Context: an optimization exercise on an open-source flow, tuned for small area, a short achievable clock period and few clock cycles. The choices shown serve that exercise and are no tape-out recipe.
Function was checked by simulation only, so behaviour that the tests miss may differ from the original.
The series may have gaps, and a smaller design here may also do less where the tests do not look.

## flow/design.v in outline (module list and top-level ports)
// module CONV: 1287 lines
module CONV(
	input				clk,
	input				reset,
	output	reg			busy,
	input				ready,
	output	reg	[11:0]	iaddr,
	input		[19:0]	idata,
	output	reg  		cwr,
	output	reg [11:0]	caddr_wr,
	output	reg [19:0]	cdata_wr,
	output	reg 		crd,
	output	reg	[11:0]	caddr_rd,
	input		[19:0] 	cdata_rd,
	output		[2:0] 	csel
	);
  // ...
==> flow/flow/run.sh <==
#!/bin/bash
export SETUP_SLACK_MARGIN=6.5
bash standard.sh > standard.log 2>&1
==> flow/standard.sh <==
#!/bin/bash
# synth_recipe.tcl (not shown) runs the flow's synth.tcl, then flattens the netlist and writes it again
# the make line also repeats each setting of config.mk as NAME=value (left out here)
make -C /OpenROAD-flow-scripts/flow DESIGN_CONFIG=/design/flow/config.mk WORK_HOME=/design/flow/orfs CLKGATE_MAP_FILE= SYNTH_SCRIPT=/design/flow/synth_recipe.tcl "${@:-finish}"
==> flow/config.mk <==
export PLATFORM = sky130hd
export DESIGN_NAME = CONV
export DESIGN_NICKNAME = CONV
export VERILOG_FILES = /design/flow/design.v
export SDC_FILE = /design/flow/constraint.sdc
export NUM_CORES = 4
export LEC_CHECK = 0
export ABC_CLOCK_PERIOD_IN_PS = 3000
export CAP_MARGIN = 20
export CORE_MARGIN = 2
export CORE_UTILIZATION = 40
export SLEW_MARGIN = 20
==> flow/constraint.sdc <==
create_clock -name core_clock -period 10.0 [get_ports {clk}]
set_input_delay 2.0000 -clock core_clock [delete_from_list [all_inputs] [get_ports {clk}]]
set_output_delay 2.0000 -clock core_clock [all_outputs]
set_load 0.01 [all_outputs]
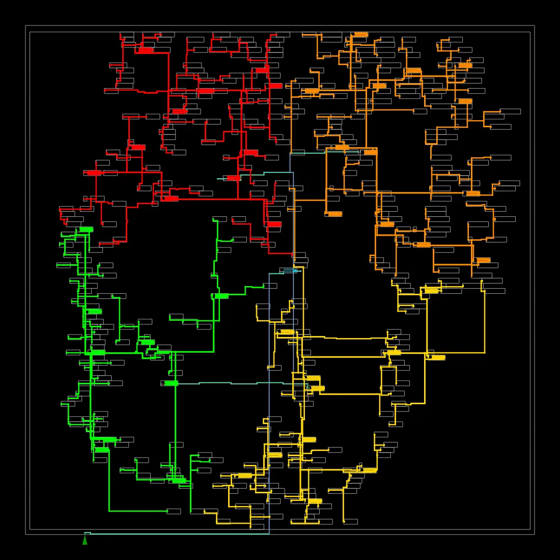
Fig. 1. Clock tree branches (run 1).
Clock Tree Root: clkbuf_16
clock sink count: 381
H-tree Lvls: 2

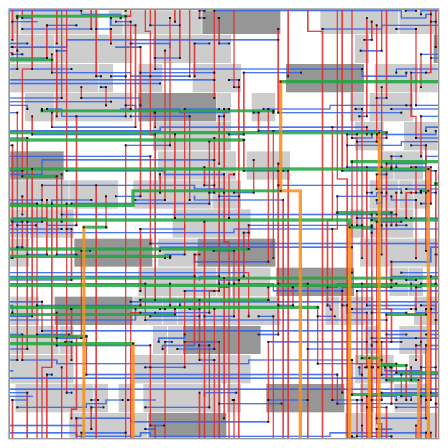
Fig. 2. Zoomed window (run 1).
Region (115, 169) to (155, 209) um. Cells in grey, sequential cells in the stronger grey; small squares are vias.
layer	colour
metal 3	green
metal 4	orange
metal 2	red
metal 1	blue
cells with their middle in the window	90
most frequent	fa_1 (20), nand2_1 (12), dfxtp_1 (11)
sequential cells in the window	11

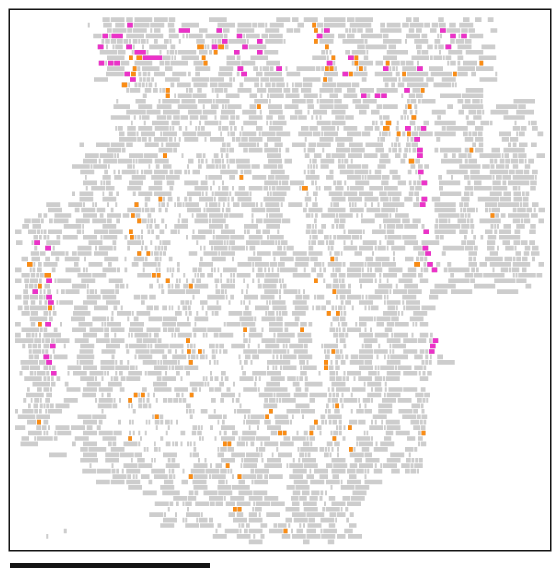
Fig. 3. Gate families picked out (run 1).
Bar = 100 um.
family	colour	cells
and/or cells	orange	100
xor and xnor cells	magenta	67
leading cell type in the layout, fill and taps excluded: inv_1
share of the final layout cell area in multi-input gates: 55.8%

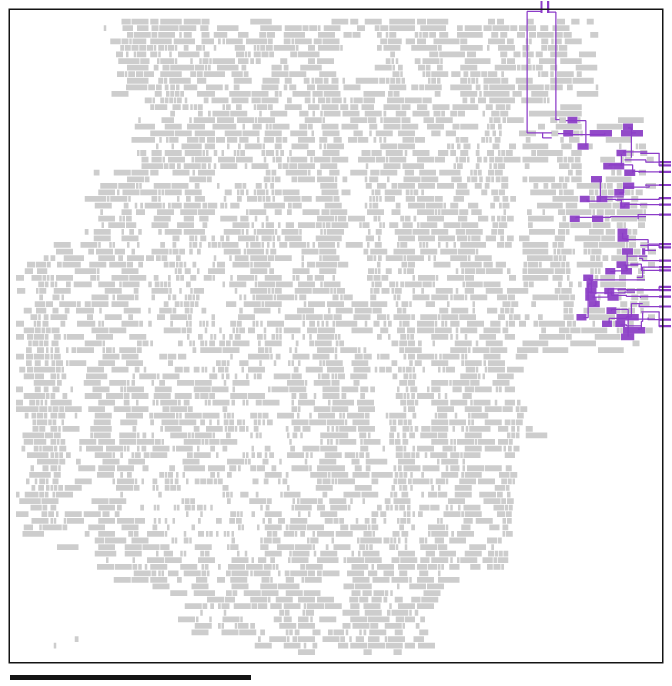
Fig. 4. Wires at chosen ports, followed through buffers (run 1).
Bar = 100 um.
port	colour	bits	direction	edge	end cells	buffers	wire
cdata_rd	purple	20	input	18 east, 2 north	39	20	741 um
Buffers on Ports: 102
io pins: 105

==> run summary, run 1 <==
Synthesis:
- When the netlist entered floorplanning its net count stood at 3,399.
- Yosys mapped a number of flops with a built-in enable equal to 52.
- Summing the areas of all xor and xnor instances in the mapped netlist gives 2.07% of the synthesized area.
- Summed over all instances, the cell type with the most area after synthesis is fa_1.
- The synthesized netlist devotes 31.4% of its cell area to adder and majority cells.
- In this run, distinct cell masters in the synthesized netlist total 82.
- The synthesized netlist occupies a cell area of 28,300 sq um.
- After synthesis, the share of flip-flops with an asynchronous set or reset is 6.30%.
- Summing the sequential cell areas from Yosys gives 29.2% of the chip area.
- In this run the mean area of a mapped cell was 9.92 sq um.
- The compound-gate portion of the synthesized area is 11.0%.
- For this run, the number of Yosys warnings is 1.
- The most instantiated flip-flop cell in the synthesis netlist is dfxtp_1.
- The largest family of logic cells by synthesized area is adder cells.

Run:
- Max-cap violations in this run came to 0.

Worst setup path:
- The critical path goes through buf_6 > o21ai_4 > nor2_4 > and2_4 > xor2_4 > inv_2 > ha_4 > inv_4 > ha_4 > a21o_1 > a21oi_2 > o21bai_1 > a21oi_1 > xor2_1 > xnor2_1.
- STA classifies the critical path endpoint as a register.
- The worst-case register-to-register setup slack is 6570 ps.
- The required time at the endpoint of the critical path is 10,520 ps.
- The critical path class is primary input to register.
- The standard cell with the maximum stage delay on the critical path is ha_4.
- The critical path's most frequent cell is ha_4.
- The critical path crosses 15 cells after its start point.

STA:
- Across all hold checks on the routed design, the worst slack comes to 418 ps.
- The worst pin sits at a relative slew slack of 34.5%.
- Derived from the worst setup path, the maximum achievable clock frequency is 278 MHz.
- For the finished layout, the period the worst path requires is 3600 ps.
- The measured slew at the worst slew-check pin is 983 ps.
- The number of failing hold endpoints at the final stage is 0.
- Setup total negative slack on the finished layout was measured at 0 ps.

Die:
- The row count is 97.
- Measured along the x axis, the die boundary spans 270 um.
- The die is 270 um tall.

Clock tree:
- The clock slew seen by the registers of the worst setup and hold paths is 60 ps.
- The number of buffers inserted during clock tree synthesis is 45.
- TritonCTS built the clock tree.
- No sink is reached through more buffers than the 3 on the longest clock path.

Global routing:
- The first global-routing pass estimated 134,000 um of wire.
- Global routing consumed, over all layers together, 23.8% of the routing resources.
- The number of antenna violations at the first check in global routing is 2.
- The largest net degree at the start of global routing is 80.
- The final global-route overflow total is 0.

Route:
- The length of the first detailed-routing pass in iterations is 9.
- The routed design has 87,200 um of wire.
- The routed via count is 21,428.
- The length of routed met2 wiring is 37,400 um.
- The via density per instance is 5.47.

Final layout:
- The layout net count is 3,484.
- The area growth from synthesis to layout is 16.3%.

Status:
- The flow ran to the end and the layout has no timing, DRC or antenna violations.

Placement:
- At the end of routability-driven placement, the weighted congestion stood at 0.953.
- The number of instances in the placed design is 3,768.

Min path:
- Counting instances, the worst hold path has a depth of 0.
Testbench counts for the RTL of run 1, summed over its fixed seeds: cycles 146,784.
-- run 1: layout make-up --
type | instances | area, sq um | area share [%]
clock buffer | 60 | 1290 | 3.93
inverter | 450 | 1710 | 5.19
timing repair buffer | 182 | 1820 | 5.54
tap | 940 | 1180 | 3.57
antenna | 2 | 5.00 | 0.0152
sequential | 381 | 8300 | 25.2
clock inverter | 23 | 251 | 0.764
multi-input combinational | 1878 | 18400 | 55.8
-- run 1: per-layer routing --
| layer | vias to the layer above | track usage (%) |
|---|---|---|
| met2 | 1006 | 35.9 |
| met4 | 0 | 7.16 |
| met3 | 172 | 5.08 |
| li1 | 9593 | - |
| met1 | 10657 | 34.1 |
| met5 | - | 0 |
-- run 1: per-stage QoR --
stage / util [%] / setup WS, ps
floorplan: - / 6010
global placement: 43.2 / 5230
detailed placement: 43.2 / 5180
CTS: 46.3 / 6360
global route: 47.0 / 6270
finish: 47.0 / 6400
-- run 1: synthesized netlist by cell type (27+ instances only) --
| cell | number |
|---|---|
| mux2_2 | 99 |
| clkbuf_1 | 118 |
| a211oi_1 | 30 |
| fa_1 | 346 |
| xnor2_1 | 40 |
| inv_1 | 445 |
| nand2b_1 | 45 |
| o21ai_0 | 71 |
| nand2_1 | 198 |
| dfxtp_1 | 305 |
| a21oi_1 | 116 |
| ha_1 | 157 |
| nor2b_1 | 84 |
| o211ai_1 | 42 |
| nand3_1 | 51 |
| a21o_1 | 27 |
| edfxtp_1 | 52 |
| xor2_1 | 27 |
| mux2i_1 | 72 |
| and2_1 | 45 |
| nor2_1 | 149 |
-- run 1: cells in the final DEF (no fill, tap or decap), types with 72 or more instances in the layout --
cell,n
a21oi_1,108
dfxtp_1,293
fa_1,344
ha_1,135
inv_1,436
mux2_2,99
mux2i_1,72
nand2_1,194
nor2_1,141
nor2b_1,82
-- run 1: timing repair --
| item | CTS | global route |
|---|---|---|
| gates resized for setup | 145 | 83 |
| setup endpoints to repair | 177 | 83 |
| cloned | 5 | 4 |
| pin swaps | 31 | 42 |
| buffers inserted | 37 | 17 |
| endpoints found under the hold margin | 0 | 0 |
==> run 2: changes to the inputs <==
==> flow/flow/run.sh (replaced) <==
#!/bin/bash
export SETUP_SLACK_MARGIN=7.0
bash standard.sh > standard.log 2>&1
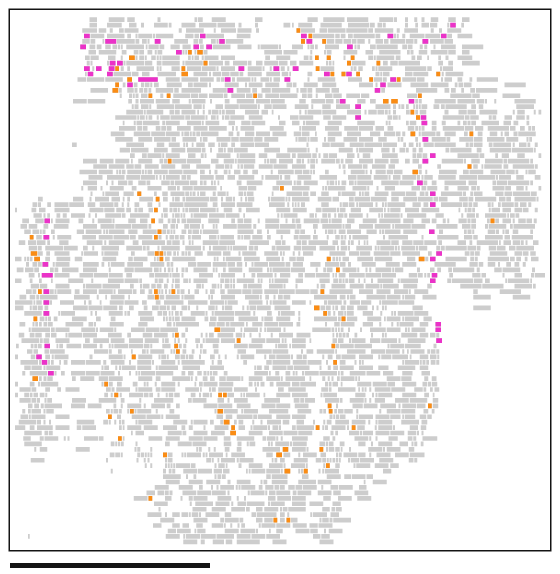
Fig. 5. Gate families picked out (run 2).
Bar = 100 um.
family	colour	cells
xor and xnor cells	magenta	67
and/or cells	orange	100
number of non-filler instances in the completed layout: 4,126
share of the final layout cell area in multi-input gates: 53.1%

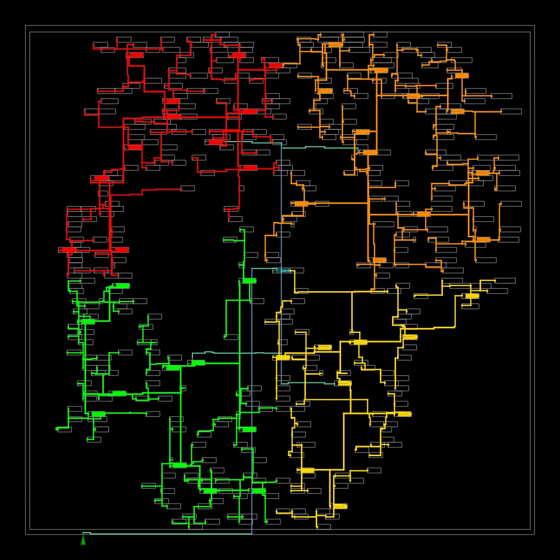
Fig. 6. Clock tree branches (run 2).
TritonCTS Buffers: 46
Seq cells: 381

==> run summary, run 2 <==
Status:
- The flow ran to the end and the layout has no timing, DRC or antenna violations.

Global routing:
- The wire length of the first global-routing pass is 142,000 um (+5.8%).
- The final global-route overflow total was 0 (unchanged).
- The global routing usage summed across all routing layers is 25.3% (+1.5 points).
- The number of antenna violations at the first check in global routing is 0 (-2).

Final layout:
- The layout net count is 3,695 (+6.1%).
- The diode insertion count for antenna repair is 0 (-2).
- The top cell types in the final layout, fill and taps aside, are 372 x inv_1, 270 x dfxtp_1, 263 x fa_1.
- The library cell used most frequently in the layout, excluding fill and tap cells, is inv_1.
- The fraction of the core area covered by cells at the end of the flow is 52.4% (+5.3 points).

Placement:
- The number of port buffers is 102 (unchanged).
- The final estimated routing congestion in global placement is 0.947 (-0.63%).
- The worst slack after detailed placement is 5170 ps (-9.11 ps).
- The number of instances in the placed design came to 3,774 (+0.16%).

Worst setup path:
- The required time at the endpoint of the critical path is 10,450 ps (-70 ps).
- The setup path with the least slack is of type primary input to register.
- The critical path contains buffers and inverters numbering 2 combined.
- The worst-case register-to-register setup slack is 6560 ps (about the same).
- The critical path endpoint category is a register.
- Among all stages on the critical path, the largest delay is contributed by a221oi_4.

Die:
- The row count is 97 (unchanged).
- The die width is 270 um (unchanged).
- The floorplan die height is 270 um (unchanged).
- The count of pins on the block boundary was 105 (unchanged).

Route:
- The length of the first detailed-routing pass in iterations was 9 (unchanged).
- The routed via count came to 22,724 (+6.0%).
- The via density per instance is 5.51 (+0.65%).
- For this run, design rule violations remaining after detail routing come to 0.
- The overall routed net length is 95,100 um (+9.1%).

Clock tree:
- The clock slew seen by the registers of the worst setup and hold paths is 60 ps (about the same).
- The number of sinks driven by the clock tree is 381 (unchanged).
- TritonCTS built the clock tree.
- The H-tree depth is 2 (unchanged).
- The master cell of the clock root buffer is clkbuf_16.

Synthesis:
- The most instantiated flip-flop cell in the synthesis netlist is dfxtp_1.
- The combined area of all synthesized cells is 28,300 sq um (unchanged).
- The number of distinct standard cells referenced by the synthesized netlist is 82 (unchanged).
- The total of warnings raised by yosys is 1 (unchanged).
- The top cell type by total area after synthesis is fa_1.
- The part of the Yosys area used for sequential elements is 29.2% (unchanged).
- By instance count, the leading cell after synthesis is inv_1.
- In the synthesized netlist, the cells that appear most often are 445 x inv_1, 346 x fa_1, 305 x dfxtp_1.
- The share of flip-flops with an asynchronous set or reset came to 6.30% (unchanged).
- The net count after synthesis was 3,399 (unchanged).
- The mean area per synthesized cell was 9.92 sq um (unchanged).
- The number of flops mapped to enable cells by yosys was 52 (unchanged).

STA:
- The worst setup margin is 6360 ps (-40.8 ps).
- The relative max-transition margin is 40.4% (+6.0 points).
- The number of failing hold endpoints at the final stage is 0 (unchanged).
- On the final layout, the worst clock skew is 21.4 ps.
- The final period demand of the worst path is 3640 ps (+40.8 ps).
- The measured slew at the worst slew-check pin is 894 ps (-89.5 ps).
- The worst-case hold slack came to 423 ps (+5.63 ps).
- The total negative setup slack was 0 ps (unchanged).
- The upper clock frequency limit came to 275 MHz (-1.1%).

Min path:
- The number of cells on the worst hold path is 0 (unchanged).
[run 2: changes by cell type in the layout (fill, tap and decap cells not counted), sizes merged, moves of 3 or more]
| cell | previous run | this run |
|---|---|---|
| buf | 82 | 344 |
| clkdlybuf4s50 | 42 | 10 |
| clkinvlp | 4 | 7 |
| clkinv | 13 | 17 |
| inv | 453 | 444 |
| bufbuf | 2 | 11 |
| dlygate4sd2 | 46 | 10 |
| clkbuf | 66 | 79 |
[run 2: cell families (layout without fill, tap and decap cells)]
kind of cell	Yosys count	in the layout	synth area share, %
compound gates	456	460	11.0
mux	171	171	6.48
flops	381	381	29.2
other cells	2	2	0.0265
fa+ha+maj	503	503	31.4
simple gates	675	676	11.7
xor+xnor	67	67	2.07
buf+inv	598	926	8.09
[run 2: cell type report]
class | instances | area (sq um)
fill | 6104 | 33400
multi-input combinational | 1879 | 19500
sequential | 381 | 8340
timing repair buffer | 391 | 4390
inverter | 450 | 1750
clock buffer | 64 | 1350
tap | 940 | 1180
clock inverter | 21 | 208
[run 2: layer usage]
| layer | global-route usage [%] | vias to the layer above | share of wire [%] |
|---|---|---|---|
| met2 | 38.1 | 1290 | 43 |
| li1 | - | 10022 | - |
| met3 | 5.78 | 294 | 11 |
| met1 | 35.2 | 11118 | 42 |
| met5 | 0 | - | 0 |
| met4 | 10.2 | 0 | 4.7 |
[run 2: repair_timing]
| item | in CTS | in global routing |
|---|---|---|
| gates resized for setup | 652 | 201 |
| gates cloned | 29 | 14 |
| pin swaps | 159 | 135 |
| setup buffers | 145 | 79 |
| endpoints found under the hold margin | 0 | 0 |
| endpoints found under the setup margin | 329 | 240 |
[run 2: worst register-to-register path: cells and delay by family, from the launching register on]
family,cells,cell delay [ps]
and+or+nand+nor,5,990
adders and majority gates,3,690
buffers and inverters,4,280
AOI/OAI and AO/OA,5,890
xor gates and xnor gates,1,120
DFF,1,390
==> run 3: changes to the inputs <==
--- a/flow/design.v
+++ b/flow/design.v
@@ -20,3 +20,3 @@
 reg         g;         
-wire        run = (busy | ready) & ~scan_done;
+wire        run = busy & ~scan_done;
 wire        cend = (ph == 2'd2);
@@ -41,5 +41,20 @@
 end
+reg [19:0] p0;
+reg [2:0]  phq;        
+reg        vq, cendq, firstq, x0q, x62q, x63q, col0q, row0q, cinitq;
+always @(posedge clk) begin
+	p0     <= g ? 20'd0 : idata;
+	phq    <= {ph == 2'd2, ph == 2'd1, ph == 2'd0};
+	cendq  <= cend;
+	firstq <= (ph == 2'd0) | ((L[12:6] == 7'd0) & (ph == 2'd1));
+	x0q    <= (L[5:0] == 6'd0);
+	x62q   <= (L[5:0] == 6'd62);
+	x63q   <= (L[5:0] == 6'd63);
+	col0q  <= (L == 13'd0);
+	row0q  <= (L[12:6] == 7'd0);
+	cinitq <= (L[5:0] == 6'd0) & ((ph == 2'd0) | ((L[12:6] == 7'd0) & (ph == 2'd1)));
+end
 reg [19:0] p;
 reg [21:0] p3;
-reg        v1, cend1, first1, x62_1, col0_1, row0_1, cinit1;
+reg        v1, cend1, first1, x62_1, x63_1, col0_1, row0_1, cinit1;
 reg [2:0] sL0;
@@ -52,18 +67,21 @@
 reg actR1;
-wire [2:0]  phq = {ph == 2'd2, ph == 2'd1, ph == 2'd0};
-wire        x0q = (L[5:0] == 6'd0);
-wire [21:0] idata3 = {{2{idata[19]}}, idata} + {idata[19], idata, 1'b0};
 always @(posedge clk or posedge reset) begin
-	if (reset) v1 <= 1'b0;
-	else v1 <= run;
+	if (reset) begin
+		vq <= 1'b0;
+		v1 <= 1'b0;
+	end else begin
+		vq <= run;
+		v1 <= vq;
+	end
 end
 always @(posedge clk) begin
-	p      <= g ? 20'd0 : idata;
-	p3     <= g ? 22'd0 : idata3;
-	cend1  <= cend;
-	first1 <= (ph == 2'd0) | ((L[12:6] == 7'd0) & (ph == 2'd1));
-	x62_1  <= (L[5:0] == 6'd62);
-	col0_1 <= (L == 13'd0);
-	row0_1 <= (L[12:6] == 7'd0);
-	cinit1 <= (L[5:0] == 6'd0) & ((ph == 2'd0) | ((L[12:6] == 7'd0) & (ph == 2'd1)));
+	p      <= p0;
+	p3     <= {{2{p0[19]}}, p0} + {p0[19], p0, 1'b0};
+	cend1  <= cendq;
+	first1 <= firstq;
+	x62_1  <= x62q;
+	x63_1  <= x63q;
+	col0_1 <= col0q;
+	row0_1 <= row0q;
+	cinit1 <= cinitq;
 	sL0 <= phq;
==> flow/flow/run.sh (replaced) <==
#!/bin/bash
export SETUP_SLACK_MARGIN=6.5
bash standard.sh > standard.log 2>&1
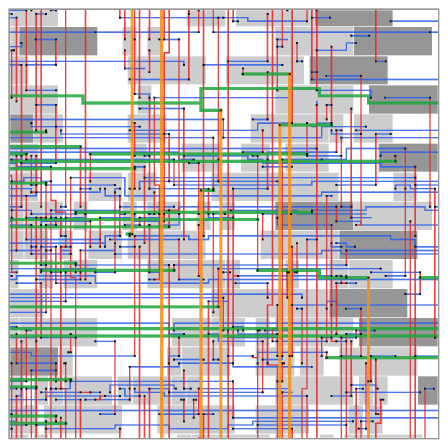
Fig. 7. Zoomed window (run 3).
Region (116, 171) to (156, 211) um. Cells in grey, sequential cells in the stronger grey; small squares are vias.
layer	colour
metal 3	green
metal 4	orange
metal 1	blue
metal 2	red
most frequent	fa_1 (18), inv_1 (13), nor2_1 (12)
cells with their middle in the window	91
sequential cells in the window	11

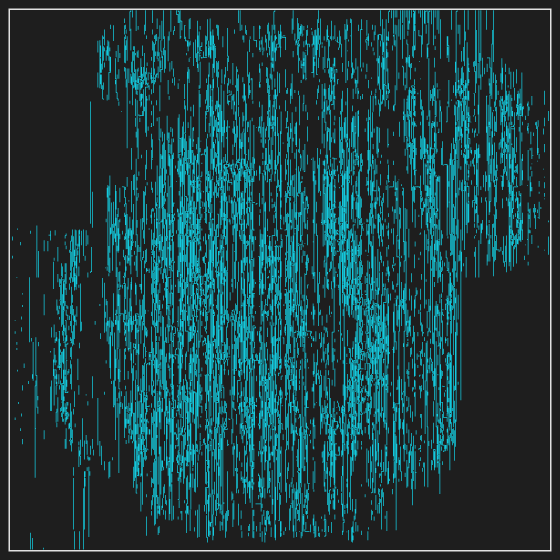
Fig. 8. The metal 2 layer (run 3).
longest straight run	86.0 um
wire length on this layer	39.4 mm
nets with wire on the layer	3,066
share of all routed wire	44%
main direction	vertical

==> run summary, run 3 <==
Status:
- The flow ran to the end and the layout has no timing, DRC or antenna violations.

Synthesis:
- The share of synthesized area spent on multiplexers came to 6.33% (-0.15 points).
- The top cell type by total area after synthesis is fa_1.
- The part of the Yosys area used for sequential elements is 30.8% (+1.6 points).
- The net count after synthesis is 3,408 (+0.26%).
- The total of warnings raised by yosys came to 1 (unchanged).
- The mean area per synthesized cell is 10.1 sq um (+1.6%).
- The share of flip-flops with an asynchronous set or reset is 6.08% (-0.22 points).
- The compound-gate portion of the synthesized area came to 10.9% (-0.17 points).
- The number of flops mapped to enable cells by yosys is 52 (unchanged).
- The number of distinct standard cells referenced by the synthesized netlist is 80 (-2.4%).
- The share of the synthesized netlist area taken by xor and xnor gates is 2.21% (+0.14 points).
- Among all cell types in the netlist, the one instantiated most often is inv_1.
- The most instantiated flip-flop cell in the synthesis netlist is dfxtp_1.
- The arithmetic-cell share of the synthesized area counting full adders, half adders and majority gates is 30.8% (-0.58 points).
- The combined area of all synthesized cells is 28,800 sq um (+1.9%).
- By count the netlist is led by 435 x inv_1, 346 x fa_1, 334 x dfxtp_1.
- The simple-gate portion of the synthesized area is 11.3% (-0.34 points).

Global routing:
- The via count of the first global-routing pass is 22,373.
- The number of antenna violations at the first check in global routing is 0 (unchanged).
- The final global-route overflow total is 0 (unchanged).
- The global routing usage summed across all routing layers is 23.9% (-1.5 points).
- The wire length of the first global-routing pass is 135,000 um (-5.1%).

Clock tree:
- TritonCTS built the clock tree.
- The H-tree depth is 2 (unchanged).
- The clock slew seen by the registers of the worst setup and hold paths is 60 ps (about the same).
- The number of sinks driven by the clock tree is 411 (+7.9%).
- The number of buffers inserted during clock tree synthesis is 49 (+6.5%).

Final layout:
- The most common cell after layout, fill and taps aside is inv_1.
- The fraction of the core area covered by cells at the end of the flow is 46.7% (-5.6 points).
- Leaving out fill and tap cells, the most frequent cells in the layout are 430 x inv_1, 346 x fa_1, 322 x dfxtp_1.
- The layout net count is 3,506 (-5.1%).

Worst setup path:
- The required time at the endpoint of the critical path is 10,340 ps (-110 ps).
- The critical path in this run is classified as primary input to register.
- The standard cell with the maximum stage delay on the critical path is a2111oi_4.
- The worst-case register-to-register setup slack is 6560 ps (about the same).
- The critical path endpoint category is a register.

Die:
- The die width is 273 um (+0.92%).
- The row count is 98 (+1.0%).
- The count of pins on the block boundary was 105 (unchanged).

STA:
- The relative max-transition margin came to 33.5% (-6.9 points).
- The measured slew at the worst slew-check pin is 996 ps (+102 ps).
- The number of failing hold endpoints at the final stage is 0 (unchanged).
- The worst-case hold slack is 323 ps (-100 ps).
- The upper clock frequency limit came to 283 MHz (+2.9%).
- The worst setup margin was 6460 ps (+103 ps).
- The clock tree skew after final layout is 25.9 ps (+4.43 ps).
- The final period demand of the worst path came to 3540 ps (-103 ps).
- The total negative setup slack came to 0 ps (unchanged).

Route:
- The overall routed net length is 88,600 um (-6.8%).
- The DRC violations left is 0 (unchanged).
- The length of the first detailed-routing pass in iterations is 6 (-3).
- The routed via count is 21,487 (-5.4%).

Placement:
- The number of port buffers is 102 (unchanged).
- The final estimated routing congestion in global placement is 0.945 (-0.20%).

Min path:
- The number of cells on the worst hold path came to 0 (unchanged).
Testbench counts for the RTL of run 3, summed over its fixed seeds: cycles 146,808.
==> run 3: cell families after synthesis <==
| group | Yosys count |
|---|---|
| simple gates | 667 |
| mux | 170 |
| flops | 411 |
| other cells | 2 |
| compound gates | 455 |
| fa+ha+maj | 503 |
| xor+xnor | 72 |
| buf+inv | 582 |
==> run 3: final cells by class <==
cell class / instances / area [sq um]
multi-input cells: 1873 / 18100
fillers: 6644 / 38100
repair buffers: 186 / 1870
clock inverters: 16 / 171
flip-flops and latches: 411 / 8900
well taps: 950 / 1190
inverters: 439 / 1680
diodes: 1 / 2.50
clock buffers: 74 / 1490
==> run 3: worst max-delay path, delay by kind of cell <==
| family | cells | cell delay [ps] |
|---|---|---|
| fa+ha+maj | 1 | 200 |
| compound gates | 8 | 1370 |
| buf+inv | 2 | 310 |
==> run 3: layer usage <==
layer	share of wire, %	routed length, um	GRT usage, %	vias up
met5	0	0	0	-
met4	3.5	3070	8.07	0
met3	9.0	8010	5.00	174
met2	44	39400	37.1	957
met1	43	38100	33.1	10709
li1	-	-	-	9647
==> run 3: repair_timing <==
action	in CTS	in global routing
cloned	5	5
gates resized for setup	113	57
hold endpoints to repair	0	0
buffers inserted	22	31
setup endpoints to repair	174	68
pin swaps	22	26
==> run 3: through the flow <==
stage	cells
3_5_place_dp	3796
2_1_floorplan	2862
3_3_place_gp	3796
6_report	3950
5_1_grt	3949
4_1_cts	3913
==> run 4: changes to the inputs <==
==> flow/flow/run.sh (replaced) <==
#!/bin/bash
export SETUP_SLACK_MARGIN=6.8
bash standard.sh > standard.log 2>&1
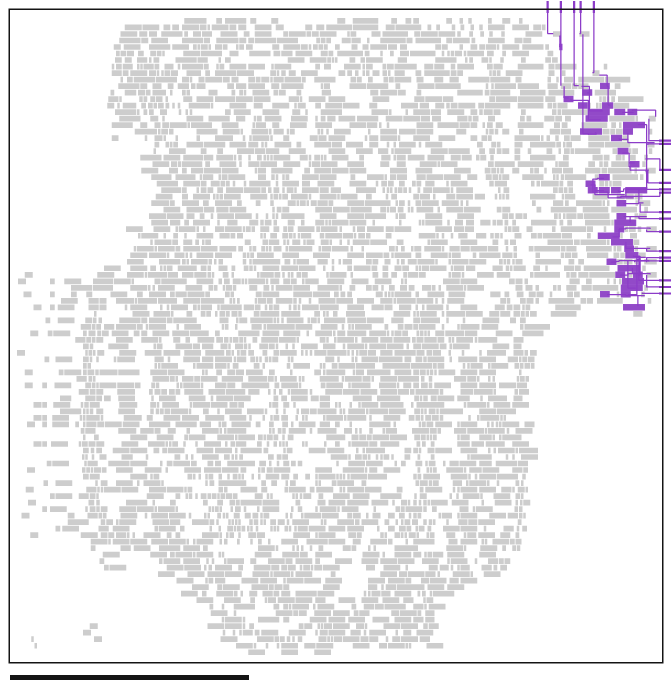
Fig. 9. Wires at chosen ports, followed through buffers (run 4).
Bar = 100 um.
port	colour	bits	direction	edge	end cells	buffers	wire
cdata_rd	purple	20	input	15 east, 5 north	39	20	718 um

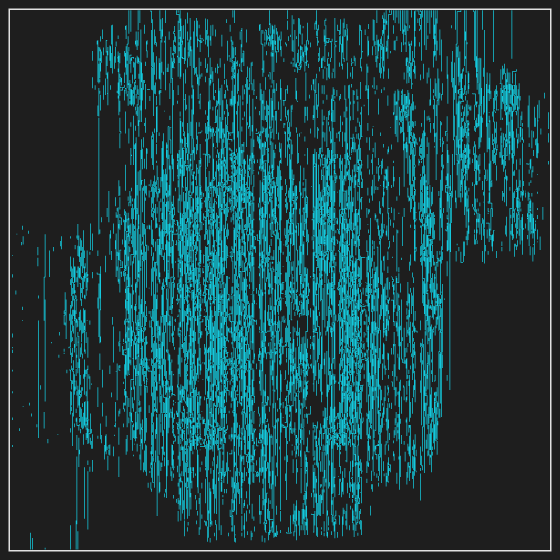
Fig. 10. The metal 2 layer (run 4).
longest straight run	84.0 um
main direction	vertical
nets with wire on the layer	3,154
wire length on this layer	40.5 mm

==> run summary, run 4 <==
Status:
- The run finished with no timing, DRC or antenna violations.

Final layout:
- Once layout is done, the placed cells without fillers occupy 35,200 sq um.
- Compared with the post-synthesis result, the final layout area differs by 22.1%.
- The most common cell after layout, fill and taps aside is inv_1.
- In the layout the commonest cells are 400 x inv_1, 313 x dfxtp_1, 299 x fa_1.
- The fraction of the core area covered by cells at the end of the flow was 49.3% (+2.5 points).
- The count of filler cells inserted in the layout is 6,363 (-4.2%).
- The layout net count is 3,611 (+3.0%).

Global routing:
- The largest net degree at the start of global routing is 75.
- The wire length of the first global-routing pass is 135,000 um (+0.26%).
- The global routing usage summed across all routing layers came to 23.7% (-0.10 points).
- The number of antenna violations at the first check in global routing is 2 (+2).
- The via count of the first global-routing pass is 22,843 (+2.1%).
- The final global-route overflow total came to 0 (unchanged).

Route:
- The routed via count came to 22,407 (+4.3%).
- The length of the first detailed-routing pass in iterations is 9 (+3).
- The remaining antenna violation count is 0.
- The overall routed net length is 90,900 um (+2.6%).
- The DRC violations left is 0 (unchanged).
- The number of DRC violations after detailed-routing iteration 0 is 2,363.

STA:
- The relative max-transition margin is 45.5% (+12 points).
- The upper clock frequency limit is 284 MHz (+0.40%).
- The worst setup margin is 6480 ps (+14.2 ps).
- The measured slew at the worst slew-check pin is 817 ps (-179 ps).
- The final period demand of the worst path was 3520 ps (-14.2 ps).
- The total negative setup slack is 0 ps (unchanged).
- The number of failing hold endpoints at the final stage was 0 (unchanged).
- The worst-case hold slack came to 325 ps (+1.77 ps).
- The clock tree skew after final layout is 32.3 ps (+6.48 ps).

Synthesis:
- In the synthesized netlist the dominant register cell turns out to be dfxtp_1.
- The part of the Yosys area used for sequential elements is 30.8% (unchanged).
- The net count after synthesis was 3,408 (unchanged).
- The share of flip-flops with an asynchronous set or reset is 6.08% (unchanged).
- The combined area of all synthesized cells was 28,800 sq um (unchanged).
- The number of distinct standard cells referenced by the synthesized netlist is 80 (unchanged).
- After synthesis, the most frequently instantiated cells are 435 x inv_1, 346 x fa_1, 334 x dfxtp_1.
- The mean area per synthesized cell was 10.1 sq um (unchanged).
- Counting every instance in the synthesized netlist gives 2,862.
- The number of flops mapped to enable cells by yosys is 52 (unchanged).
- The total of warnings raised by yosys is 1 (unchanged).
- The top cell type by total area after synthesis is fa_1.
- inv_1 is the most common cell in the netlist.

Placement:
- The final estimated routing congestion in global placement is 0.999 (+5.7%).
- The number of port buffers came to 102 (unchanged).

Worst setup path:
- The required time at the endpoint of the critical path came to 10,350 ps (about the same).
- The critical path endpoint category is a register.
- The worst-case register-to-register setup slack is 6640 ps (+80 ps).
- The maximum fanout encountered on the critical timing path is 5.
- The critical path class is primary input to register.

Clock tree:
- The H-tree depth was 2 (unchanged).
- The clock slew seen by the registers of the worst setup and hold paths is 60 ps (about the same).
- The number of sinks driven by the clock tree is 411 (unchanged).
- The master cell of the clock root buffer is clkbuf_16.
- TritonCTS built the clock tree.
- The number of buffers inserted during clock tree synthesis is 47 (-4.1%).

Min path:
- The number of cells on the worst hold path is 0 (unchanged).

Die:
- The core region is 71,500 sq um.
- The row count came to 98 (unchanged).
- The die width is 273 um (unchanged).
- The count of pins on the block boundary was 105 (unchanged).
## run 4: changes by cell type in the layout (fill, tap and decap cells not counted), moves of 27 or more
cell / delta
buf_2: +34
buf_4: +68
dlygate4sd2_1: -37
fa_1: -47
fa_2: +47
inv_1: -30
inv_2: +27
## run 4: repair_timing
item	in CTS	in global routing
resized for setup	402	135
buffers inserted	96	44
gates cloned	20	11
endpoints found under the setup margin	240	171
pin swaps	85	74
## run 4: per-layer routing
metal | global-route usage, % | vias up | share of wire [%]
met2 | 37.1 | 1194 | 45
met4 | 10.1 | 0 | 5.0
li1 | - | 9863 | -
met3 | 4.95 | 306 | 10
met1 | 32.0 | 11044 | 40
met5 | 0 | - | 0
## run 4: area by class of cell
class	count	area, sq um	share of cell area (%)
Multi-Input combinational cell	1874	18700	53.0
Sequential cell	411	8940	25.4
Timing Repair Buffer	292	3110	8.83
Inverter	439	1700	4.82
Clock buffer	66	1350	3.83
Tap cell	950	1190	3.37
Clock inverter	20	275	0.782
Antenna cell	1	2.50	0.00711
## run 4: kinds of logic (layout without fill, tap and decap cells)
kind of cell,after synthesis,after routing,synth area share (%)
adder cells (fa/ha/maj),503,503,30.8
multiplexers,170,170,6.33
buffers and inverters,582,817,7.64
AND/OR/NAND/NOR,667,668,11.3
XOR/XNOR,72,72,2.21
flip-flops,411,411,30.8
other,2,3,0.0260
AO/OA/AOI/OAI,455,459,10.9
## run 4: critical path: stages
cell	delay, ps
buf_8	100
ha_4	210
a21o_1	180
a21o_1	150
a21o_1	150
a21o_1	170
a21oi_2	130
o21ai_2	80
a2111oi_4	360
buf_6	200
o21bai_4	130
## run 4: per-stage QoR
step           std cells
3_5_place_dp        3795
2_1_floorplan       2862
6_report            4053
3_3_place_gp        3795
4_1_cts             3997
5_1_grt             4052
## Run 5: large edit since run 4, in outline
flow/design.v: 1306 -> 1329 lines; modules unchanged: 0
  CONV: edited, 1305 -> 1328 lines
==> flow/flow/run.sh (replaced) <==
#!/bin/bash
export SETUP_SLACK_MARGIN=6.5
bash standard.sh > standard.log 2>&1
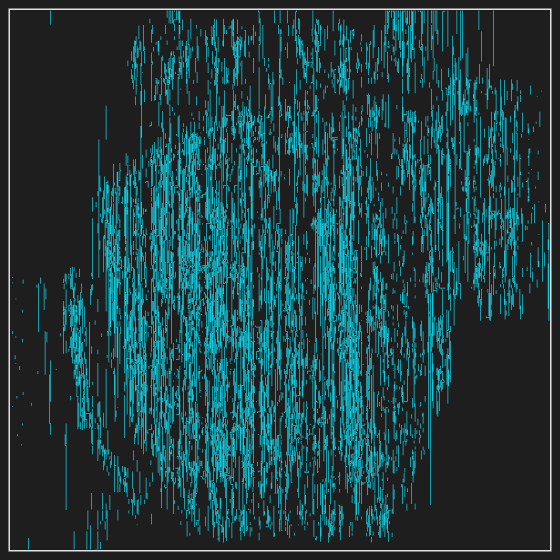
Fig. 11. The metal 2 layer (run 5).
longest straight run	106 um
main direction	vertical
routed wire length: 84,100 um
routed vias: 20,655
GR Util met2: 33.8%

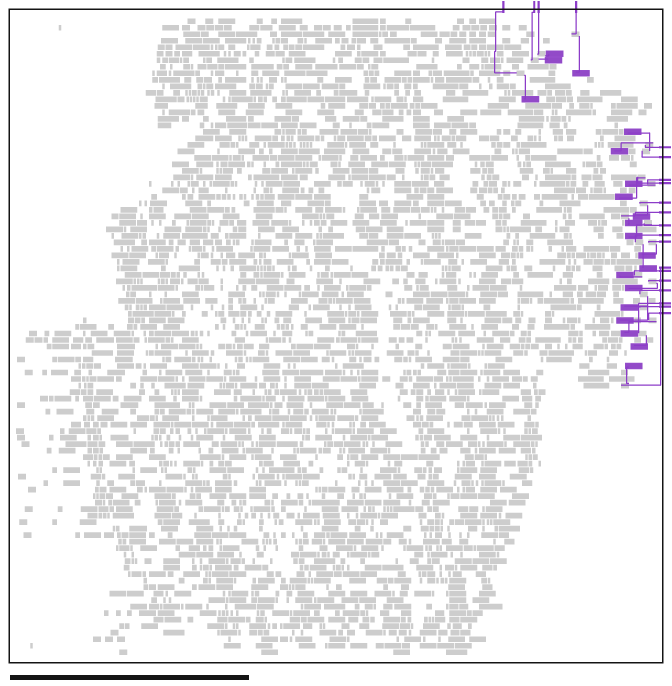
Fig. 12. Wires at chosen ports, followed through buffers (run 5).
Bar = 100 um.
port	colour	bits	direction	edge	end cells	buffers	wire
cdata_rd	purple	20	input	16 east, 4 north	20	20	548 um

==> run summary, run 5 <==
Final layout:
- The layout net count is 3,420 (-5.3%).
- Of the cells placed in the final design, the portion with a size suffix greater than 1 is 11.2%.
- The library cells used most frequently in the layout, excluding fill and tap cells, are 446 x inv_1, 353 x fa_1, 339 x dfxtp_1.
- The final design area excluding fillers is 33,200 sq um (-5.7%).
- The count of filler cells inserted in the layout is 6,563 (+3.1%).
- Relative to the synthesized area, the layout overhead comes to 15.1%.
- The most common cell after layout, fill and taps aside is inv_1.

Die:
- The die width is 273 um (about the same).
- The row count is 98 (unchanged).
- The floorplan step defined a die boundary enclosing 74,300 sq um.
- The floorplan core area is 71,500 sq um (unchanged).
- The starting density of the core is 40.4%.
- The floorplan die height is 273 um.
- The count of pins on the block boundary came to 105 (unchanged).

Clock tree:
- The master cell of the clock root buffer is clkbuf_16.
- The H-tree depth is 2 (unchanged).
- The number of sinks driven by the clock tree was 432 (+5.1%).
- The clock slew seen by the registers of the worst setup and hold paths is 60 ps (about the same).
- The number of buffers inserted during clock tree synthesis is 50 (+6.4%).
- For the worst-skew pair, the clock arrives at the later sink with an insertion delay of 610 ps.
- The maximum clock path buffer count is 3.
- Hold repair after CTS inserted 0 buffers.
- TritonCTS built the clock tree.

Worst setup path:
- Traced cell by cell, the critical path runs through inv_1 > ha_1 > nand2_1 > a21boi_1 > fa_1 > fa_1 > fa_1 > inv_1 > fa_1.
- The category of the worst setup path launch point is a register.
- The critical path's most frequent cell is fa_1.
- The standard cell with the maximum stage delay on the critical path is fa_1.
- The arrival time at the worst endpoint is 3940 ps.
- STA classifies the critical path endpoint as a register.
- The worst setup path is of the register to register kind.
- The required time at the endpoint of the critical path is 10,470 ps (+120 ps).
- The number of cells on the worst reg-to-reg path is 9.
- The maximum fanout encountered on the critical timing path is 6 (+1).
- The highest cell delay on the worst timing path is 500 ps (+140 ps).
- The worst-case register-to-register setup slack is 6530 ps (-110 ps).

Route:
- The remaining antenna violation count was 0 (unchanged).
- The wire length on met3 is 8370 um (-9.4%).
- The via density per instance is 5.35.
- The DRC violations left is 0 (unchanged).
- The detailed-route wire length per cell is 21.8 um.
- The number of DRC violations after detailed-routing iteration 0 was 1,892 (-20%).
- The highest layer touched by signal routing is met4.
- The length of routed met2 wiring is 36,100 um (-11%).
- The met1 wire length came to 36,700 um (about the same).
- The length of the first detailed-routing pass in iterations is 8 (-1).

STA:
- The max-slew violation count is 0.
- The relative max-transition margin is 25.9% (-20 points).
- The final period demand of the worst path came to 3470 ps (-56.7 ps).
- The upper clock frequency limit is 289 MHz (+1.6%).
- The total negative setup slack is 0 ps (unchanged).
- Setup repair after global routing could not meet its margin everywhere.
- The final-report setup violation count is 0.
- The fraction of the cycle the final worst path needs is 34.7%.
- The worst-case hold slack is 323 ps (-1.82 ps).
- The worst setup margin is 6530 ps (+56.7 ps).
- The measured slew at the worst slew-check pin was 1110 ps (+293 ps).
- The clock tree skew after final layout is 21.5 ps (-10.8 ps).
- The number of failing hold endpoints at the final stage is 0 (unchanged).

Synthesis:
- The combined area of all synthesized cells was 28,900 sq um (about the same).
- The part of the Yosys area used for sequential elements is 32.2% (+1.4 points).
- The most repeated cell in the gate-level netlist after synthesis is inv_1.
- The number of flops mapped to enable cells by yosys was 52 (unchanged).
- The share of flip-flops with an asynchronous set or reset came to 6.02% (-0.064 points).
- The top cell type by total area after synthesis is dfxtp_1.
- By area the synthesized netlist is led by dfxtp_1 25%, fa_1 24%, ha_1 6.7%, inv_1 5.8%, edfxtp_1 5.4%.
- The number of cells produced by synthesis was 2,798 (-2.2%).
- The most instantiated flip-flop cell in the synthesis netlist is dfxtp_1.
- The mean area per synthesized cell came to 10.3 sq um (+2.4%).
- The number of distinct standard cells referenced by the synthesized netlist is 70 (-13%).
- The top cell type by area accounts for 24.6% of the synthesized area.
- The synthesis-stage register bit count is 432.
- The total of warnings raised by yosys is 1 (unchanged).
- The commonest cells after synthesis are 448 x inv_1, 354 x dfxtp_1, 353 x fa_1.
- The net count after synthesis came to 3,349 (-1.7%).

Placement:
- The worst slack after detailed placement is 5350 ps.
- The final estimated routing congestion in global placement is 0.936 (-6.3%).
- The number of port buffers is 102 (unchanged).
- The HPWL after detailed placement is 60,200 um.
- Once placement finished, the instance area stood at 30,800 sq um.

Global routing:
- The final global-route overflow total is 0 (unchanged).
- The via count of the first global-routing pass is 21,737 (-4.8%).
- The wire length of the first global-routing pass is 129,000 um (-4.7%).
- The global routing usage summed across all routing layers is 22.6% (-1.2 points).
- The largest net degree at the start of global routing is 82 (+9.3%).
- The number of antenna violations at the first check in global routing is 0 (-2).

Run:
- Max-cap violations in this run came to 0.

Min path:
- The number of cells on the worst hold path is 0 (unchanged).
- The worst min-delay path category is register to register.

Status:
- The flow ran to the end and the layout has no timing, DRC or antenna violations.
Testbench counts for the RTL of run 5, summed over its fixed seeds: cycles 146,808.
## run 5: cells by family (layout without fill, tap and decap cells)
logic type,count (synthesis),in the layout,share of synthesized area [%]
XOR/XNOR,69,69,2.17
multiplexers,183,183,6.81
buffers and inverters,595,706,7.78
AO/OA/AOI/OAI,428,428,9.91
other,2,3,0.0260
adder cells (fa/ha/maj),508,508,31.2
AND/OR/NAND/NOR,581,581,9.88
flip-flops,432,432,32.2
## run 5: stage by stage
stage,util (%),std cells
after global placement,43.1,3735
after floorplan,-,2798
final,46.5,3860
after detailed placement,43.1,3736
after CTS,46.1,3852
after global routing,46.5,3859
## run 5: area by class of cell
class / count / area [sq um] / area share [%]
diodes: 1 / 2.50 / 0.00753
clock buffers: 69 / 1430 / 4.32
clock inverters: 23 / 347 / 1.04
inverters: 450 / 1700 / 5.11
multi-input cells: 1771 / 17500 / 52.7
flip-flops and latches: 432 / 9330 / 28.1
well taps: 950 / 1190 / 3.58
repair buffers: 164 / 1700 / 5.13
## run 5: worst max-delay path, delay by kind of cell (launching register included)
| family | cells | cell delay, ps |
|---|---|---|
| compound gates | 1 | 270 |
| fa+ha+maj | 5 | 2160 |
| buf+inv | 2 | 180 |
| flops | 1 | 480 |
| simple gates | 1 | 250 |
## run 5: repair_timing
action | in CTS | in global routing
setup buffers | 22 | 3
cloned | 2 | 4
pin swaps | 13 | 12
setup endpoints to repair | 170 | 66
gates resized for setup | 85 | 34
## run 5: metal layers
| layer | GRT usage, % | up-vias |
|---|---|---|
| met1 | 32.2 | 10171 |
| met4 | 7.81 | 0 |
| li1 | - | 9268 |
| met5 | 0 | - |
| met2 | 33.8 | 1026 |
| met3 | 5.00 | 190 |
==> run 6: changes to the inputs <==
==> flow/flow/run.sh (replaced) <==
#!/bin/bash
export SETUP_SLACK_MARGIN=6.7
bash standard.sh > standard.log 2>&1
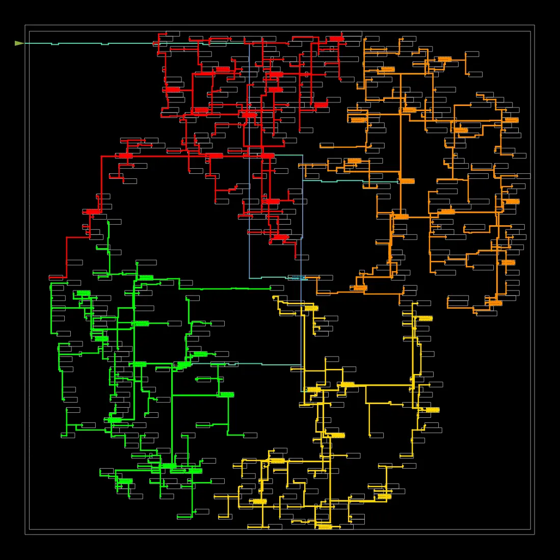
Fig. 13. Clock tree branches (run 6).
clock sink count: 432
Seq cells: 432

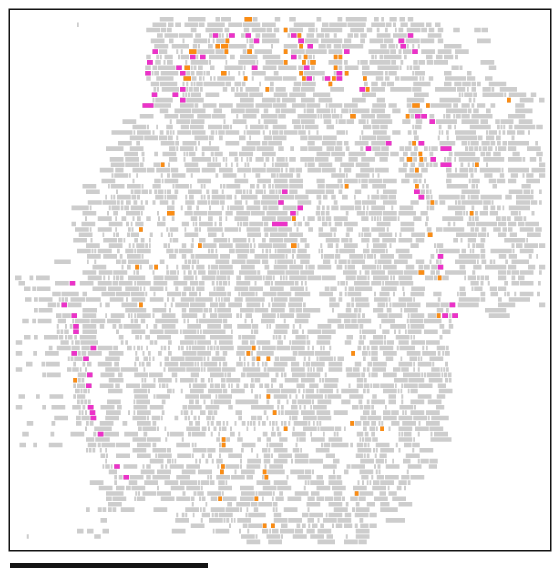
Fig. 14. Gate families picked out (run 6).
Bar = 100 um.
family	colour	cells
xor and xnor cells	magenta	69
and/or cells	orange	80

==> run summary, run 6 <==
Status:
- The run finished with no timing, DRC or antenna violations.

Worst setup path:
- The worst setup path is of the register to register kind.
- The highest cell delay on the worst timing path came to 560 ps (+60 ps).
- The maximum fanout encountered on the critical timing path is 8 (+2).
- The worst-case register-to-register setup slack came to 6630 ps (+100 ps).
- The required time at the endpoint of the critical path is 10,550 ps (+80 ps).
- The category of the worst setup path launch point is a register.
- For this design, the slowest cell found on the critical path is fa_1.
- The arrival time at the worst endpoint was 3910 ps (-30 ps).
- The critical path endpoint category is a register.
- The number of cells on the worst reg-to-reg path is 10 (+1).
- Traced cell by cell, the critical path runs through buf_12 > buf_12 > buf_16 > mux2_4 > fa_1 > inv_2 > fa_2 > fa_1 > inv_2 > fa_2.

Synthesis:
- The net count after synthesis was 3,349 (unchanged).
- The number of cells produced by synthesis is 2,798 (unchanged).
- The combined area of all synthesized cells came to 28,900 sq um (unchanged).
- The share of Yosys cell area claimed by the top area cell type came to 24.6% (unchanged).
- In the post-synthesis netlist, the biggest area contributors are dfxtp_1 25%, fa_1 24%, ha_1 6.7%, inv_1 5.8%, edfxtp_1 5.4%.
- After synthesis, the most frequently instantiated cells are 448 x inv_1, 354 x dfxtp_1, 353 x fa_1.
- The mean area per synthesized cell is 10.3 sq um (unchanged).
- The synthesis-stage register bit count was 432 (unchanged).
- The share of flip-flops with an asynchronous set or reset is 6.02% (unchanged).
- The most repeated cell in the gate-level netlist after synthesis is inv_1.
- The number of flops mapped to enable cells by yosys is 52 (unchanged).
- The most instantiated flip-flop cell in the synthesis netlist is dfxtp_1.
- The total of warnings raised by yosys is 1 (unchanged).
- The part of the Yosys area used for sequential elements is 32.2% (unchanged).
- The top cell type by total area after synthesis is dfxtp_1.
- The number of distinct standard cells referenced by the synthesized netlist was 70 (unchanged).

Route:
- The DRC violations left is 0 (unchanged).
- The routed via count was 21,131 (+2.3%).
- The overall routed net length is 89,000 um (+5.9%).
- The via density per instance came to 5.36 (+0.18%).
- The detailed-route wire length per cell came to 22.6 um (+3.6%).
- The length of the first detailed-routing pass in iterations was 6 (-2).
- The remaining antenna violation count was 0 (unchanged).
- The number of DRC violations after detailed-routing iteration 0 is 1,995 (+5.4%).

Final layout:
- The layout net count is 3,502 (+2.4%).
- The library cells used most frequently in the layout, excluding fill and tap cells, are 431 x inv_1, 334 x fa_1, 328 x dfxtp_1.
- The count of filler cells inserted in the layout was 6,490 (-1.1%).
- The final design area excluding fillers is 34,600 sq um (+4.1%).
- The area of the multi-input gates is 17,900 sq um (+2.0%).
- The fraction of the core area covered by cells at the end of the flow is 48.4% (+1.9 points).
- Leaving out fill and tap cells, the most frequent cell in the layout is inv_1.
- The share of layout cells above drive strength 1 is 17.5% (+6.3 points).
- The post-synthesis to final-layout area growth is 19.8%.
- The sequential cell area is 9360 sq um (+0.28%).

STA:
- The relative max-transition margin is 32.2% (+6.3 points).
- The measured slew at the worst slew-check pin is 1010 ps (-95.9 ps).
- The upper clock frequency limit is 297 MHz (+2.9%).
- The final period demand of the worst path came to 3370 ps (-99.2 ps).
- The number of failing hold endpoints at the final stage was 0 (unchanged).
- The total negative setup slack came to 0 ps (unchanged).
- The clock tree skew after final layout is 20.6 ps (-0.943 ps).
- The final-report setup violation count is 0 (unchanged).
- The max-slew violation count came to 0 (unchanged).
- The fraction of the cycle the final worst path needs is 33.7% (-0.99 points).
- Setup repair after global routing could not meet its margin everywhere.

Die:
- The floorplan die height is 273 um (unchanged).
- The starting density of the core is 40.4% (unchanged).
- The die width is 273 um (unchanged).
- The row count is 98 (unchanged).
- The floorplan core area is 71,500 sq um (unchanged).
- The full die area is 74,300 sq um (unchanged).
- The count of pins on the block boundary was 105 (unchanged).

Clock tree:
- The clock slew seen by the registers of the worst setup and hold paths is 60 ps (about the same).
- TritonCTS built the clock tree.
- The maximum clock path buffer count was 3 (unchanged).
- The H-tree depth is 2 (unchanged).
- The master cell of the clock root buffer is clkbuf_16.
- The clock insertion delay at the later pin of the skew report came to 600 ps (about the same).
- The number of buffers inserted during clock tree synthesis is 51 (+2.0%).

Placement:
- The final estimated routing congestion in global placement is 0.957 (+2.3%).
- The number of port buffers was 102 (unchanged).
- The detailed placer's ending HPWL is 61,400 um (+1.9%).
- The instance area after placement is 30,800 sq um (-0.15%).

Global routing:
- The largest net degree at the start of global routing is 84 (+2.4%).
- The via count of the first global-routing pass is 22,246 (+2.3%).
- The number of antenna violations at the first check in global routing was 0 (unchanged).
- The wire length of the first global-routing pass came to 134,000 um (+3.8%).
- The global routing usage summed across all routing layers was 23.6% (+0.96 points).
- The final global-route overflow total was 0 (unchanged).

Min path:
- The worst min-delay path category is register to register.
- The number of cells on the worst hold path is 0 (unchanged).

Run:
- The total of max-cap violations is 0 (unchanged).
run 6: cell counts after synthesis:
No cell type changed its count.
run 6: what timing repair did:
item                                    4_1_cts  5_1_grt
endpoints found under the setup margin      231       80
setup buffers                                61       33
pin swaps                                    16       56
hold buffers                                  0        0
gates resized for setup                     235      133
hold endpoints to repair                      0        0
gates cloned                                 13        9
run 6: layout make-up:
class | count | area share (%)
multi-input combinational | 1772 | 51.7
clock inverter | 23 | 1.01
sequential | 432 | 27.1
clock buffer | 70 | 4.16
tap | 950 | 3.44
antenna | 1 | 0.00724
inverter | 450 | 4.95
timing repair buffer | 243 | 7.71
timing repair inverter | 1 | 0.0217
run 6: logic make-up (layout without fill, tap and decap cells):
| kind of cell | Yosys count | after routing | share of synthesized area [%] |
|---|---|---|---|
| AO/OA/AOI/OAI | 428 | 428 | 9.91 |
| XOR/XNOR | 69 | 69 | 2.17 |
| adder cells (fa/ha/maj) | 508 | 508 | 31.2 |
| buffers and inverters | 595 | 787 | 7.78 |
| flip-flops | 432 | 432 | 32.2 |
| multiplexers | 183 | 183 | 6.81 |
| other | 2 | 3 | 0.0260 |
| AND/OR/NAND/NOR | 581 | 582 | 9.88 |
run 6: critical path, delay by kind of cell (launching register included):
kind	cells	cell delay, ps
flops	1	430
buf+inv	5	490
fa+ha+maj	4	2080
mux	1	310
run 6: per-layer routing:
metal	share of wire, %	up-vias	global-route usage, %
li1	-	9435	-
met1	42	10345	32.4
met2	44	1097	36.5
met3	10	254	5.13
met4	4.4	0	8.78
met5	0	-	0
run 6: through the flow:
stage / std cells / worst slack (ps) / hold WS (ps)
2_1_floorplan: 2798 / 6700 / 310
3_3_place_gp: 3732 / 5550 / 311
3_5_place_dp: 3732 / 5520 / 313
4_1_cts: 3899 / 6570 / 325
5_1_grt: 3941 / 6500 / 328
6_report: 3942 / 6630 / 324
==> run 7: changes to the inputs <==
==> flow/flow/run.sh (replaced) <==
#!/bin/bash
export SETUP_SLACK_MARGIN=6.6
export BUFFER_PORTS_ARGS="-buffer_cell sky130_fd_sc_hd__buf_2"
bash standard.sh > standard.log 2>&1
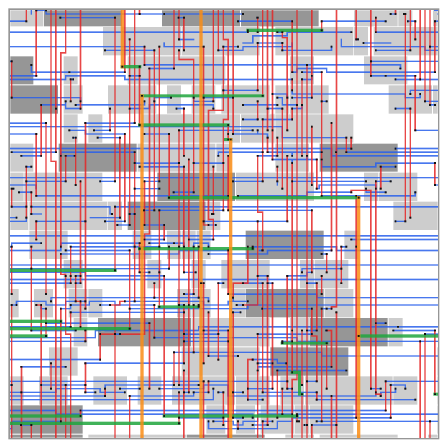
Fig. 15. Zoomed window (run 7).
Region (116, 171) to (156, 211) um. Cells in grey, sequential cells in the stronger grey; small squares are vias.
layer	colour
metal 2	red
metal 1	blue
metal 3	green
metal 4	orange
most frequent	dfxtp_1 (13), inv_1 (13), fa_1 (11)
cells with their middle in the window	91
sequential cells in the window	14

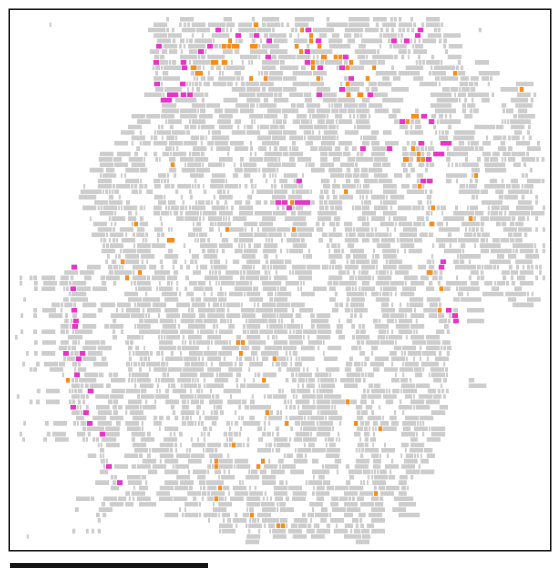
Fig. 16. Gate families picked out (run 7).
Bar = 100 um.
family	colour	cells
xor and xnor cells	magenta	69
and/or cells	orange	80

==> run summary, run 7 <==
Status:
- The flow ran to the end and the layout has no timing, DRC or antenna violations.

Min path:
- The worst min-delay path category is register to register.
- The number of cells on the worst hold path is 0 (unchanged).

Synthesis:
- The synthesis-stage register bit count is 432 (unchanged).
- The most common cell in the synthesized netlist is inv_1.
- The mean area per synthesized cell is 10.3 sq um (unchanged).
- The number of distinct standard cells referenced by the synthesized netlist is 70 (unchanged).
- The combined area of all synthesized cells is 28,900 sq um (unchanged).
- The most instantiated flip-flop cell in the synthesis netlist is dfxtp_1.
- The number of cells produced by synthesis is 2,798 (unchanged).
- By area the synthesized netlist is led by dfxtp_1 25%, fa_1 24%, ha_1 6.7%, inv_1 5.8%, edfxtp_1 5.4%.
- The commonest cells after synthesis are 448 x inv_1, 354 x dfxtp_1, 353 x fa_1.
- The total of warnings raised by yosys is 1 (unchanged).
- The largest total area in the synthesized netlist belongs to dfxtp_1.
- The number of flops mapped to enable cells by yosys is 52 (unchanged).
- The share of flip-flops with an asynchronous set or reset is 6.02% (unchanged).
- The part of the Yosys area used for sequential elements is 32.2% (unchanged).
- The net count after synthesis was 3,349 (unchanged).
- The share of Yosys cell area claimed by the top area cell type is 24.6% (unchanged).

Die:
- The die width is 273 um (unchanged).
- The floorplan die height came to 273 um (unchanged).
- The row count is 98 (unchanged).
- The floorplan core area was 71,500 sq um (unchanged).
- The count of pins on the block boundary is 105 (unchanged).
- The full die area is 74,300 sq um (unchanged).
- The starting density of the core is 40.4% (unchanged).

Worst setup path:
- The number of cells on the worst reg-to-reg path was 7 (-3).
- The critical path is of the register to register type.
- The category of the worst setup path launch point is a register.
- The required time at the endpoint of the critical path was 10,470 ps (-80 ps).
- The worst setup path is captured at a register.
- The worst-case register-to-register setup slack is 6600 ps (-40 ps).
- The maximum fanout encountered on the critical timing path came to 11 (+3).
- The arrival time at the worst endpoint is 3870 ps (-40 ps).

STA:
- The measured slew at the worst slew-check pin was 1020 ps (+2.54 ps).
- Setup repair after global routing could not meet its margin everywhere.
- The clock tree skew after final layout is 17.6 ps (-3.04 ps).
- The final-report setup violation count is 0 (unchanged).
- The max-slew violation count is 0 (unchanged).
- The relative max-transition margin is 32.0% (-0.17 points).
- The worst setup margin came to 6600 ps (-36.8 ps).
- The total negative setup slack is 0 ps (unchanged).
- The fraction of the cycle the final worst path needs is 34.0% (+0.37 points).
- The final period demand of the worst path is 3400 ps (+36.8 ps).
- The upper clock frequency limit came to 294 MHz (-1.1%).
- The number of failing hold endpoints at the final stage came to 0 (unchanged).

Clock tree:
- The CTS tree is built.
- The number of sinks driven by the clock tree is 432 (unchanged).
- The H-tree depth is 2 (unchanged).
- The number of buffers inserted during clock tree synthesis was 51 (unchanged).
- The clock slew seen by the registers of the worst setup and hold paths was 60 ps (about the same).
- The maximum clock path buffer count is 3 (unchanged).
- The clock insertion delay at the later pin of the skew report is 610 ps (about the same).
- CTS placed an instance of clkbuf_16 at the clock tree root.

Route:
- The detailed-route wire length per cell is 22.4 um (-0.68%).
- The overall routed net length was 87,100 um (-2.2%).
- The remaining antenna violation count is 0 (unchanged).
- The number of DRC violations after detailed-routing iteration 0 is 2,157 (+8.1%).
- The routed via count was 20,869 (-1.2%).
- The length of the first detailed-routing pass in iterations is 10 (+4).
- The DRC violations left is 0 (unchanged).
- The via density per instance is 5.37 (+0.26%).

Global routing:
- The number of antenna violations at the first check in global routing was 2 (+2).
- The largest net degree at the start of global routing is 85 (+1.2%).
- The wire length of the first global-routing pass is 130,000 um (-2.9%).
- The global routing usage summed across all routing layers is 22.7% (-0.81 points).
- The via count of the first global-routing pass is 21,784 (-2.1%).
- The final global-route overflow total is 0 (unchanged).

Final layout:
- Leaving out fill and tap cells, the most frequent cells in the layout are 443 x inv_1, 351 x fa_1, 335 x dfxtp_1.
- The count of filler cells inserted in the layout is 6,495 (+0.077%).
- The post-synthesis to final-layout area growth is 15.7%.
- The most common cell after layout, fill and taps aside is inv_1.
- The fraction of the core area covered by cells at the end of the flow is 46.7% (-1.7 points).
- The count of placed standard cells in the final layout, fillers left out is 3,883 (-1.5%).
- The share of layout cells above drive strength 1 came to 16.5% (-1.0 points).
- The layout net count is 3,442 (-1.7%).
- The diode insertion count for antenna repair is 0 (-1).

Placement:
- The number of instances in the placed design is 3,736 (+0.11%).
- The detailed placer's ending HPWL is 61,000 um (-0.65%).
- The final estimated routing congestion in global placement is 0.943 (-1.5%).
- The number of port buffers is 102 (unchanged).
- The worst slack after detailed placement came to 5690 ps (+175 ps).

Run:
- The total of max-cap violations is 0 (unchanged).
-- run 7: layout make-up --
cell class	instances	area [sq um]	share of cell area [%]
well taps	950	1190	3.56
clock inverters	22	319	0.956
repair buffers	183	1630	4.89
inverters	450	1710	5.13
clock buffers	73	1510	4.53
flip-flops and latches	432	9340	28.0
repair inverters	1	7.51	0.0225
multi-input cells	1772	17700	52.9
-- run 7: cell families after synthesis --
kind of cell             after synthesis  synth area share (%)
flip-flops                           432                  32.2
adder cells (fa/ha/maj)              508                  31.2
AO/OA/AOI/OAI                        428                  9.91
XOR/XNOR                              69                  2.17
AND/OR/NAND/NOR                      581                  9.88
multiplexers                         183                  6.81
other                                  2                0.0260
buffers and inverters                595                  7.78
-- run 7: metrics by stage --
stage          cell area [sq um]  hold slack (ps)
2_1_floorplan              28900              310
3_3_place_gp               30300              311
3_5_place_dp               30300              314
4_1_cts                    32600              317
5_1_grt                    33400              323
6_report                   33400              314
-- run 7: layer usage --
| metal | share of wire, % | GRT usage [%] | up-vias |
|---|---|---|---|
| met2 | 43 | 34.5 | 1047 |
| met1 | 43 | 32.1 | 10265 |
| li1 | - | - | 9324 |
| met4 | 4.2 | 8.01 | 0 |
| met3 | 9.6 | 5.01 | 233 |
| met5 | 0 | 0 | - |
-- run 7: what timing repair did --
item                       4_1_cts  5_1_grt
hold buffers                     0        0
cloned                           4       15
pin swaps                       13       15
setup endpoints to repair      142       48
resized for setup               74       67
buffers inserted                12       21
-- run 7: critical path, stage by stage (launching register included) --
cell and delay [ps]:
dfxtp_1 900, nor2_2 140, a211oi_2 290, fa_1 490, fa_1 430, fa_1 510, inv_1 50, fa_1 440
==> run 8: changes to the inputs <==
==> flow/flow/run.sh (replaced) <==
#!/bin/bash
export SETUP_SLACK_MARGIN=6.7
export BUFFER_PORTS_ARGS="-buffer_cell sky130_fd_sc_hd__buf_2"
bash standard.sh > standard.log 2>&1
--- a/flow/config.mk
+++ b/flow/config.mk
@@ -10,3 +10,3 @@
 export CORE_MARGIN = 2
-export CORE_UTILIZATION = 40
+export CORE_UTILIZATION = 60
 export SLEW_MARGIN = 20
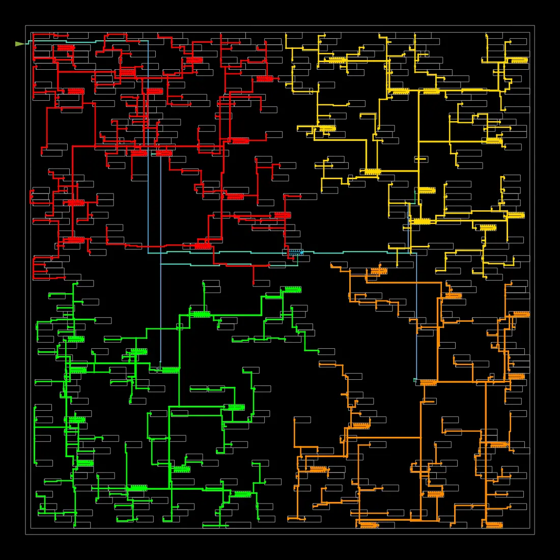
Fig. 17. Clock tree branches (run 8).
TritonCTS Buffers: 49

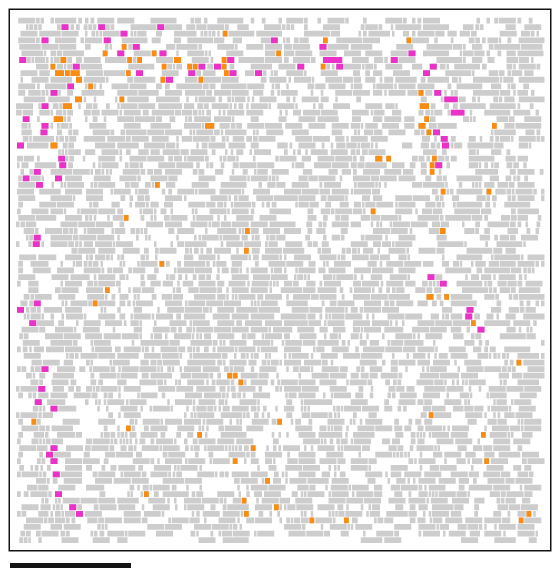
Fig. 18. Gate families picked out (run 8).
Bar = 50 um.
family	colour	cells	where
xor and xnor cells	magenta	69	spread over the die
and/or cells	orange	80	spread over the die

==> run summary, run 8 <==
Status:
- The run finished with no timing, DRC or antenna violations.

Final layout:
- The layout net count is 3,461 (+0.55%).
- The most common cell after layout, fill and taps aside is inv_1.
- The count of filler cells inserted in the layout was 3,680 (-43%).
- The final design area excluding fillers is 33,200 sq um (-0.61%).
- The top cell types in the final layout, fill and taps aside, are 433 x inv_1, 344 x fa_1, 332 x dfxtp_1.
- The share of layout cells above drive strength 1 is 17.9% (+1.4 points).
- The fraction of the core area covered by cells at the end of the flow was 69.6% (+23 points).
- The sequential cell area is 9350 sq um (about the same).
- Compared with the post-synthesis result, the final layout area differs by 15.0%.
- The area of the multi-input gates is 17,700 sq um (+0.25%).

Global routing:
- The global routing usage summed across all routing layers was 34.5% (+12 points).
- The wire length of the first global-routing pass was 129,000 um (-0.36%).
- The final global-route overflow total was 0 (unchanged).
- The number of antenna violations at the first check in global routing came to 1 (-1).
- The largest net degree at the start of global routing is 82 (-3.5%).
- The via count of the first global-routing pass is 22,110 (+1.5%).

Clock tree:
- The H-tree depth was 2 (unchanged).
- The master cell of the clock root buffer is clkbuf_16.
- The maximum clock path buffer count is 3 (unchanged).
- TritonCTS built the clock tree.
- The clock slew seen by the registers of the worst setup and hold paths is 60 ps (about the same).
- The number of hold buffers added after CTS is 0 (unchanged).
- The number of sinks driven by the clock tree is 432 (unchanged).
- The clock insertion delay at the later pin of the skew report came to 600 ps (about the same).

Die:
- The die width is 223 um (-18%).
- The row count was 80 (-18%).
- The floorplan die height was 223 um (-18%).
- The starting density of the core was 60.6% (+20 points).
- The count of pins on the block boundary is 105 (unchanged).
- The floorplan core area is 47,600 sq um (-33%).
- The full die area is 49,900 sq um (-33%).

Synthesis:
- The number of distinct standard cells referenced by the synthesized netlist was 70 (unchanged).
- The most repeated cell in the gate-level netlist after synthesis is inv_1.
- The mean area per synthesized cell is 10.3 sq um (unchanged).
- The net count after synthesis is 3,349 (unchanged).
- The number of cells produced by synthesis is 2,798 (unchanged).
- The total of warnings raised by yosys is 1 (unchanged).
- The synthesis-stage register bit count is 432 (unchanged).
- The share of Yosys cell area claimed by the top area cell type was 24.6% (unchanged).
- The share of flip-flops with an asynchronous set or reset is 6.02% (unchanged).
- The most instantiated flip-flop cell in the synthesis netlist is dfxtp_1.
- The part of the Yosys area used for sequential elements is 32.2% (unchanged).
- After synthesis, the cell types taking the most area are dfxtp_1 25%, fa_1 24%, ha_1 6.7%, inv_1 5.8%, edfxtp_1 5.4%.
- The synthesized design spends more area on one cell type than any other, namely dfxtp_1.
- The number of flops mapped to enable cells by yosys is 52 (unchanged).
- The combined area of all synthesized cells is 28,900 sq um (unchanged).
- By count the netlist is led by 448 x inv_1, 354 x dfxtp_1, 353 x fa_1.

STA:
- The clock tree skew after final layout is 20.1 ps (+2.59 ps).
- The measured slew at the worst slew-check pin was 1080 ps (+61.9 ps).
- The worst-case hold slack came to 325 ps (+11.0 ps).
- The max-slew violation count is 0 (unchanged).
- Setup repair after global routing could not meet its margin everywhere.
- The upper clock frequency limit was 300 MHz (+2.1%).
- The fraction of the cycle the final worst path needs is 33.4% (-0.69 points).
- The relative max-transition margin is 28.0% (-4.1 points).
- The final period demand of the worst path came to 3340 ps (-68.5 ps).
- The number of failing hold endpoints at the final stage is 0 (unchanged).
- The final-report setup violation count is 0 (unchanged).
- The total negative setup slack is 0 ps (unchanged).

Placement:
- The instance area after placement is 29,900 sq um (-1.5%).
- The final estimated routing congestion in global placement was 0.948 (+0.49%).
- The detailed placer's ending HPWL is 59,600 um (-2.3%).
- The number of port buffers was 102 (unchanged).

Route:
- The detailed-route wire length per cell is 24.4 um (+9.0%).
- The overall routed net length is 87,200 um (about the same).
- The DRC violations left is 0 (unchanged).
- The via density per instance is 5.99 (+11%).
- The number of DRC violations after detailed-routing iteration 0 is 2,484 (+15%).
- The routed via count is 21,365 (+2.4%).
- The remaining antenna violation count was 0 (unchanged).
- The length of the first detailed-routing pass in iterations was 6 (-4).

Worst setup path:
- By startpoint and endpoint, the worst setup path is classified as register to register.
- The critical path goes through a21boi_0 > fa_1 > fa_1 > fa_1 > inv_1 > fa_1.
- The maximum fanout encountered on the critical timing path is 12 (+1).
- The cell type group with the largest total delay on the critical path is adder cells.
- By instance count, the cell type seen most on the critical path is fa_1.
- The number of cells on the critical path is 6 (-1).
- The highest cell delay on the worst timing path is 860 ps (-40 ps).
- The number of cells on the worst reg-to-reg path is 6 (-1).
- The worst setup path is launched from a register.
- The standard cell with the maximum stage delay on the critical path is dfxtp_1.
- The required time at the endpoint of the critical path is 10,470 ps (about the same).
- The worst-case register-to-register setup slack is 6660 ps (+70 ps).
- The worst setup path is captured at a register.
- The combined buffer and inverter count along the critical path is 1 (unchanged).
- The arrival time at the worst endpoint came to 3810 ps (-60 ps).

Min path:
- The tightest min-delay check is of the register to register type.
- The number of cells on the worst hold path is 0 (unchanged).

Run:
- The total of max-cap violations was 0 (unchanged).
[run 8: logic make-up (layout without fill, tap and decap cells)]
kind of cell | Yosys count | after routing | synth area share, %
adder cells (fa/ha/maj) | 508 | 508 | 31.2
multiplexers | 183 | 183 | 6.81
buffers and inverters | 595 | 747 | 7.78
AND/OR/NAND/NOR | 581 | 582 | 9.88
AO/OA/AOI/OAI | 428 | 428 | 9.91
XOR/XNOR | 69 | 69 | 2.17
flip-flops | 432 | 432 | 32.2
other | 2 | 3 | 0.0260
[run 8: area by class of cell]
class,count,share of cell area (%)
Sequential cell,432,28.2
Clock buffer,68,4.21
Multi-Input combinational cell,1772,53.4
Timing Repair inverter,1,0.0226
Tap cell,615,2.32
Inverter,450,5.17
Timing Repair Buffer,204,5.63
Antenna cell,1,0.00754
Clock inverter,24,1.08
[run 8: metal layers]
metal | vias to the layer above | part of all wire [%] | GRT usage (%)
met2 | 1242 | 43 | 51.2
met1 | 10530 | 41 | 48.3
met3 | 241 | 12 | 9.90
met5 | - | 0 | 0
met4 | 0 | 4.1 | 12.8
li1 | 9352 | - | -
[run 8: timing repair]
item                                    in CTS  in global routing
endpoints found under the setup margin     158                 75
resized for setup                           89                 94
setup buffers                               27                 28
gates cloned                                 9                 11
pin swaps                                   13                 39
[run 8: per-stage QoR]
step                      setup WS, ps  std cells
after floorplan                   6700       2798
after global placement            5650       3398
after detailed placement          5610       3398
after CTS                         6700       3526
after global routing              6590       3566
final                             6660       3567
[run 8: worst reg2reg max path, cell delays in order, from the launching register on]
cell,delay (ps)
dfxtp_1,860
a21boi_0,330
fa_1,530
fa_1,460
fa_1,540
inv_1,60
fa_1,450
==> run 9: changes to the inputs <==
--- a/flow/config.mk
+++ b/flow/config.mk
@@ -11,2 +11,4 @@
 export CORE_UTILIZATION = 60
+export CTS_CLUSTER_DIAMETER = 100
+export CTS_CLUSTER_SIZE = 20
 export SLEW_MARGIN = 20
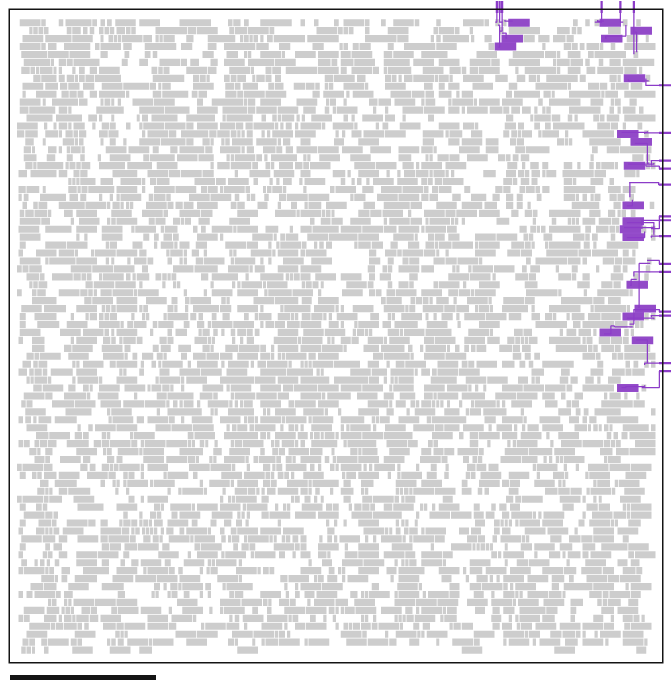
Fig. 19. Wires at chosen ports, followed through buffers (run 9).
Bar = 50 um.
port	colour	bits	direction	edge	end cells	buffers	wire
cdata_rd	purple	20	input	14 east, 6 north	20	20	335 um

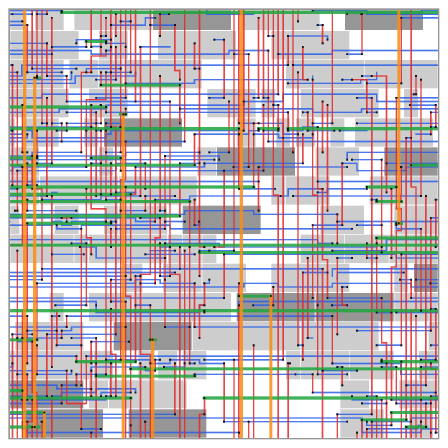
Fig. 20. Zoomed window (run 9).
Region (92, 136) to (132, 176) um. Cells in grey, sequential cells in the stronger grey; small squares are vias.
layer	colour
metal 4	orange
metal 1	blue
metal 3	green
metal 2	red
cells with their middle in the window	92
sequential cells in the window	12
most frequent	fa_1 (19), dfxtp_1 (12), inv_1 (8)

==> run summary, run 9 <==
Die:
- The count of pins on the block boundary is 105 (unchanged).
- The starting density of the core is 60.6% (unchanged).
- The floorplan core area was 47,600 sq um (unchanged).
- The row count is 80 (unchanged).

Synthesis:
- The combined area of all synthesized cells is 28,900 sq um (unchanged).
- By area the synthesized netlist is led by dfxtp_1 25%, fa_1 24%, ha_1 6.7%, inv_1 5.8%, edfxtp_1 5.4%.
- The commonest cells after synthesis are 448 x inv_1, 354 x dfxtp_1, 353 x fa_1.
- The number of distinct standard cells referenced by the synthesized netlist is 70 (unchanged).
- Yosys instantiated no cell more often than inv_1.
- The total of warnings raised by yosys is 1 (unchanged).

Global routing:
- The final global-route overflow total is 0 (unchanged).
- The via count of the first global-routing pass is 21,808 (-1.4%).
- The global routing usage summed across all routing layers is 34.2% (-0.27 points).
- The wire length of the first global-routing pass is 129,000 um (-0.30%).

Worst setup path:
- The worst-case register-to-register setup slack came to 6630 ps (-30 ps).
- The number of cells on the worst reg-to-reg path is 7 (+1).
- The arrival time at the worst endpoint is 3830 ps (+20 ps).
- The required time at the endpoint of the critical path came to 10,470 ps (about the same).

Clock tree:
- The number of hold buffers added after CTS came to 0 (unchanged).
- The number of buffers inserted during clock tree synthesis is 25 (-49%).
- The number of sinks driven by the clock tree came to 432 (unchanged).
- The clock slew seen by the registers of the worst setup and hold paths came to 100 ps (+40 ps).
- The maximum clock path buffer count is 3 (unchanged).
- The clock insertion delay at the later pin of the skew report was 610 ps (about the same).
- In this run the clock root is driven by a clkbuf_16.

Placement:
- The number of port buffers is 102 (unchanged).
- The detailed placer's ending HPWL is 59,600 um (unchanged).
- The final estimated routing congestion in global placement is 0.948 (unchanged).
- The worst slack after detailed placement is 5610 ps (unchanged).

STA:
- The number of failing hold endpoints at the final stage came to 0 (unchanged).
- The measured slew at the worst slew-check pin is 1080 ps (+0.169 ps).
- The fraction of the cycle the final worst path needs is 33.7% (+0.32 points).
- The worst setup margin is 6630 ps (-31.9 ps).
- The clock tree skew after final layout is 34.5 ps (+14.4 ps).
- The final-report setup violation count came to 0 (unchanged).

Final layout:
- The sequential cell area is 9350 sq um (about the same).
- The post-synthesis to final-layout area growth is 11.4%.
- The count of filler cells inserted in the layout came to 3,779 (+2.7%).
- The library cell used most frequently in the layout, excluding fill and tap cells, is inv_1.
- The count of placed standard cells in the final layout, fillers left out is 3,510 (-1.6%).

Route:
- The DRC violations left is 0 (unchanged).
- The routed via count is 21,165 (-0.94%).
- The length of the first detailed-routing pass in iterations is 8 (+2).
- The remaining antenna violation count is 0 (unchanged).

Run:
- The total of max-cap violations is 0 (unchanged).

Status:
- The flow ran to the end and the layout has no timing, DRC or antenna violations.
==> run 9: cell counts after synthesis <==
Identical to the previous run, type by type.
==> run 9: repair_timing <==
action                     in CTS  in global routing
setup buffers                  26                 25
resized for setup              96                 91
setup endpoints to repair     158                 91
hold endpoints to repair        0                  0
gates cloned                   10                 11
pin swaps                      14                 35
==> run 9: critical path: stages, from the launching register on <==
cell and delay [ps]:
dfxtp_1 810, nor2_1 190, a211oi_2 270, fa_1 480
fa_1 460, fa_1 520, inv_1 50, fa_1 460
==> run 9: cells by family after synthesis <==
logic type / count (synthesis) / synth area share [%]
compound gates: 428 / 9.91
xor+xnor: 69 / 2.17
fa+ha+maj: 508 / 31.2
buf+inv: 595 / 7.78
flops: 432 / 32.2
mux: 183 / 6.81
other cells: 2 / 0.0260
simple gates: 581 / 9.88
==> run 9: layout make-up <==
type	instances	area share, %
multi-input cells	1772	55.2
clock buffers	35	2.06
diodes	1	0.00779
repair buffers	201	5.77
clock inverters	3	0.101
well taps	615	2.39
inverters	450	5.35
repair inverters	1	0.0234
flip-flops and latches	432	29.1
==> run 9: layer usage <==
metal | up-vias | GRT usage (%) | wire length [um]
met5 | - | 0 | 0
met2 | 1240 | 51.2 | 36700
li1 | 9276 | - | -
met4 | 0 | 11.4 | 3640
met3 | 249 | 9.22 | 10600
met1 | 10400 | 48.5 | 35000
==> run 9: through the flow <==
step	hold slack (ps)	utilization [%]	area [sq um]
2_1_floorplan	310	-	28900
3_3_place_gp	311	62.6	29800
3_5_place_dp	312	62.7	29900
4_1_cts	326	65.9	31400
5_1_grt	330	67.5	32100
6_report	326	67.5	32100
==> run 10: changes to the inputs <==
--- a/flow/config.mk
+++ b/flow/config.mk
@@ -10,3 +10,3 @@
 export CORE_MARGIN = 2
-export CORE_UTILIZATION = 60
+export CORE_UTILIZATION = 70
 export CTS_CLUSTER_DIAMETER = 100
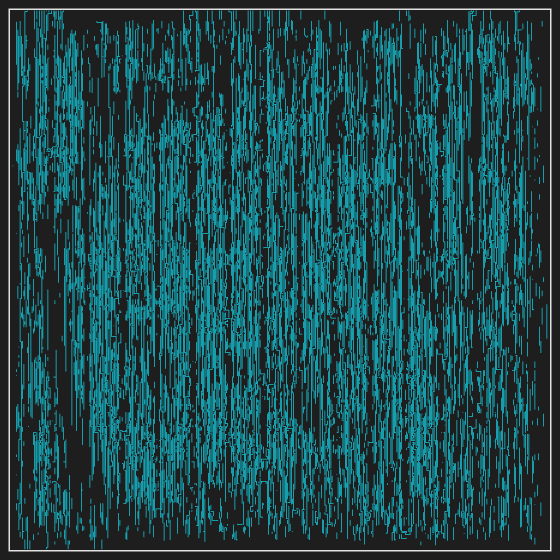
Fig. 21. The metal 2 layer (run 10).
wire length on this layer	37.7 mm
nets with wire on the layer	3,035
share of all routed wire	43%
longest straight run	93.8 um

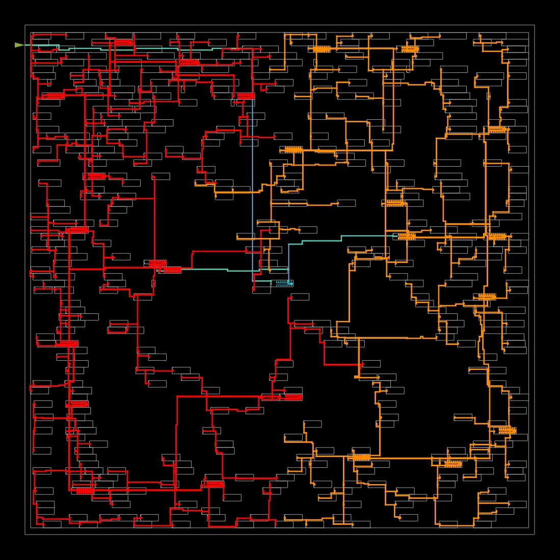
Fig. 22. Clock tree branches (run 10).
TritonCTS Buffers: 25
H-tree Lvls: 1

==> run summary, run 10 <==
Status:
- The flow ran to the end and the layout has no timing, DRC or antenna violations.

Final layout:
- The final design area excluding fillers is 32,400 sq um (+0.93%).
- The count of filler cells inserted in the layout came to 2,628 (-30%).
- The diode insertion count for antenna repair came to 0 (-1).
- The post-synthesis to final-layout area growth is 12.4%.
- The most common cell after layout, fill and taps aside is inv_1.

Worst setup path:
- The arrival time at the worst endpoint was 3890 ps (+60 ps).
- The signal on the critical path passes through buf_16 > buf_12 > buf_16 > mux2_2 > fa_1 > inv_1 > fa_2 > fa_1 > inv_2 > fa_1.
- The number of cells on the worst reg-to-reg path was 10 (+3).
- The number of cells on the critical path is 10 (+3).
- The slowest stage of the critical path is the fa_1 cell.
- The most numerous cell type found on the critical path is fa_1.
- The worst-case register-to-register setup slack was 6570 ps (-60 ps).
- The highest cell delay on the worst timing path came to 540 ps (-270 ps).
- The combined buffer and inverter count along the critical path came to 5 (+4).

Placement:
- The instance area after placement is 29,700 sq um (-0.38%).
- The final estimated routing congestion in global placement came to 0.973 (+2.6%).
- The worst slack after detailed placement is 5180 ps (-434 ps).
- The detailed placer's ending HPWL is 59,100 um (-0.93%).

Route:
- The routed via count is 21,965 (+3.8%).
- The DRC violations left came to 0 (unchanged).
- The remaining antenna violation count is 0 (unchanged).
- The length of the first detailed-routing pass in iterations is 7 (-1).

STA:
- The clock tree skew after final layout is 31.6 ps (-2.92 ps).
- The measured slew at the worst slew-check pin is 1040 ps (-37.3 ps).
- The fraction of the cycle the final worst path needs is 34.3% (+0.65 points).
- The worst setup margin is 6570 ps (-64.5 ps).
- The final-report setup violation count was 0 (unchanged).
- The number of failing hold endpoints at the final stage was 0 (unchanged).

Synthesis:
- The arithmetic-cell share of the synthesized area counting full adders, half adders and majority gates is 31.2% (unchanged).
- The total of warnings raised by yosys came to 1 (unchanged).
- Ranked by total cell area, the synthesized netlist is headed by dfxtp_1 25%, fa_1 24%, ha_1 6.7%, inv_1 5.8%, edfxtp_1 5.4%.
- The combined area of all synthesized cells is 28,900 sq um (unchanged).
- The share of the synthesized netlist area taken by xor and xnor gates is 2.17% (unchanged).
- The most repeated cell in the gate-level netlist after synthesis is inv_1.
- The compound-gate portion of the synthesized area is 9.91% (unchanged).
- The commonest cells after synthesis are 448 x inv_1, 354 x dfxtp_1, 353 x fa_1.
- The number of distinct standard cells referenced by the synthesized netlist is 70 (unchanged).

Clock tree:
- The maximum clock path buffer count is 3 (unchanged).
- The clock insertion delay at the later pin of the skew report is 600 ps (about the same).
- The clock slew seen by the registers of the worst setup and hold paths is 110 ps (about the same).
- CTS placed an instance of clkbuf_16 at the clock tree root.
- The number of sinks driven by the clock tree is 432 (unchanged).

Global routing:
- The final global-route overflow total is 0 (unchanged).
- The wire length of the first global-routing pass is 132,000 um (+2.2%).
- The global routing usage summed across all routing layers came to 40.1% (+5.9 points).

Run:
- The total of max-cap violations is 0 (unchanged).

Die:
- The floorplan core area is 40,700 sq um (-14%).
- The row count was 74 (-7.5%).
- The starting density of the core is 70.8% (+10 points).
==> run 10: kinds of logic after synthesis <==
| logic type | Yosys count |
|---|---|
| flip-flops | 432 |
| other | 2 |
| adder cells (fa/ha/maj) | 508 |
| multiplexers | 183 |
| XOR/XNOR | 69 |
| AND/OR/NAND/NOR | 581 |
| buffers and inverters | 595 |
| AO/OA/AOI/OAI | 428 |
==> run 10: timing repair <==
action | in CTS | in global routing
buffers inserted | 40 | 35
cloned | 18 | 5
pin swaps | 27 | 50
hold buffers | 0 | 0
gates resized for setup | 125 | 109
endpoints found under the setup margin | 152 | 79
==> run 10: per-stage QoR <==
step | util [%] | hold WS [ps] | std cells
floorplan | - | 310 | 2798
global placement | 73.0 | 314 | 3317
detailed placement | 73.0 | 317 | 3317
CTS | 77.9 | 323 | 3415
global route | 79.6 | 335 | 3455
finish | 79.6 | 313 | 3455
==> run 10: metal layers <==
metal  track usage [%]  routed length [um]
met1              54.7               32900
met2              59.5               37700
met3              13.6               12200
met4              16.0                4750
met5                 0                   0
==> run 10: cell type report <==
type	instances	area (sq um)	area share [%]
sequential	432	9360	28.8
multi-input combinational	1772	17800	55.0
clock inverter	2	17.5	0.0540
clock buffer	38	674	2.08
tap	532	666	2.05
timing repair buffer	228	2180	6.71
inverter	450	1710	5.27
timing repair inverter	1	7.51	0.0231
==> run 11: changes to the inputs <==
--- a/flow/design.v
+++ b/flow/design.v
@@ -1281,4 +1281,4 @@
 reg         pr1, pr2, pr3, q;
-reg  [11:0] oa;        
 reg  [19:0] M, Rr;
+wire [11:0] oprev = csel1 ? {caddr_wr[9:5], 1'b1, caddr_wr[4:0], 1'b1} : caddr_wr;
 wire [35:0] osum = RAs + RAc;
@@ -1314,7 +1314,8 @@
 	caddr_rd <= {caddr_wr[11:6] - 6'd1, caddr_wr[5:1], pr1};
-	if (!busy) oa <= 12'd0;
-	else if (e2) oa <= oa + 12'd1;
-	if (e2) begin
+	if (!busy) begin
 		csel1 <= 1'b0;
-		caddr_wr <= oa;
+		caddr_wr <= 12'hfff;
+	end else if (e2) begin
+		csel1 <= 1'b0;
+		caddr_wr <= oprev + 12'd1;
 		cdata_wr <= osum[35] ? 20'd0 : osum[35:16];
--- a/flow/config.mk
+++ b/flow/config.mk
@@ -10,3 +10,3 @@
 export CORE_MARGIN = 2
-export CORE_UTILIZATION = 70
+export CORE_UTILIZATION = 60
 export CTS_CLUSTER_DIAMETER = 100
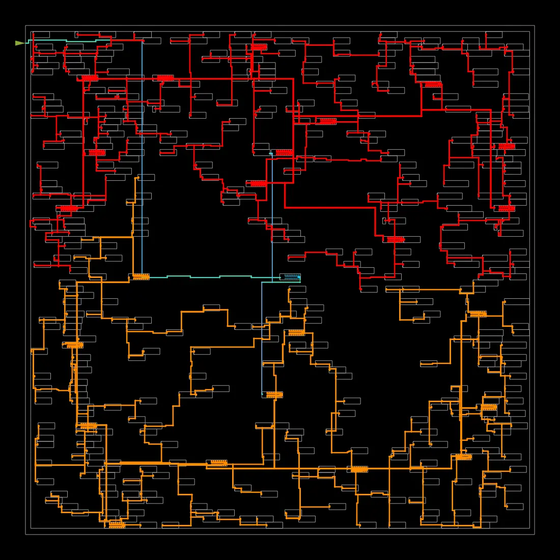
Fig. 23. Clock tree branches (run 11).
clock sink count: 420
TritonCTS Buffers: 24
Seq cells: 420

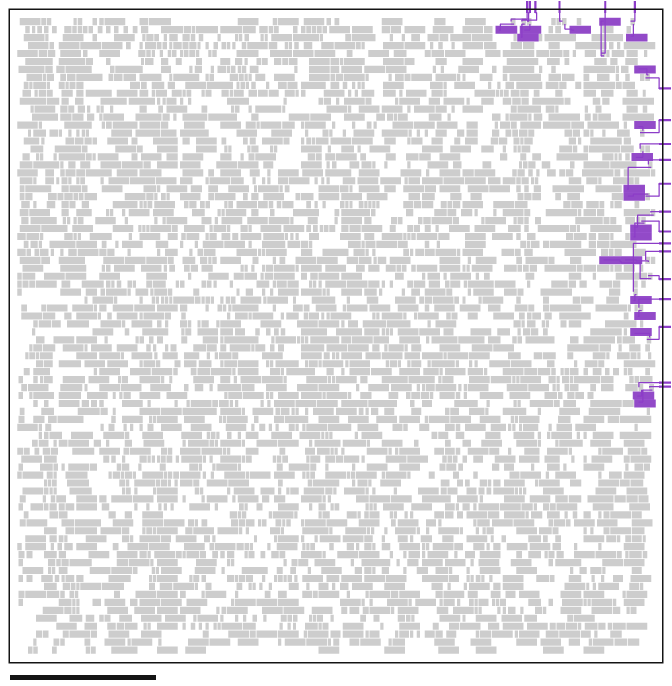
Fig. 24. Wires at chosen ports, followed through buffers (run 11).
Bar = 50 um.
port	colour	bits	direction	edge	end cells	buffers	wire
cdata_rd	purple	20	input	14 east, 6 north	20	20	321 um

==> run summary, run 11 <==
Clock tree:
- The clock insertion delay at the later pin of the skew report is 590 ps (about the same).
- The H-tree depth is 1 (unchanged).
- The maximum clock path buffer count is 3 (unchanged).
- The clock slew seen by the registers of the worst setup and hold paths is 90 ps (-20 ps).
- The master cell of the clock root buffer is clkbuf_16.

Final layout:
- The post-synthesis to final-layout area growth is 10.4%.
- The fraction of the core area covered by cells at the end of the flow was 66.8% (-13 points).
- The diode insertion count for antenna repair came to 0 (unchanged).
- The count of placed standard cells in the final layout, fillers left out is 3,521 (+1.9%).
- The count of filler cells inserted in the layout came to 3,859 (+47%).
- The final design area excluding fillers is 31,700 sq um (-2.1%).
- The most common cell after layout, fill and taps aside is inv_1.

Placement:
- The instance area after placement is 29,700 sq um (-0.21%).
- The final estimated routing congestion in global placement was 0.945 (-2.8%).
- The detailed placer's ending HPWL is 59,500 um (+0.84%).
- The number of instances in the placed design is 3,420 (+3.1%).

STA:
- The final-report setup violation count was 0 (unchanged).
- The clock tree skew after final layout is 25.8 ps (-5.81 ps).
- The worst-case hold slack is 325 ps (+11.3 ps).
- Adding up every negative setup slack in the final design gives 0 ps.
- The measured slew at the worst slew-check pin came to 995 ps (-46.7 ps).
- The number of failing hold endpoints at the final stage is 0 (unchanged).
- The max-slew violation count is 0.
- The fraction of the cycle the final worst path needs is 33.5% (-0.78 points).

Status:
- The run finished with no timing, DRC or antenna violations.

Route:
- The routed via count is 21,266 (-3.2%).
- The length of the first detailed-routing pass in iterations came to 7 (unchanged).
- The remaining antenna violation count came to 0 (unchanged).
- The DRC violations left is 0 (unchanged).

Die:
- The floorplan die height is 223 um.
- The row count is 80 (+8.1%).
- The starting density of the core came to 60.5% (-10 points).
- The floorplan core area is 47,500 sq um (+17%).

Synthesis:
- The share of the synthesized netlist area taken by xor and xnor gates is 2.18% (+0.012 points).
- Ranked by instance count, the synthesized netlist is headed by 456 x inv_1, 354 x dfxtp_1, 353 x fa_1.
- The total of warnings raised by yosys was 1 (unchanged).
- The combined area of all synthesized cells is 28,800 sq um (-0.33%).
- The compound-gate portion of the synthesized area is 11.1% (+1.1 points).
- Among all cell types in the netlist, the one instantiated most often is inv_1.
- The arithmetic-cell share of the synthesized area counting full adders, half adders and majority gates is 31.3% (+0.10 points).
- Sorting the synthesized cells by area gives the leading types as dfxtp_1 25%, fa_1 25%, ha_1 6.7%, inv_1 6.0%, edfxtp_1 4.2%.
- The number of distinct standard cells referenced by the synthesized netlist came to 78 (+11%).

Worst setup path:
- The number of cells on the worst reg-to-reg path is 10 (unchanged).
- The worst setup path is captured at a register.
- The worst-case register-to-register setup slack is 6650 ps (+80 ps).
- The arrival time at the worst endpoint was 3820 ps (-70 ps).
- The category of the worst setup path launch point is a register.

Run:
- The total of max-cap violations was 0 (unchanged).

Global routing:
- The global routing usage summed across all routing layers is 33.7% (-6.4 points).
- The wire length of the first global-routing pass is 127,000 um (-3.6%).
- The final global-route overflow total was 0 (unchanged).

Min path:
- The worst hold path was traced through 0 stages.
Testbench counts for the RTL of run 11, summed over its fixed seeds: cycles 146,808.
-- run 11: changes by cell type in the layout (fill, tap and decap cells not counted), sizes merged, moves of 9 or more --
| cell | delta |
|---|---|
| o21ai | +16 |
| buf | -29 |
| and2 | -10 |
| nand2 | +12 |
| edfxtp | -12 |
| o22ai | +12 |
| bufbuf | -10 |
| o211ai | +9 |
-- run 11: layout make-up --
| type | instances | area [sq um] | share of cell area (%) |
|---|---|---|---|
| clock buffers | 36 | 667 | 2.10 |
| inverters | 458 | 1730 | 5.46 |
| multi-input cells | 1801 | 17900 | 56.3 |
| flip-flops and latches | 420 | 9000 | 28.4 |
| well taps | 615 | 769 | 2.42 |
| repair buffers | 191 | 1720 | 5.41 |
-- run 11: kinds of logic (layout without fill, tap and decap cells) --
family / after synthesis / in the layout
xor gates and xnor gates: 70 / 70
muxes: 182 / 182
buffers and inverters: 613 / 685
and+or+nand+nor: 568 / 569
adders and majority gates: 508 / 508
AOI/OAI and AO/OA: 469 / 470
other: 2 / 2
DFF: 420 / 420
-- run 11: repair_timing --
| action | 4_1_cts | 5_1_grt |
|---|---|---|
| endpoints found under the setup margin | 189 | 73 |
| cloned | 9 | 8 |
| setup buffers | 28 | 20 |
| gates resized for setup | 95 | 89 |
| hold buffers | 0 | 0 |
| pin swaps | 8 | 25 |
-- run 11: layer usage --
layer / GRT usage [%] / wire length, um / up-vias
met3: 7.19 / 9630 / 240
met1: 48.5 / 34800 / 10461
met2: 50.8 / 36500 / 1194
met5: 0 / 0 / -
met4: 11.8 / 3650 / 0
li1: - / - / 9371
-- run 11: worst max-delay path, stage by stage, from the launching register on --
cell       delay [ps]
dfxtp_4           410
buf_12            140
buf_16            130
clkbuf_16         170
mux2_4            310
fa_2              570
inv_2              40
fa_2              560
fa_1              410
inv_1              80
fa_1              400
-- run 11: per-stage QoR --
step | setup slack (ps)
floorplan | 6700
global placement | 5680
detailed placement | 5600
CTS | 6620
global route | 6580
finish | 6650
==> run 12: changes to the inputs <==
--- a/flow/config.mk
+++ b/flow/config.mk
@@ -14 +14,2 @@
 export SLEW_MARGIN = 20
+export TNS_END_PERCENT = 20
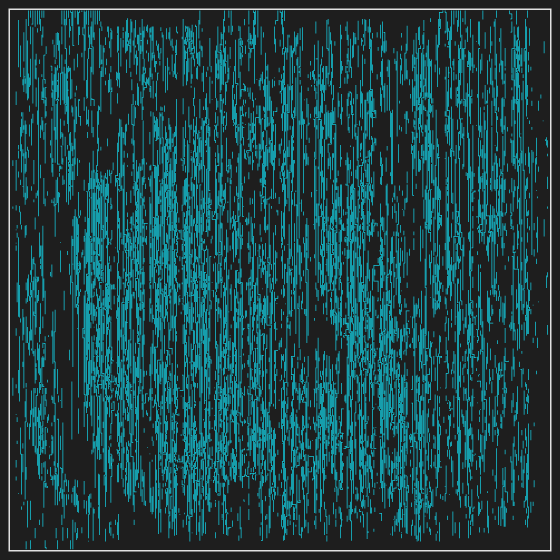
Fig. 25. The metal 2 layer (run 12).
nets with wire on the layer	2,922
share of all routed wire	43%
GR Util met2: 50.8%
routed vias: 20,993

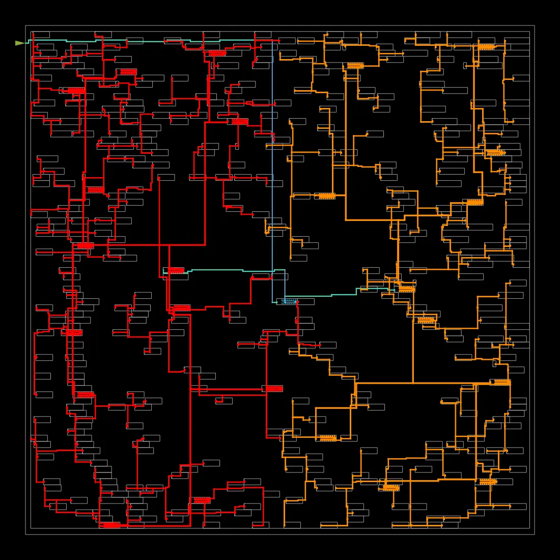
Fig. 26. Clock tree branches (run 12).
TritonCTS Buffers: 25

==> run summary, run 12 <==
STA:
- The measured slew at the worst slew-check pin is 1010 ps (+10.6 ps).
- Measured against its own limit, the worst slew margin works out to 32.9%.
- The number of failing hold endpoints at the final stage came to 0 (unchanged).
- The max-slew violation count came to 0 (unchanged).
- Setup repair after global routing could not meet its margin everywhere.
- The clock tree skew after final layout is 22.8 ps (-3.02 ps).
- The total negative setup slack is 0 ps (unchanged).
- The final-report setup violation count is 0 (unchanged).
- The fraction of the cycle the final worst path needs is 34.0% (+0.45 points).

Route:
- For this block, the routed nets add up to 82,800 um of wire.
- The remaining antenna violation count is 0 (unchanged).
- Dividing the detail-routed wire length by the instance count gives 23.6 um.
- The via density per instance is 5.99.
- The length of the first detailed-routing pass in iterations was 6 (-1).
- The first routing iteration left 2,123 violations.
- The DRC violations left is 0 (unchanged).

Synthesis:
- Among all cell types in the netlist, the one instantiated most often is inv_1.
- Yosys attributes the largest share of cell area to dfxtp_1 25%, fa_1 25%, ha_1 6.7%, inv_1 6.0%, edfxtp_1 4.2%.
- The mean area per synthesized cell is 10.2 sq um.
- The net count after synthesis is 3,383.
- The largest total area in the synthesized netlist belongs to dfxtp_1.
- The commonest cells after synthesis are 456 x inv_1, 354 x dfxtp_1, 353 x fa_1.
- The synthesis-stage register bit count is 420.
- The number of distinct standard cells referenced by the synthesized netlist was 78 (unchanged).
- The total of warnings raised by yosys is 1 (unchanged).
- The combined area of all synthesized cells came to 28,800 sq um (unchanged).
- The number of cells produced by synthesis is 2,832.
- For this run, asynchronously set or reset flops after synthesis account for 6.19%.

Global routing:
- In this run the most used layer during global routing was met2.
- The number of antenna violations at the first check in global routing came to 4.
- The global-route track usage on met1 was 47.3% (-1.2 points).
- The global routing usage summed across all routing layers was 33.8% (+0.10 points).
- The final global-route overflow total is 0 (unchanged).
- The met3 usage is 9.19% (+2.0 points).
- The largest net degree at the start of global routing is 74.
- The wire length of the first global-routing pass is 127,000 um (+0.31%).
- The via count of the first global-routing pass is 21,778.

Die:
- The floorplan core area is 47,500 sq um (unchanged).
- The starting density of the core is 60.5% (unchanged).
- Measured along the x axis, the die boundary spans 223 um.
- The count of pins on the block boundary is 105.
- The floorplan die height is 223 um (unchanged).
- The row count is 80 (unchanged).
- The full die area is 49,700 sq um.

Run:
- The total of max-cap violations is 0 (unchanged).

Final layout:
- Compared with the post-synthesis result, the final layout area differs by 8.94%.
- The most common cell after layout, fill and taps aside is inv_1.
- The layout net count is 3,427.
- Leaving out fill and tap cells, the most frequent cells in the layout are 453 x inv_1, 352 x fa_1, 335 x dfxtp_1.
- The fraction of the core area covered by cells at the end of the flow is 65.9% (-0.87 points).
- The count of filler cells inserted in the layout is 3,814 (-1.2%).

Worst setup path:
- The required time at the endpoint of the critical path is 8000 ps.
- STA classifies the critical path startpoint as a register.
- The number of cells on the worst reg-to-reg path is 7 (-3).
- The arrival time at the worst endpoint was 1400 ps (-2420 ps).
- Of all nets on the critical path, the largest fanout is 21.
- The critical path endpoint category is a primary output.
- The worst-case register-to-register setup slack is 6610 ps (-40 ps).

Clock tree:
- TritonCTS built the clock tree.
- The number of sinks driven by the clock tree is 420 (unchanged).
- The maximum clock path buffer count is 3 (unchanged).
- The H-tree depth is 1 (unchanged).
- The master cell of the clock root buffer is clkbuf_16.
- The number of hold buffers added after CTS is 0 (unchanged).
- The clock slew seen by the registers of the worst setup and hold paths is 90 ps (about the same).
- The clock insertion delay at the later pin of the skew report is 610 ps (+20 ps).

Status:
- The flow ran to the end and the layout has no timing, DRC or antenna violations.

Min path:
- The path class of the tightest hold or removal check is register to register.
- The number of cells on the worst hold path is 0 (unchanged).

Placement:
- The final estimated routing congestion in global placement is 0.953 (+0.91%).
- The detailed placer's ending HPWL is 60,200 um (+1.1%).
run 12: cells by family (layout without fill, tap and decap cells):
family / count (synthesis) / count (layout) / synth area share (%)
AOI/OAI and AO/OA: 469 / 469 / 11.1
xor gates and xnor gates: 70 / 70 / 2.18
adders and majority gates: 508 / 508 / 31.3
buffers and inverters: 613 / 670 / 8.07
DFF: 420 / 420 / 31.1
muxes: 182 / 182 / 6.80
other: 2 / 3 / 0.0261
and+or+nand+nor: 568 / 569 / 9.48
run 12: through the flow:
stage | std cells | worst slack [ps] | hold WS (ps) | instance area [sq um]
after floorplan | 2832 | 6240 | 310 | 28800
after global placement | 3424 | 5700 | 311 | 29700
after detailed placement | 3424 | 5690 | 316 | 29700
after CTS | 3495 | 6440 | 332 | 31100
after global routing | 3505 | 6470 | 338 | 31300
final | 3506 | 6600 | 333 | 31300
run 12: area by class of cell:
| class | instances | area (sq um) | share of cell area, % |
|---|---|---|---|
| diodes | 1 | 2.50 | 0.00799 |
| clock buffers | 36 | 667 | 2.13 |
| clock inverters | 5 | 85.1 | 0.272 |
| inverters | 458 | 1730 | 5.53 |
| multi-input cells | 1800 | 17700 | 56.4 |
| flip-flops and latches | 420 | 8980 | 28.7 |
| well taps | 615 | 769 | 2.46 |
| repair buffers | 170 | 1430 | 4.58 |
| repair inverters | 1 | 7.51 | 0.0240 |
run 12: timing repair:
item,in CTS,in global routing
setup buffers,21,8
gates cloned,9,1
endpoints found under the setup margin,186,115
pin swaps,5,2
resized for setup,74,27
run 12: critical path, stage by stage (launching register included):
cell and delay [ps]:
dfxtp_1 320, buf_4 280, buf_2 190
run 12: metal layers:
metal / up-vias / part of all wire [%] / routed length (um)
li1: 9311 / - / -
met1: 10288 / 41 / 33600
met2: 1173 / 43 / 35800
met3: 217 / 12 / 10000
met4: 4 / 4.0 / 3300
met5: - / 0.031 / 26
==> run 13: changes to the inputs <==
==> flow/flow/run.sh (replaced) <==
#!/bin/bash
export SETUP_SLACK_MARGIN=6.9
export BUFFER_PORTS_ARGS="-buffer_cell sky130_fd_sc_hd__buf_2"
bash standard.sh > standard.log 2>&1
--- a/flow/config.mk
+++ b/flow/config.mk
@@ -14,2 +14 @@
 export SLEW_MARGIN = 20
-export TNS_END_PERCENT = 20
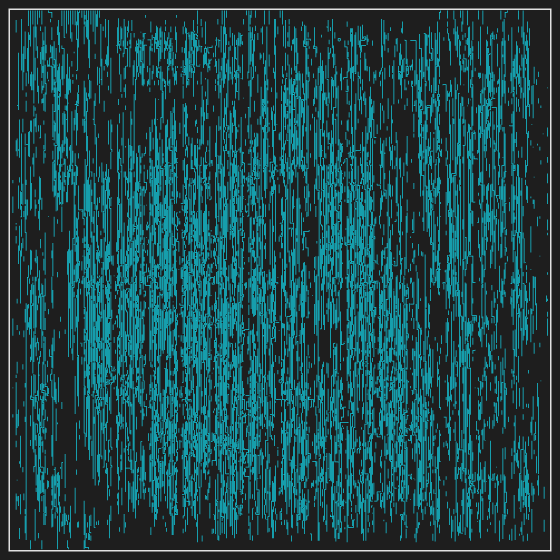
Fig. 27. The metal 2 layer (run 13).
main direction	vertical
wire length on this layer	39.8 mm
longest straight run	97.6 um

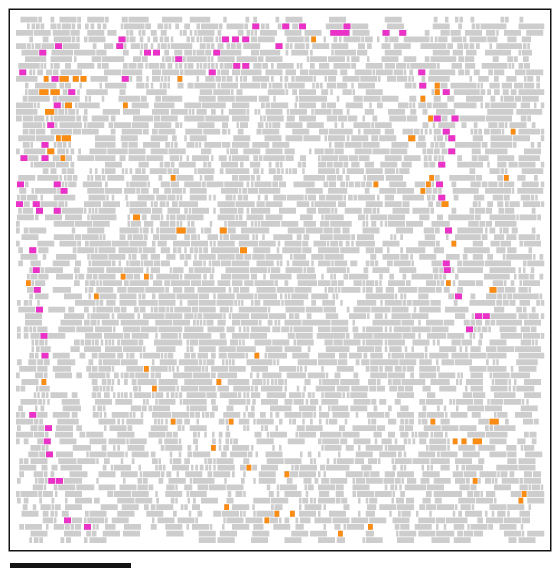
Fig. 28. Gate families picked out (run 13).
Bar = 50 um.
family	colour	cells	where
xor and xnor cells	magenta	70	spread over the die
and/or cells	orange	63	spread over the die

==> run summary, run 13 <==
Synthesis:
- Sorting the synthesized cells by how often they occur yields 456 x inv_1, 354 x dfxtp_1, 353 x fa_1.
- The combined area of all synthesized cells is 28,800 sq um (unchanged).
- The total of warnings raised by yosys was 1 (unchanged).
- The arithmetic-cell share of the synthesized area counting full adders, half adders and majority gates came to 31.3% (unchanged).
- The simple-gate portion of the synthesized area came to 9.48% (unchanged).
- After synthesis, the largest family of logic cells by area is adder cells.
- Ranked by total cell area, the synthesized netlist is headed by dfxtp_1 25%, fa_1 25%, ha_1 6.7%, inv_1 6.0%, edfxtp_1 4.2%.
- The mean area per synthesized cell is 10.2 sq um (unchanged).
- The synthesis-stage register bit count is 420 (unchanged).
- The share of synthesized area spent on multiplexers was 6.80% (unchanged).
- The share of the synthesized netlist area taken by xor and xnor gates is 2.18% (unchanged).

Final layout:
- The count of filler cells inserted in the layout is 3,465 (-9.2%).
- The count of placed standard cells in the final layout, fillers left out is 3,648 (+4.1%).
- The most common cell after layout, fill and taps aside is inv_1.
- The sequential cell area was 9060 sq um (+0.91%).
- The post-synthesis to final-layout area growth is 18.8%.
- The library cells used most frequently in the layout, excluding fill and tap cells, are 398 x inv_1, 309 x dfxtp_1, 280 x fa_1.

Route:
- The length of the first detailed-routing pass in iterations was 8 (+2).
- The remaining antenna violation count is 0 (unchanged).
- The number of DRC violations after detailed-routing iteration 0 is 2,684 (+26%).
- The detailed-route wire length per cell was 25.3 um (+7.1%).
- The DRC violations left was 0 (unchanged).
- The via density per instance is 6.12 (+2.2%).

Worst setup path:
- The arrival time at the worst endpoint came to 3810 ps (+2410 ps).
- The maximum fanout encountered on the critical timing path is 5 (-76%).
- The required time at the endpoint of the critical path is 10,480 ps (+2480 ps).
- The worst-case register-to-register setup slack is 6670 ps (+60 ps).
- The number of cells on the worst reg-to-reg path is 12 (+5).
- The category of the worst setup path launch point is a register.
- STA classifies the critical path endpoint as a register.

STA:
- The relative max-transition margin came to 27.3% (-5.6 points).
- The max-slew violation count is 0 (unchanged).
- The number of failing hold endpoints at the final stage is 0 (unchanged).

Global routing:
- The global routing usage summed across all routing layers is 37.1% (+3.3 points).
- The via count of the first global-routing pass is 23,025 (+5.7%).
- The final global-route overflow total was 0 (unchanged).
- The number of antenna violations at the first check in global routing came to 1 (-3).

Clock tree:
- The clock insertion delay at the later pin of the skew report is 600 ps (about the same).
- The number of buffers inserted during clock tree synthesis is 26 (+4.0%).
- The maximum clock path buffer count is 3 (unchanged).
- TritonCTS built the clock tree.
- The cell sitting at the root of the clock tree is a clkbuf_16.

Die:
- The full die area was 49,700 sq um (unchanged).
- The die width is 223 um (unchanged).
- The row count is 80 (unchanged).
- The starting density of the core is 60.5% (unchanged).
- The floorplan core area is 47,500 sq um (unchanged).

Status:
- The run finished with no timing, DRC or antenna violations.

Run:
- The total of max-cap violations is 0 (unchanged).
==> run 13: cell count changes in the layout (fill, tap and decap cells not counted), sizes merged <==
cell | previous run | this run
clkinv | 2 | 1
bufbuf | 5 | 18
diode | 1 | 2
clkinvlp | 4 | 2
clkbuf | 37 | 41
buf | 164 | 289
inv | 456 | 457
a311oi | 1 | 2
==> run 13: final cells by class <==
class	instances	area share (%)
timing repair buffer	310	9.57
sequential	420	26.5
inverter	458	5.10
tap	615	2.25
multi-input combinational	1801	54.1
clock inverter	4	0.249
antenna	2	0.0146
clock buffer	38	2.22
==> run 13: logic make-up (layout without fill, tap and decap cells) <==
kind of cell    Yosys count  in the layout
compound gates          469            470
flops                   420            420
xor+xnor                 70             70
simple gates            568            569
fa+ha+maj               508            508
mux                     182            182
other cells               2              4
buf+inv                 613            810
==> run 13: metal layers <==
metal,vias to the layer above,part of all wire [%],global-route usage [%]
li1,9609,-,-
met1,10895,38,49.7
met2,1458,43,55.1
met3,365,13,11.8
met4,2,5.3,16.8
met5,-,0.014,0
==> run 13: what timing repair did <==
action / in CTS / in global routing
gates resized for setup: 275 / 177
pin swaps: 71 / 98
setup buffers: 115 / 35
hold buffers: 0 / 0
gates cloned: 27 / 3
setup endpoints to repair: 285 / 171
==> run 13: critical path, cell delays in order, from the launching register on <==
cell,delay [ps]
dfxtp_4,400
buf_12,150
inv_4,40
buf_12,140
or3_4,450
o21ai_4,90
fa_1,430
inv_1,80
fa_1,420
inv_2,80
fa_2,420
inv_2,70
fa_2,450
==> run 13: metrics by stage <==
step | area [sq um] | worst slack [ps] | utilization [%]
final | 34200 | 6670 | 71.9
after global routing | 34200 | 6600 | 71.9
after CTS | 33300 | 6680 | 69.9
after detailed placement | 29800 | 5400 | 62.6
after global placement | 29800 | 5440 | 62.6
after floorplan | 29000 | 6840 | -
==> run 14: changes to the inputs <==
==> flow/flow/run.sh (replaced) <==
#!/bin/bash
export SETUP_SLACK_MARGIN=6.6
export BUFFER_PORTS_ARGS="-buffer_cell sky130_fd_sc_hd__buf_2"
bash standard.sh > standard.log 2>&1
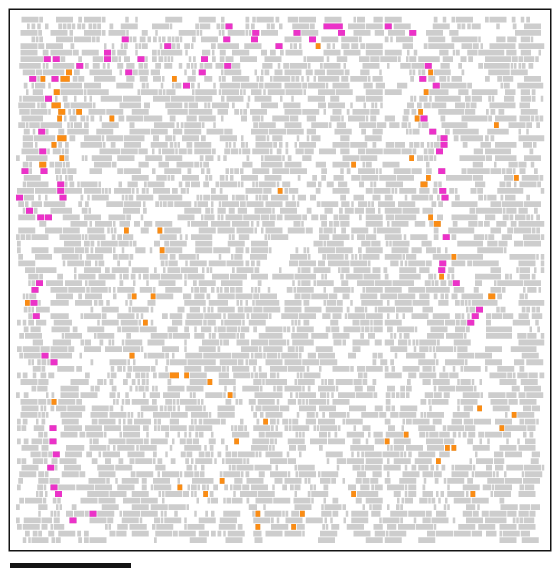
Fig. 29. Gate families picked out (run 14).
Bar = 50 um.
family	colour	cells	where
and/or cells	orange	63	spread over the die
xor and xnor cells	magenta	70	spread over the die
share of the final layout cell area in multi-input gates: 56.3%
number of non-filler instances in the completed layout: 3,513

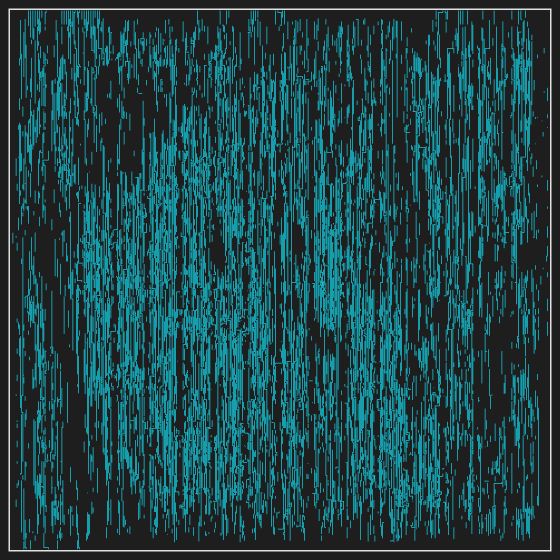
Fig. 30. The metal 2 layer (run 14).
main direction	vertical
share of all routed wire	43%

==> run summary, run 14 <==
Die:
- For this design the top-level I/O count stands at 105.
- The die width is 223 um (unchanged).
- The floorplan core area was 47,500 sq um (unchanged).
- Measured along the y axis, the die boundary spans 223 um.
- The full die area was 49,700 sq um (unchanged).
- The row count was 80 (unchanged).
- The starting density of the core is 60.5% (unchanged).

Route:
- The length of the first detailed-routing pass in iterations is 8 (unchanged).
- The via density per instance is 6.05 (-1.2%).
- The remaining antenna violation count is 0 (unchanged).
- The overall routed net length is 85,300 um.
- The number of DRC violations after detailed-routing iteration 0 is 2,602 (-3.1%).
- The DRC violations left is 0 (unchanged).
- The detailed-route wire length per cell is 24.3 um (-4.0%).
- Detailed routing inserted a total of 21,255 vias.

Final layout:
- The post-synthesis to final-layout area growth is 9.53%.
- The share of layout cells above drive strength 1 is 14.5%.
- Leaving out fill and tap cells, the most frequent cells in the layout are 451 x inv_1, 348 x fa_1, 331 x dfxtp_1.
- The layout net count is 3,440.
- The diode insertion count for antenna repair is 0 (-2).
- The count of filler cells inserted in the layout is 3,882 (+12%).
- The final design area excluding fillers is 31,500 sq um (-7.8%).
- The most common cell after layout, fill and taps aside is inv_1.
- The sequential cell area was 8990 sq um (-0.76%).
- The area of the multi-input gates is 17,700 sq um.
- The fraction of the core area covered by cells at the end of the flow is 66.3% (-5.6 points).

Global routing:
- The largest net degree at the start of global routing is 82.
- The final global-route overflow total is 0 (unchanged).
- The global routing usage summed across all routing layers was 34.3% (-2.8 points).
- The via count of the first global-routing pass is 21,560 (-6.4%).
- The number of antenna violations at the first check in global routing is 1 (unchanged).

Worst setup path:
- The worst-case register-to-register setup slack is 6600 ps (-70 ps).
- Among cell families on the critical path, the largest total delay comes from adder cells.
- The arrival time at the worst endpoint is 3860 ps (+50 ps).
- STA classifies the critical path endpoint as a register.
- The standard cell with the maximum stage delay on the critical path is dfxtp_1.
- The combined buffer and inverter count along the critical path is 2 (-4).
- The required time at the endpoint of the critical path is 10,470 ps (about the same).
- The signal on the critical path passes through o22ai_1 > fa_1 > inv_1 > fa_1 > fa_1 > inv_1 > fa_1.
- The number of cells on the worst reg-to-reg path came to 7 (-5).
- Among the stages of the critical path, the cell type that occurs most often is fa_1.
- The maximum fanout encountered on the critical timing path is 12 (+7).
- The worst setup path is launched from a register.
- The number of cells on the critical path is 7 (-5).
- The highest cell delay on the worst timing path is 970 ps (+520 ps).

STA:
- Setup repair after global routing could not meet its margin everywhere.
- The worst-case hold slack is 326 ps.
- The final-report setup violation count is 0.
- The relative max-transition margin came to 26.8% (-0.53 points).
- The number of failing hold endpoints at the final stage is 0 (unchanged).
- After routing, the total negative slack on setup checks comes to 0 ps.
- The final period demand of the worst path is 3400 ps.
- The max-slew violation count was 0 (unchanged).

Clock tree:
- The maximum clock path buffer count is 3 (unchanged).
- The CTS tree is built.
- The clock net in this run drives a total of 420 sinks.
- Clock-pin slew was measured on the worst setup and hold paths at 90 ps.
- CTS placed an instance of clkbuf_16 at the clock tree root.
- The H-tree depth is 1.
- The clock insertion delay at the later pin of the skew report came to 600 ps (about the same).
- The number of buffers inserted during clock tree synthesis was 24 (-7.7%).

Synthesis:
- The mean area per synthesized cell was 10.2 sq um (unchanged).
- Synthesis produced a netlist with a net count of 3,383.
- Ranked by total cell area, the synthesized netlist is headed by dfxtp_1 25%, fa_1 25%, ha_1 6.7%, inv_1 6.0%, edfxtp_1 4.2%.
- dfxtp_1 takes more of the synthesized area than any other cell.
- The combined area of all synthesized cells is 28,800 sq um (unchanged).
- The number of different library cells used by synthesis comes to 78.
- The total of warnings raised by yosys is 1 (unchanged).
- After synthesis, the largest area contributor takes up 24.6% of total cell area.
- Counting instances in the post-synthesis netlist gives the leading cell types as 456 x inv_1, 354 x dfxtp_1, 353 x fa_1.
- Counting every instance in the synthesized netlist gives 2,832.
- The synthesis-stage register bit count is 420 (unchanged).
- The part of the Yosys area used for sequential elements is 31.1%.
- In the synthesized netlist the dominant register cell turns out to be dfxtp_1.
- In the synthesized netlist the async set-or-reset flop fraction comes to 6.19%.

Placement:
- The final estimated routing congestion in global placement is 0.957.
- The instance area after placement was 29,700 sq um (-0.25%).
- The number of port buffers is 102.
- The detailed placer's ending HPWL is 60,200 um.

Min path:
- The worst min-delay path category is register to register.
- The number of cells on the worst hold path is 0.

Status:
- The flow ran to the end and the layout has no timing, DRC or antenna violations.

Run:
- The total of max-cap violations was 0 (unchanged).
-- run 14: per-layer routing --
layer | GRT usage (%) | share of wire, % | wire [um] | vias up
met3 | 9.11 | 12 | 10100 | 265
met5 | 0 | 0 | 0 | -
met4 | 11.6 | 4.9 | 4170 | 0
met2 | 51.4 | 43 | 36500 | 1222
li1 | - | - | - | 9316
met1 | 48.4 | 40 | 34500 | 10452
-- run 14: logic make-up (layout without fill, tap and decap cells) --
| family | after synthesis | after routing | synth area share [%] |
|---|---|---|---|
| AO/OA/AOI/OAI | 469 | 470 | 11.1 |
| XOR/XNOR | 70 | 70 | 2.18 |
| adder cells (fa/ha/maj) | 508 | 508 | 31.3 |
| buffers and inverters | 613 | 677 | 8.07 |
| flip-flops | 420 | 420 | 31.1 |
| multiplexers | 182 | 182 | 6.80 |
| other | 2 | 2 | 0.0261 |
| AND/OR/NAND/NOR | 568 | 569 | 9.48 |
-- run 14: through the flow --
stage | setup slack, ps | instances
6_report | 6600 | 3513
5_1_grt | 6560 | 3513
4_1_cts | 6500 | 3479
2_1_floorplan | 6600 | 2832
3_5_place_dp | 5510 | 3421
3_3_place_gp | 5560 | 3420
-- run 14: area by class of cell --
class / instances / share of cell area (%)
multi-input cells: 1801 / 56.3
flip-flops and latches: 420 / 28.5
inverters: 458 / 5.52
repair buffers: 184 / 5.08
well taps: 615 / 2.44
clock buffers: 35 / 2.10
-- run 14: timing repair --
item	4_1_cts	5_1_grt
buffers inserted	15	28
endpoints found under the setup margin	159	96
pin swaps	5	14
resized for setup	61	66
gates cloned	8	6
endpoints found under the hold margin	0	0
hold buffers	0	0

==> gallery <==
Clock tree branches.
Plate I
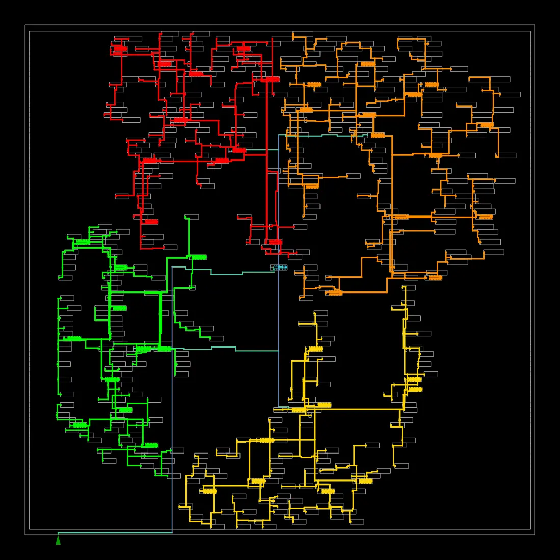
Plate II
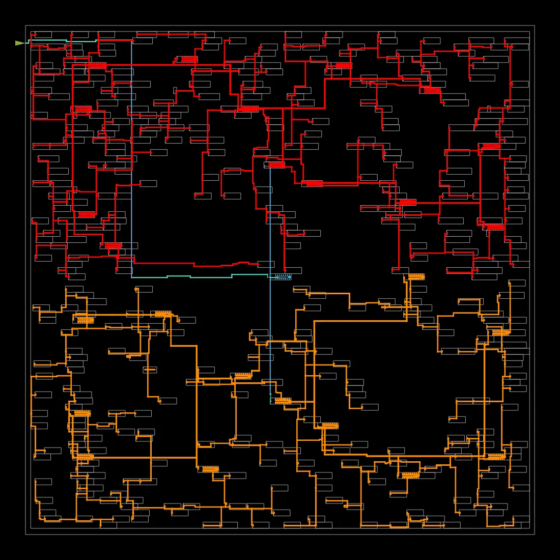
Plate III
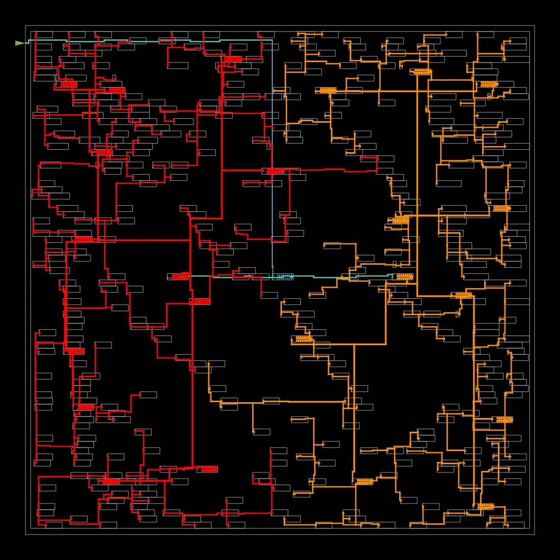
Plate IV
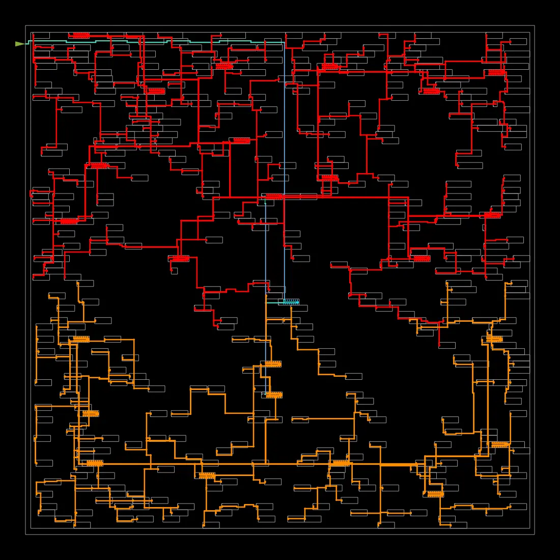
Plate II is run 13.
Plate IV is run 9.
Plate I is run 4.
Plate III is run 14.

## re-timing with driven ports
Ports are ideal in the flow. The routed layouts listed here were re-timed in OpenROAD.
Step 1 (the two cells are an assumption about what drives the block):
set clk [get_ports {clk}]
set_driving_cell -lib_cell sky130_fd_sc_hd__clkbuf_16 $clk
set_driving_cell -lib_cell sky130_fd_sc_hd__buf_2 [delete_from_list [all_inputs] $clk]
Step 2 also shifts input and output timing later by t, the mid clock arrival at the registers, as if the neighbouring blocks saw the same clock.
a / b / c = ideal ports / drivers / drivers and shift; a / b = the first two.
run | shift t [ns] | setup WS [ns] | slew at the worst register clock pin (ns) | worst data-port slew with drivers (ns)
run 1 | 0.645 | 6.401 / 6.432 / 5.787 | 0.07 / 0.07 | 0.07
run 2 | 0.644 | 6.360 / 6.383 / 5.739 | 0.06 / 0.06 | 0.05
run 3 | 0.657 | 6.463 / 6.480 / 5.828 | 0.07 / 0.07 | 0.05
run 4 | 0.663 | 6.477 / 6.503 / 5.840 | 0.07 / 0.07 | 0.05
run 5 | 0.663 | 6.534 / 6.491 / 6.534 | 0.07 / 0.07 | 0.06
run 6 | 0.660 | 6.633 / 6.633 / 6.633 | 0.07 / 0.07 | 0.05
run 7 | 0.666 | 6.596 / 6.596 / 6.596 | 0.06 / 0.06 | 0.04
run 8 | 0.654 | 6.665 / 6.665 / 6.665 | 0.07 / 0.07 | 0.03
run 9 | 0.653 | 6.633 / 6.633 / 6.633 | 0.10 / 0.10 | 0.03
run 10 | 0.649 | 6.568 / 6.568 / 6.568 | 0.11 / 0.11 | 0.03
run 11 | 0.643 | 6.646 / 6.646 / 6.646 | 0.10 / 0.10 | 0.04
run 12 | 0.653 | 6.601 / 6.541 / 6.607 | 0.10 / 0.10 | 0.03
run 13 | 0.651 | 6.672 / 6.672 / 6.672 | 0.09 / 0.09 | 0.04
run 14 | 0.641 | 6.602 / 6.599 / 6.602 | 0.10 / 0.10 | 0.04
After both steps every run listed still meets setup and hold. The setup slack of run 4, which loses most, moves by +0.026 ns with the drivers and by -0.637 ns with both steps.
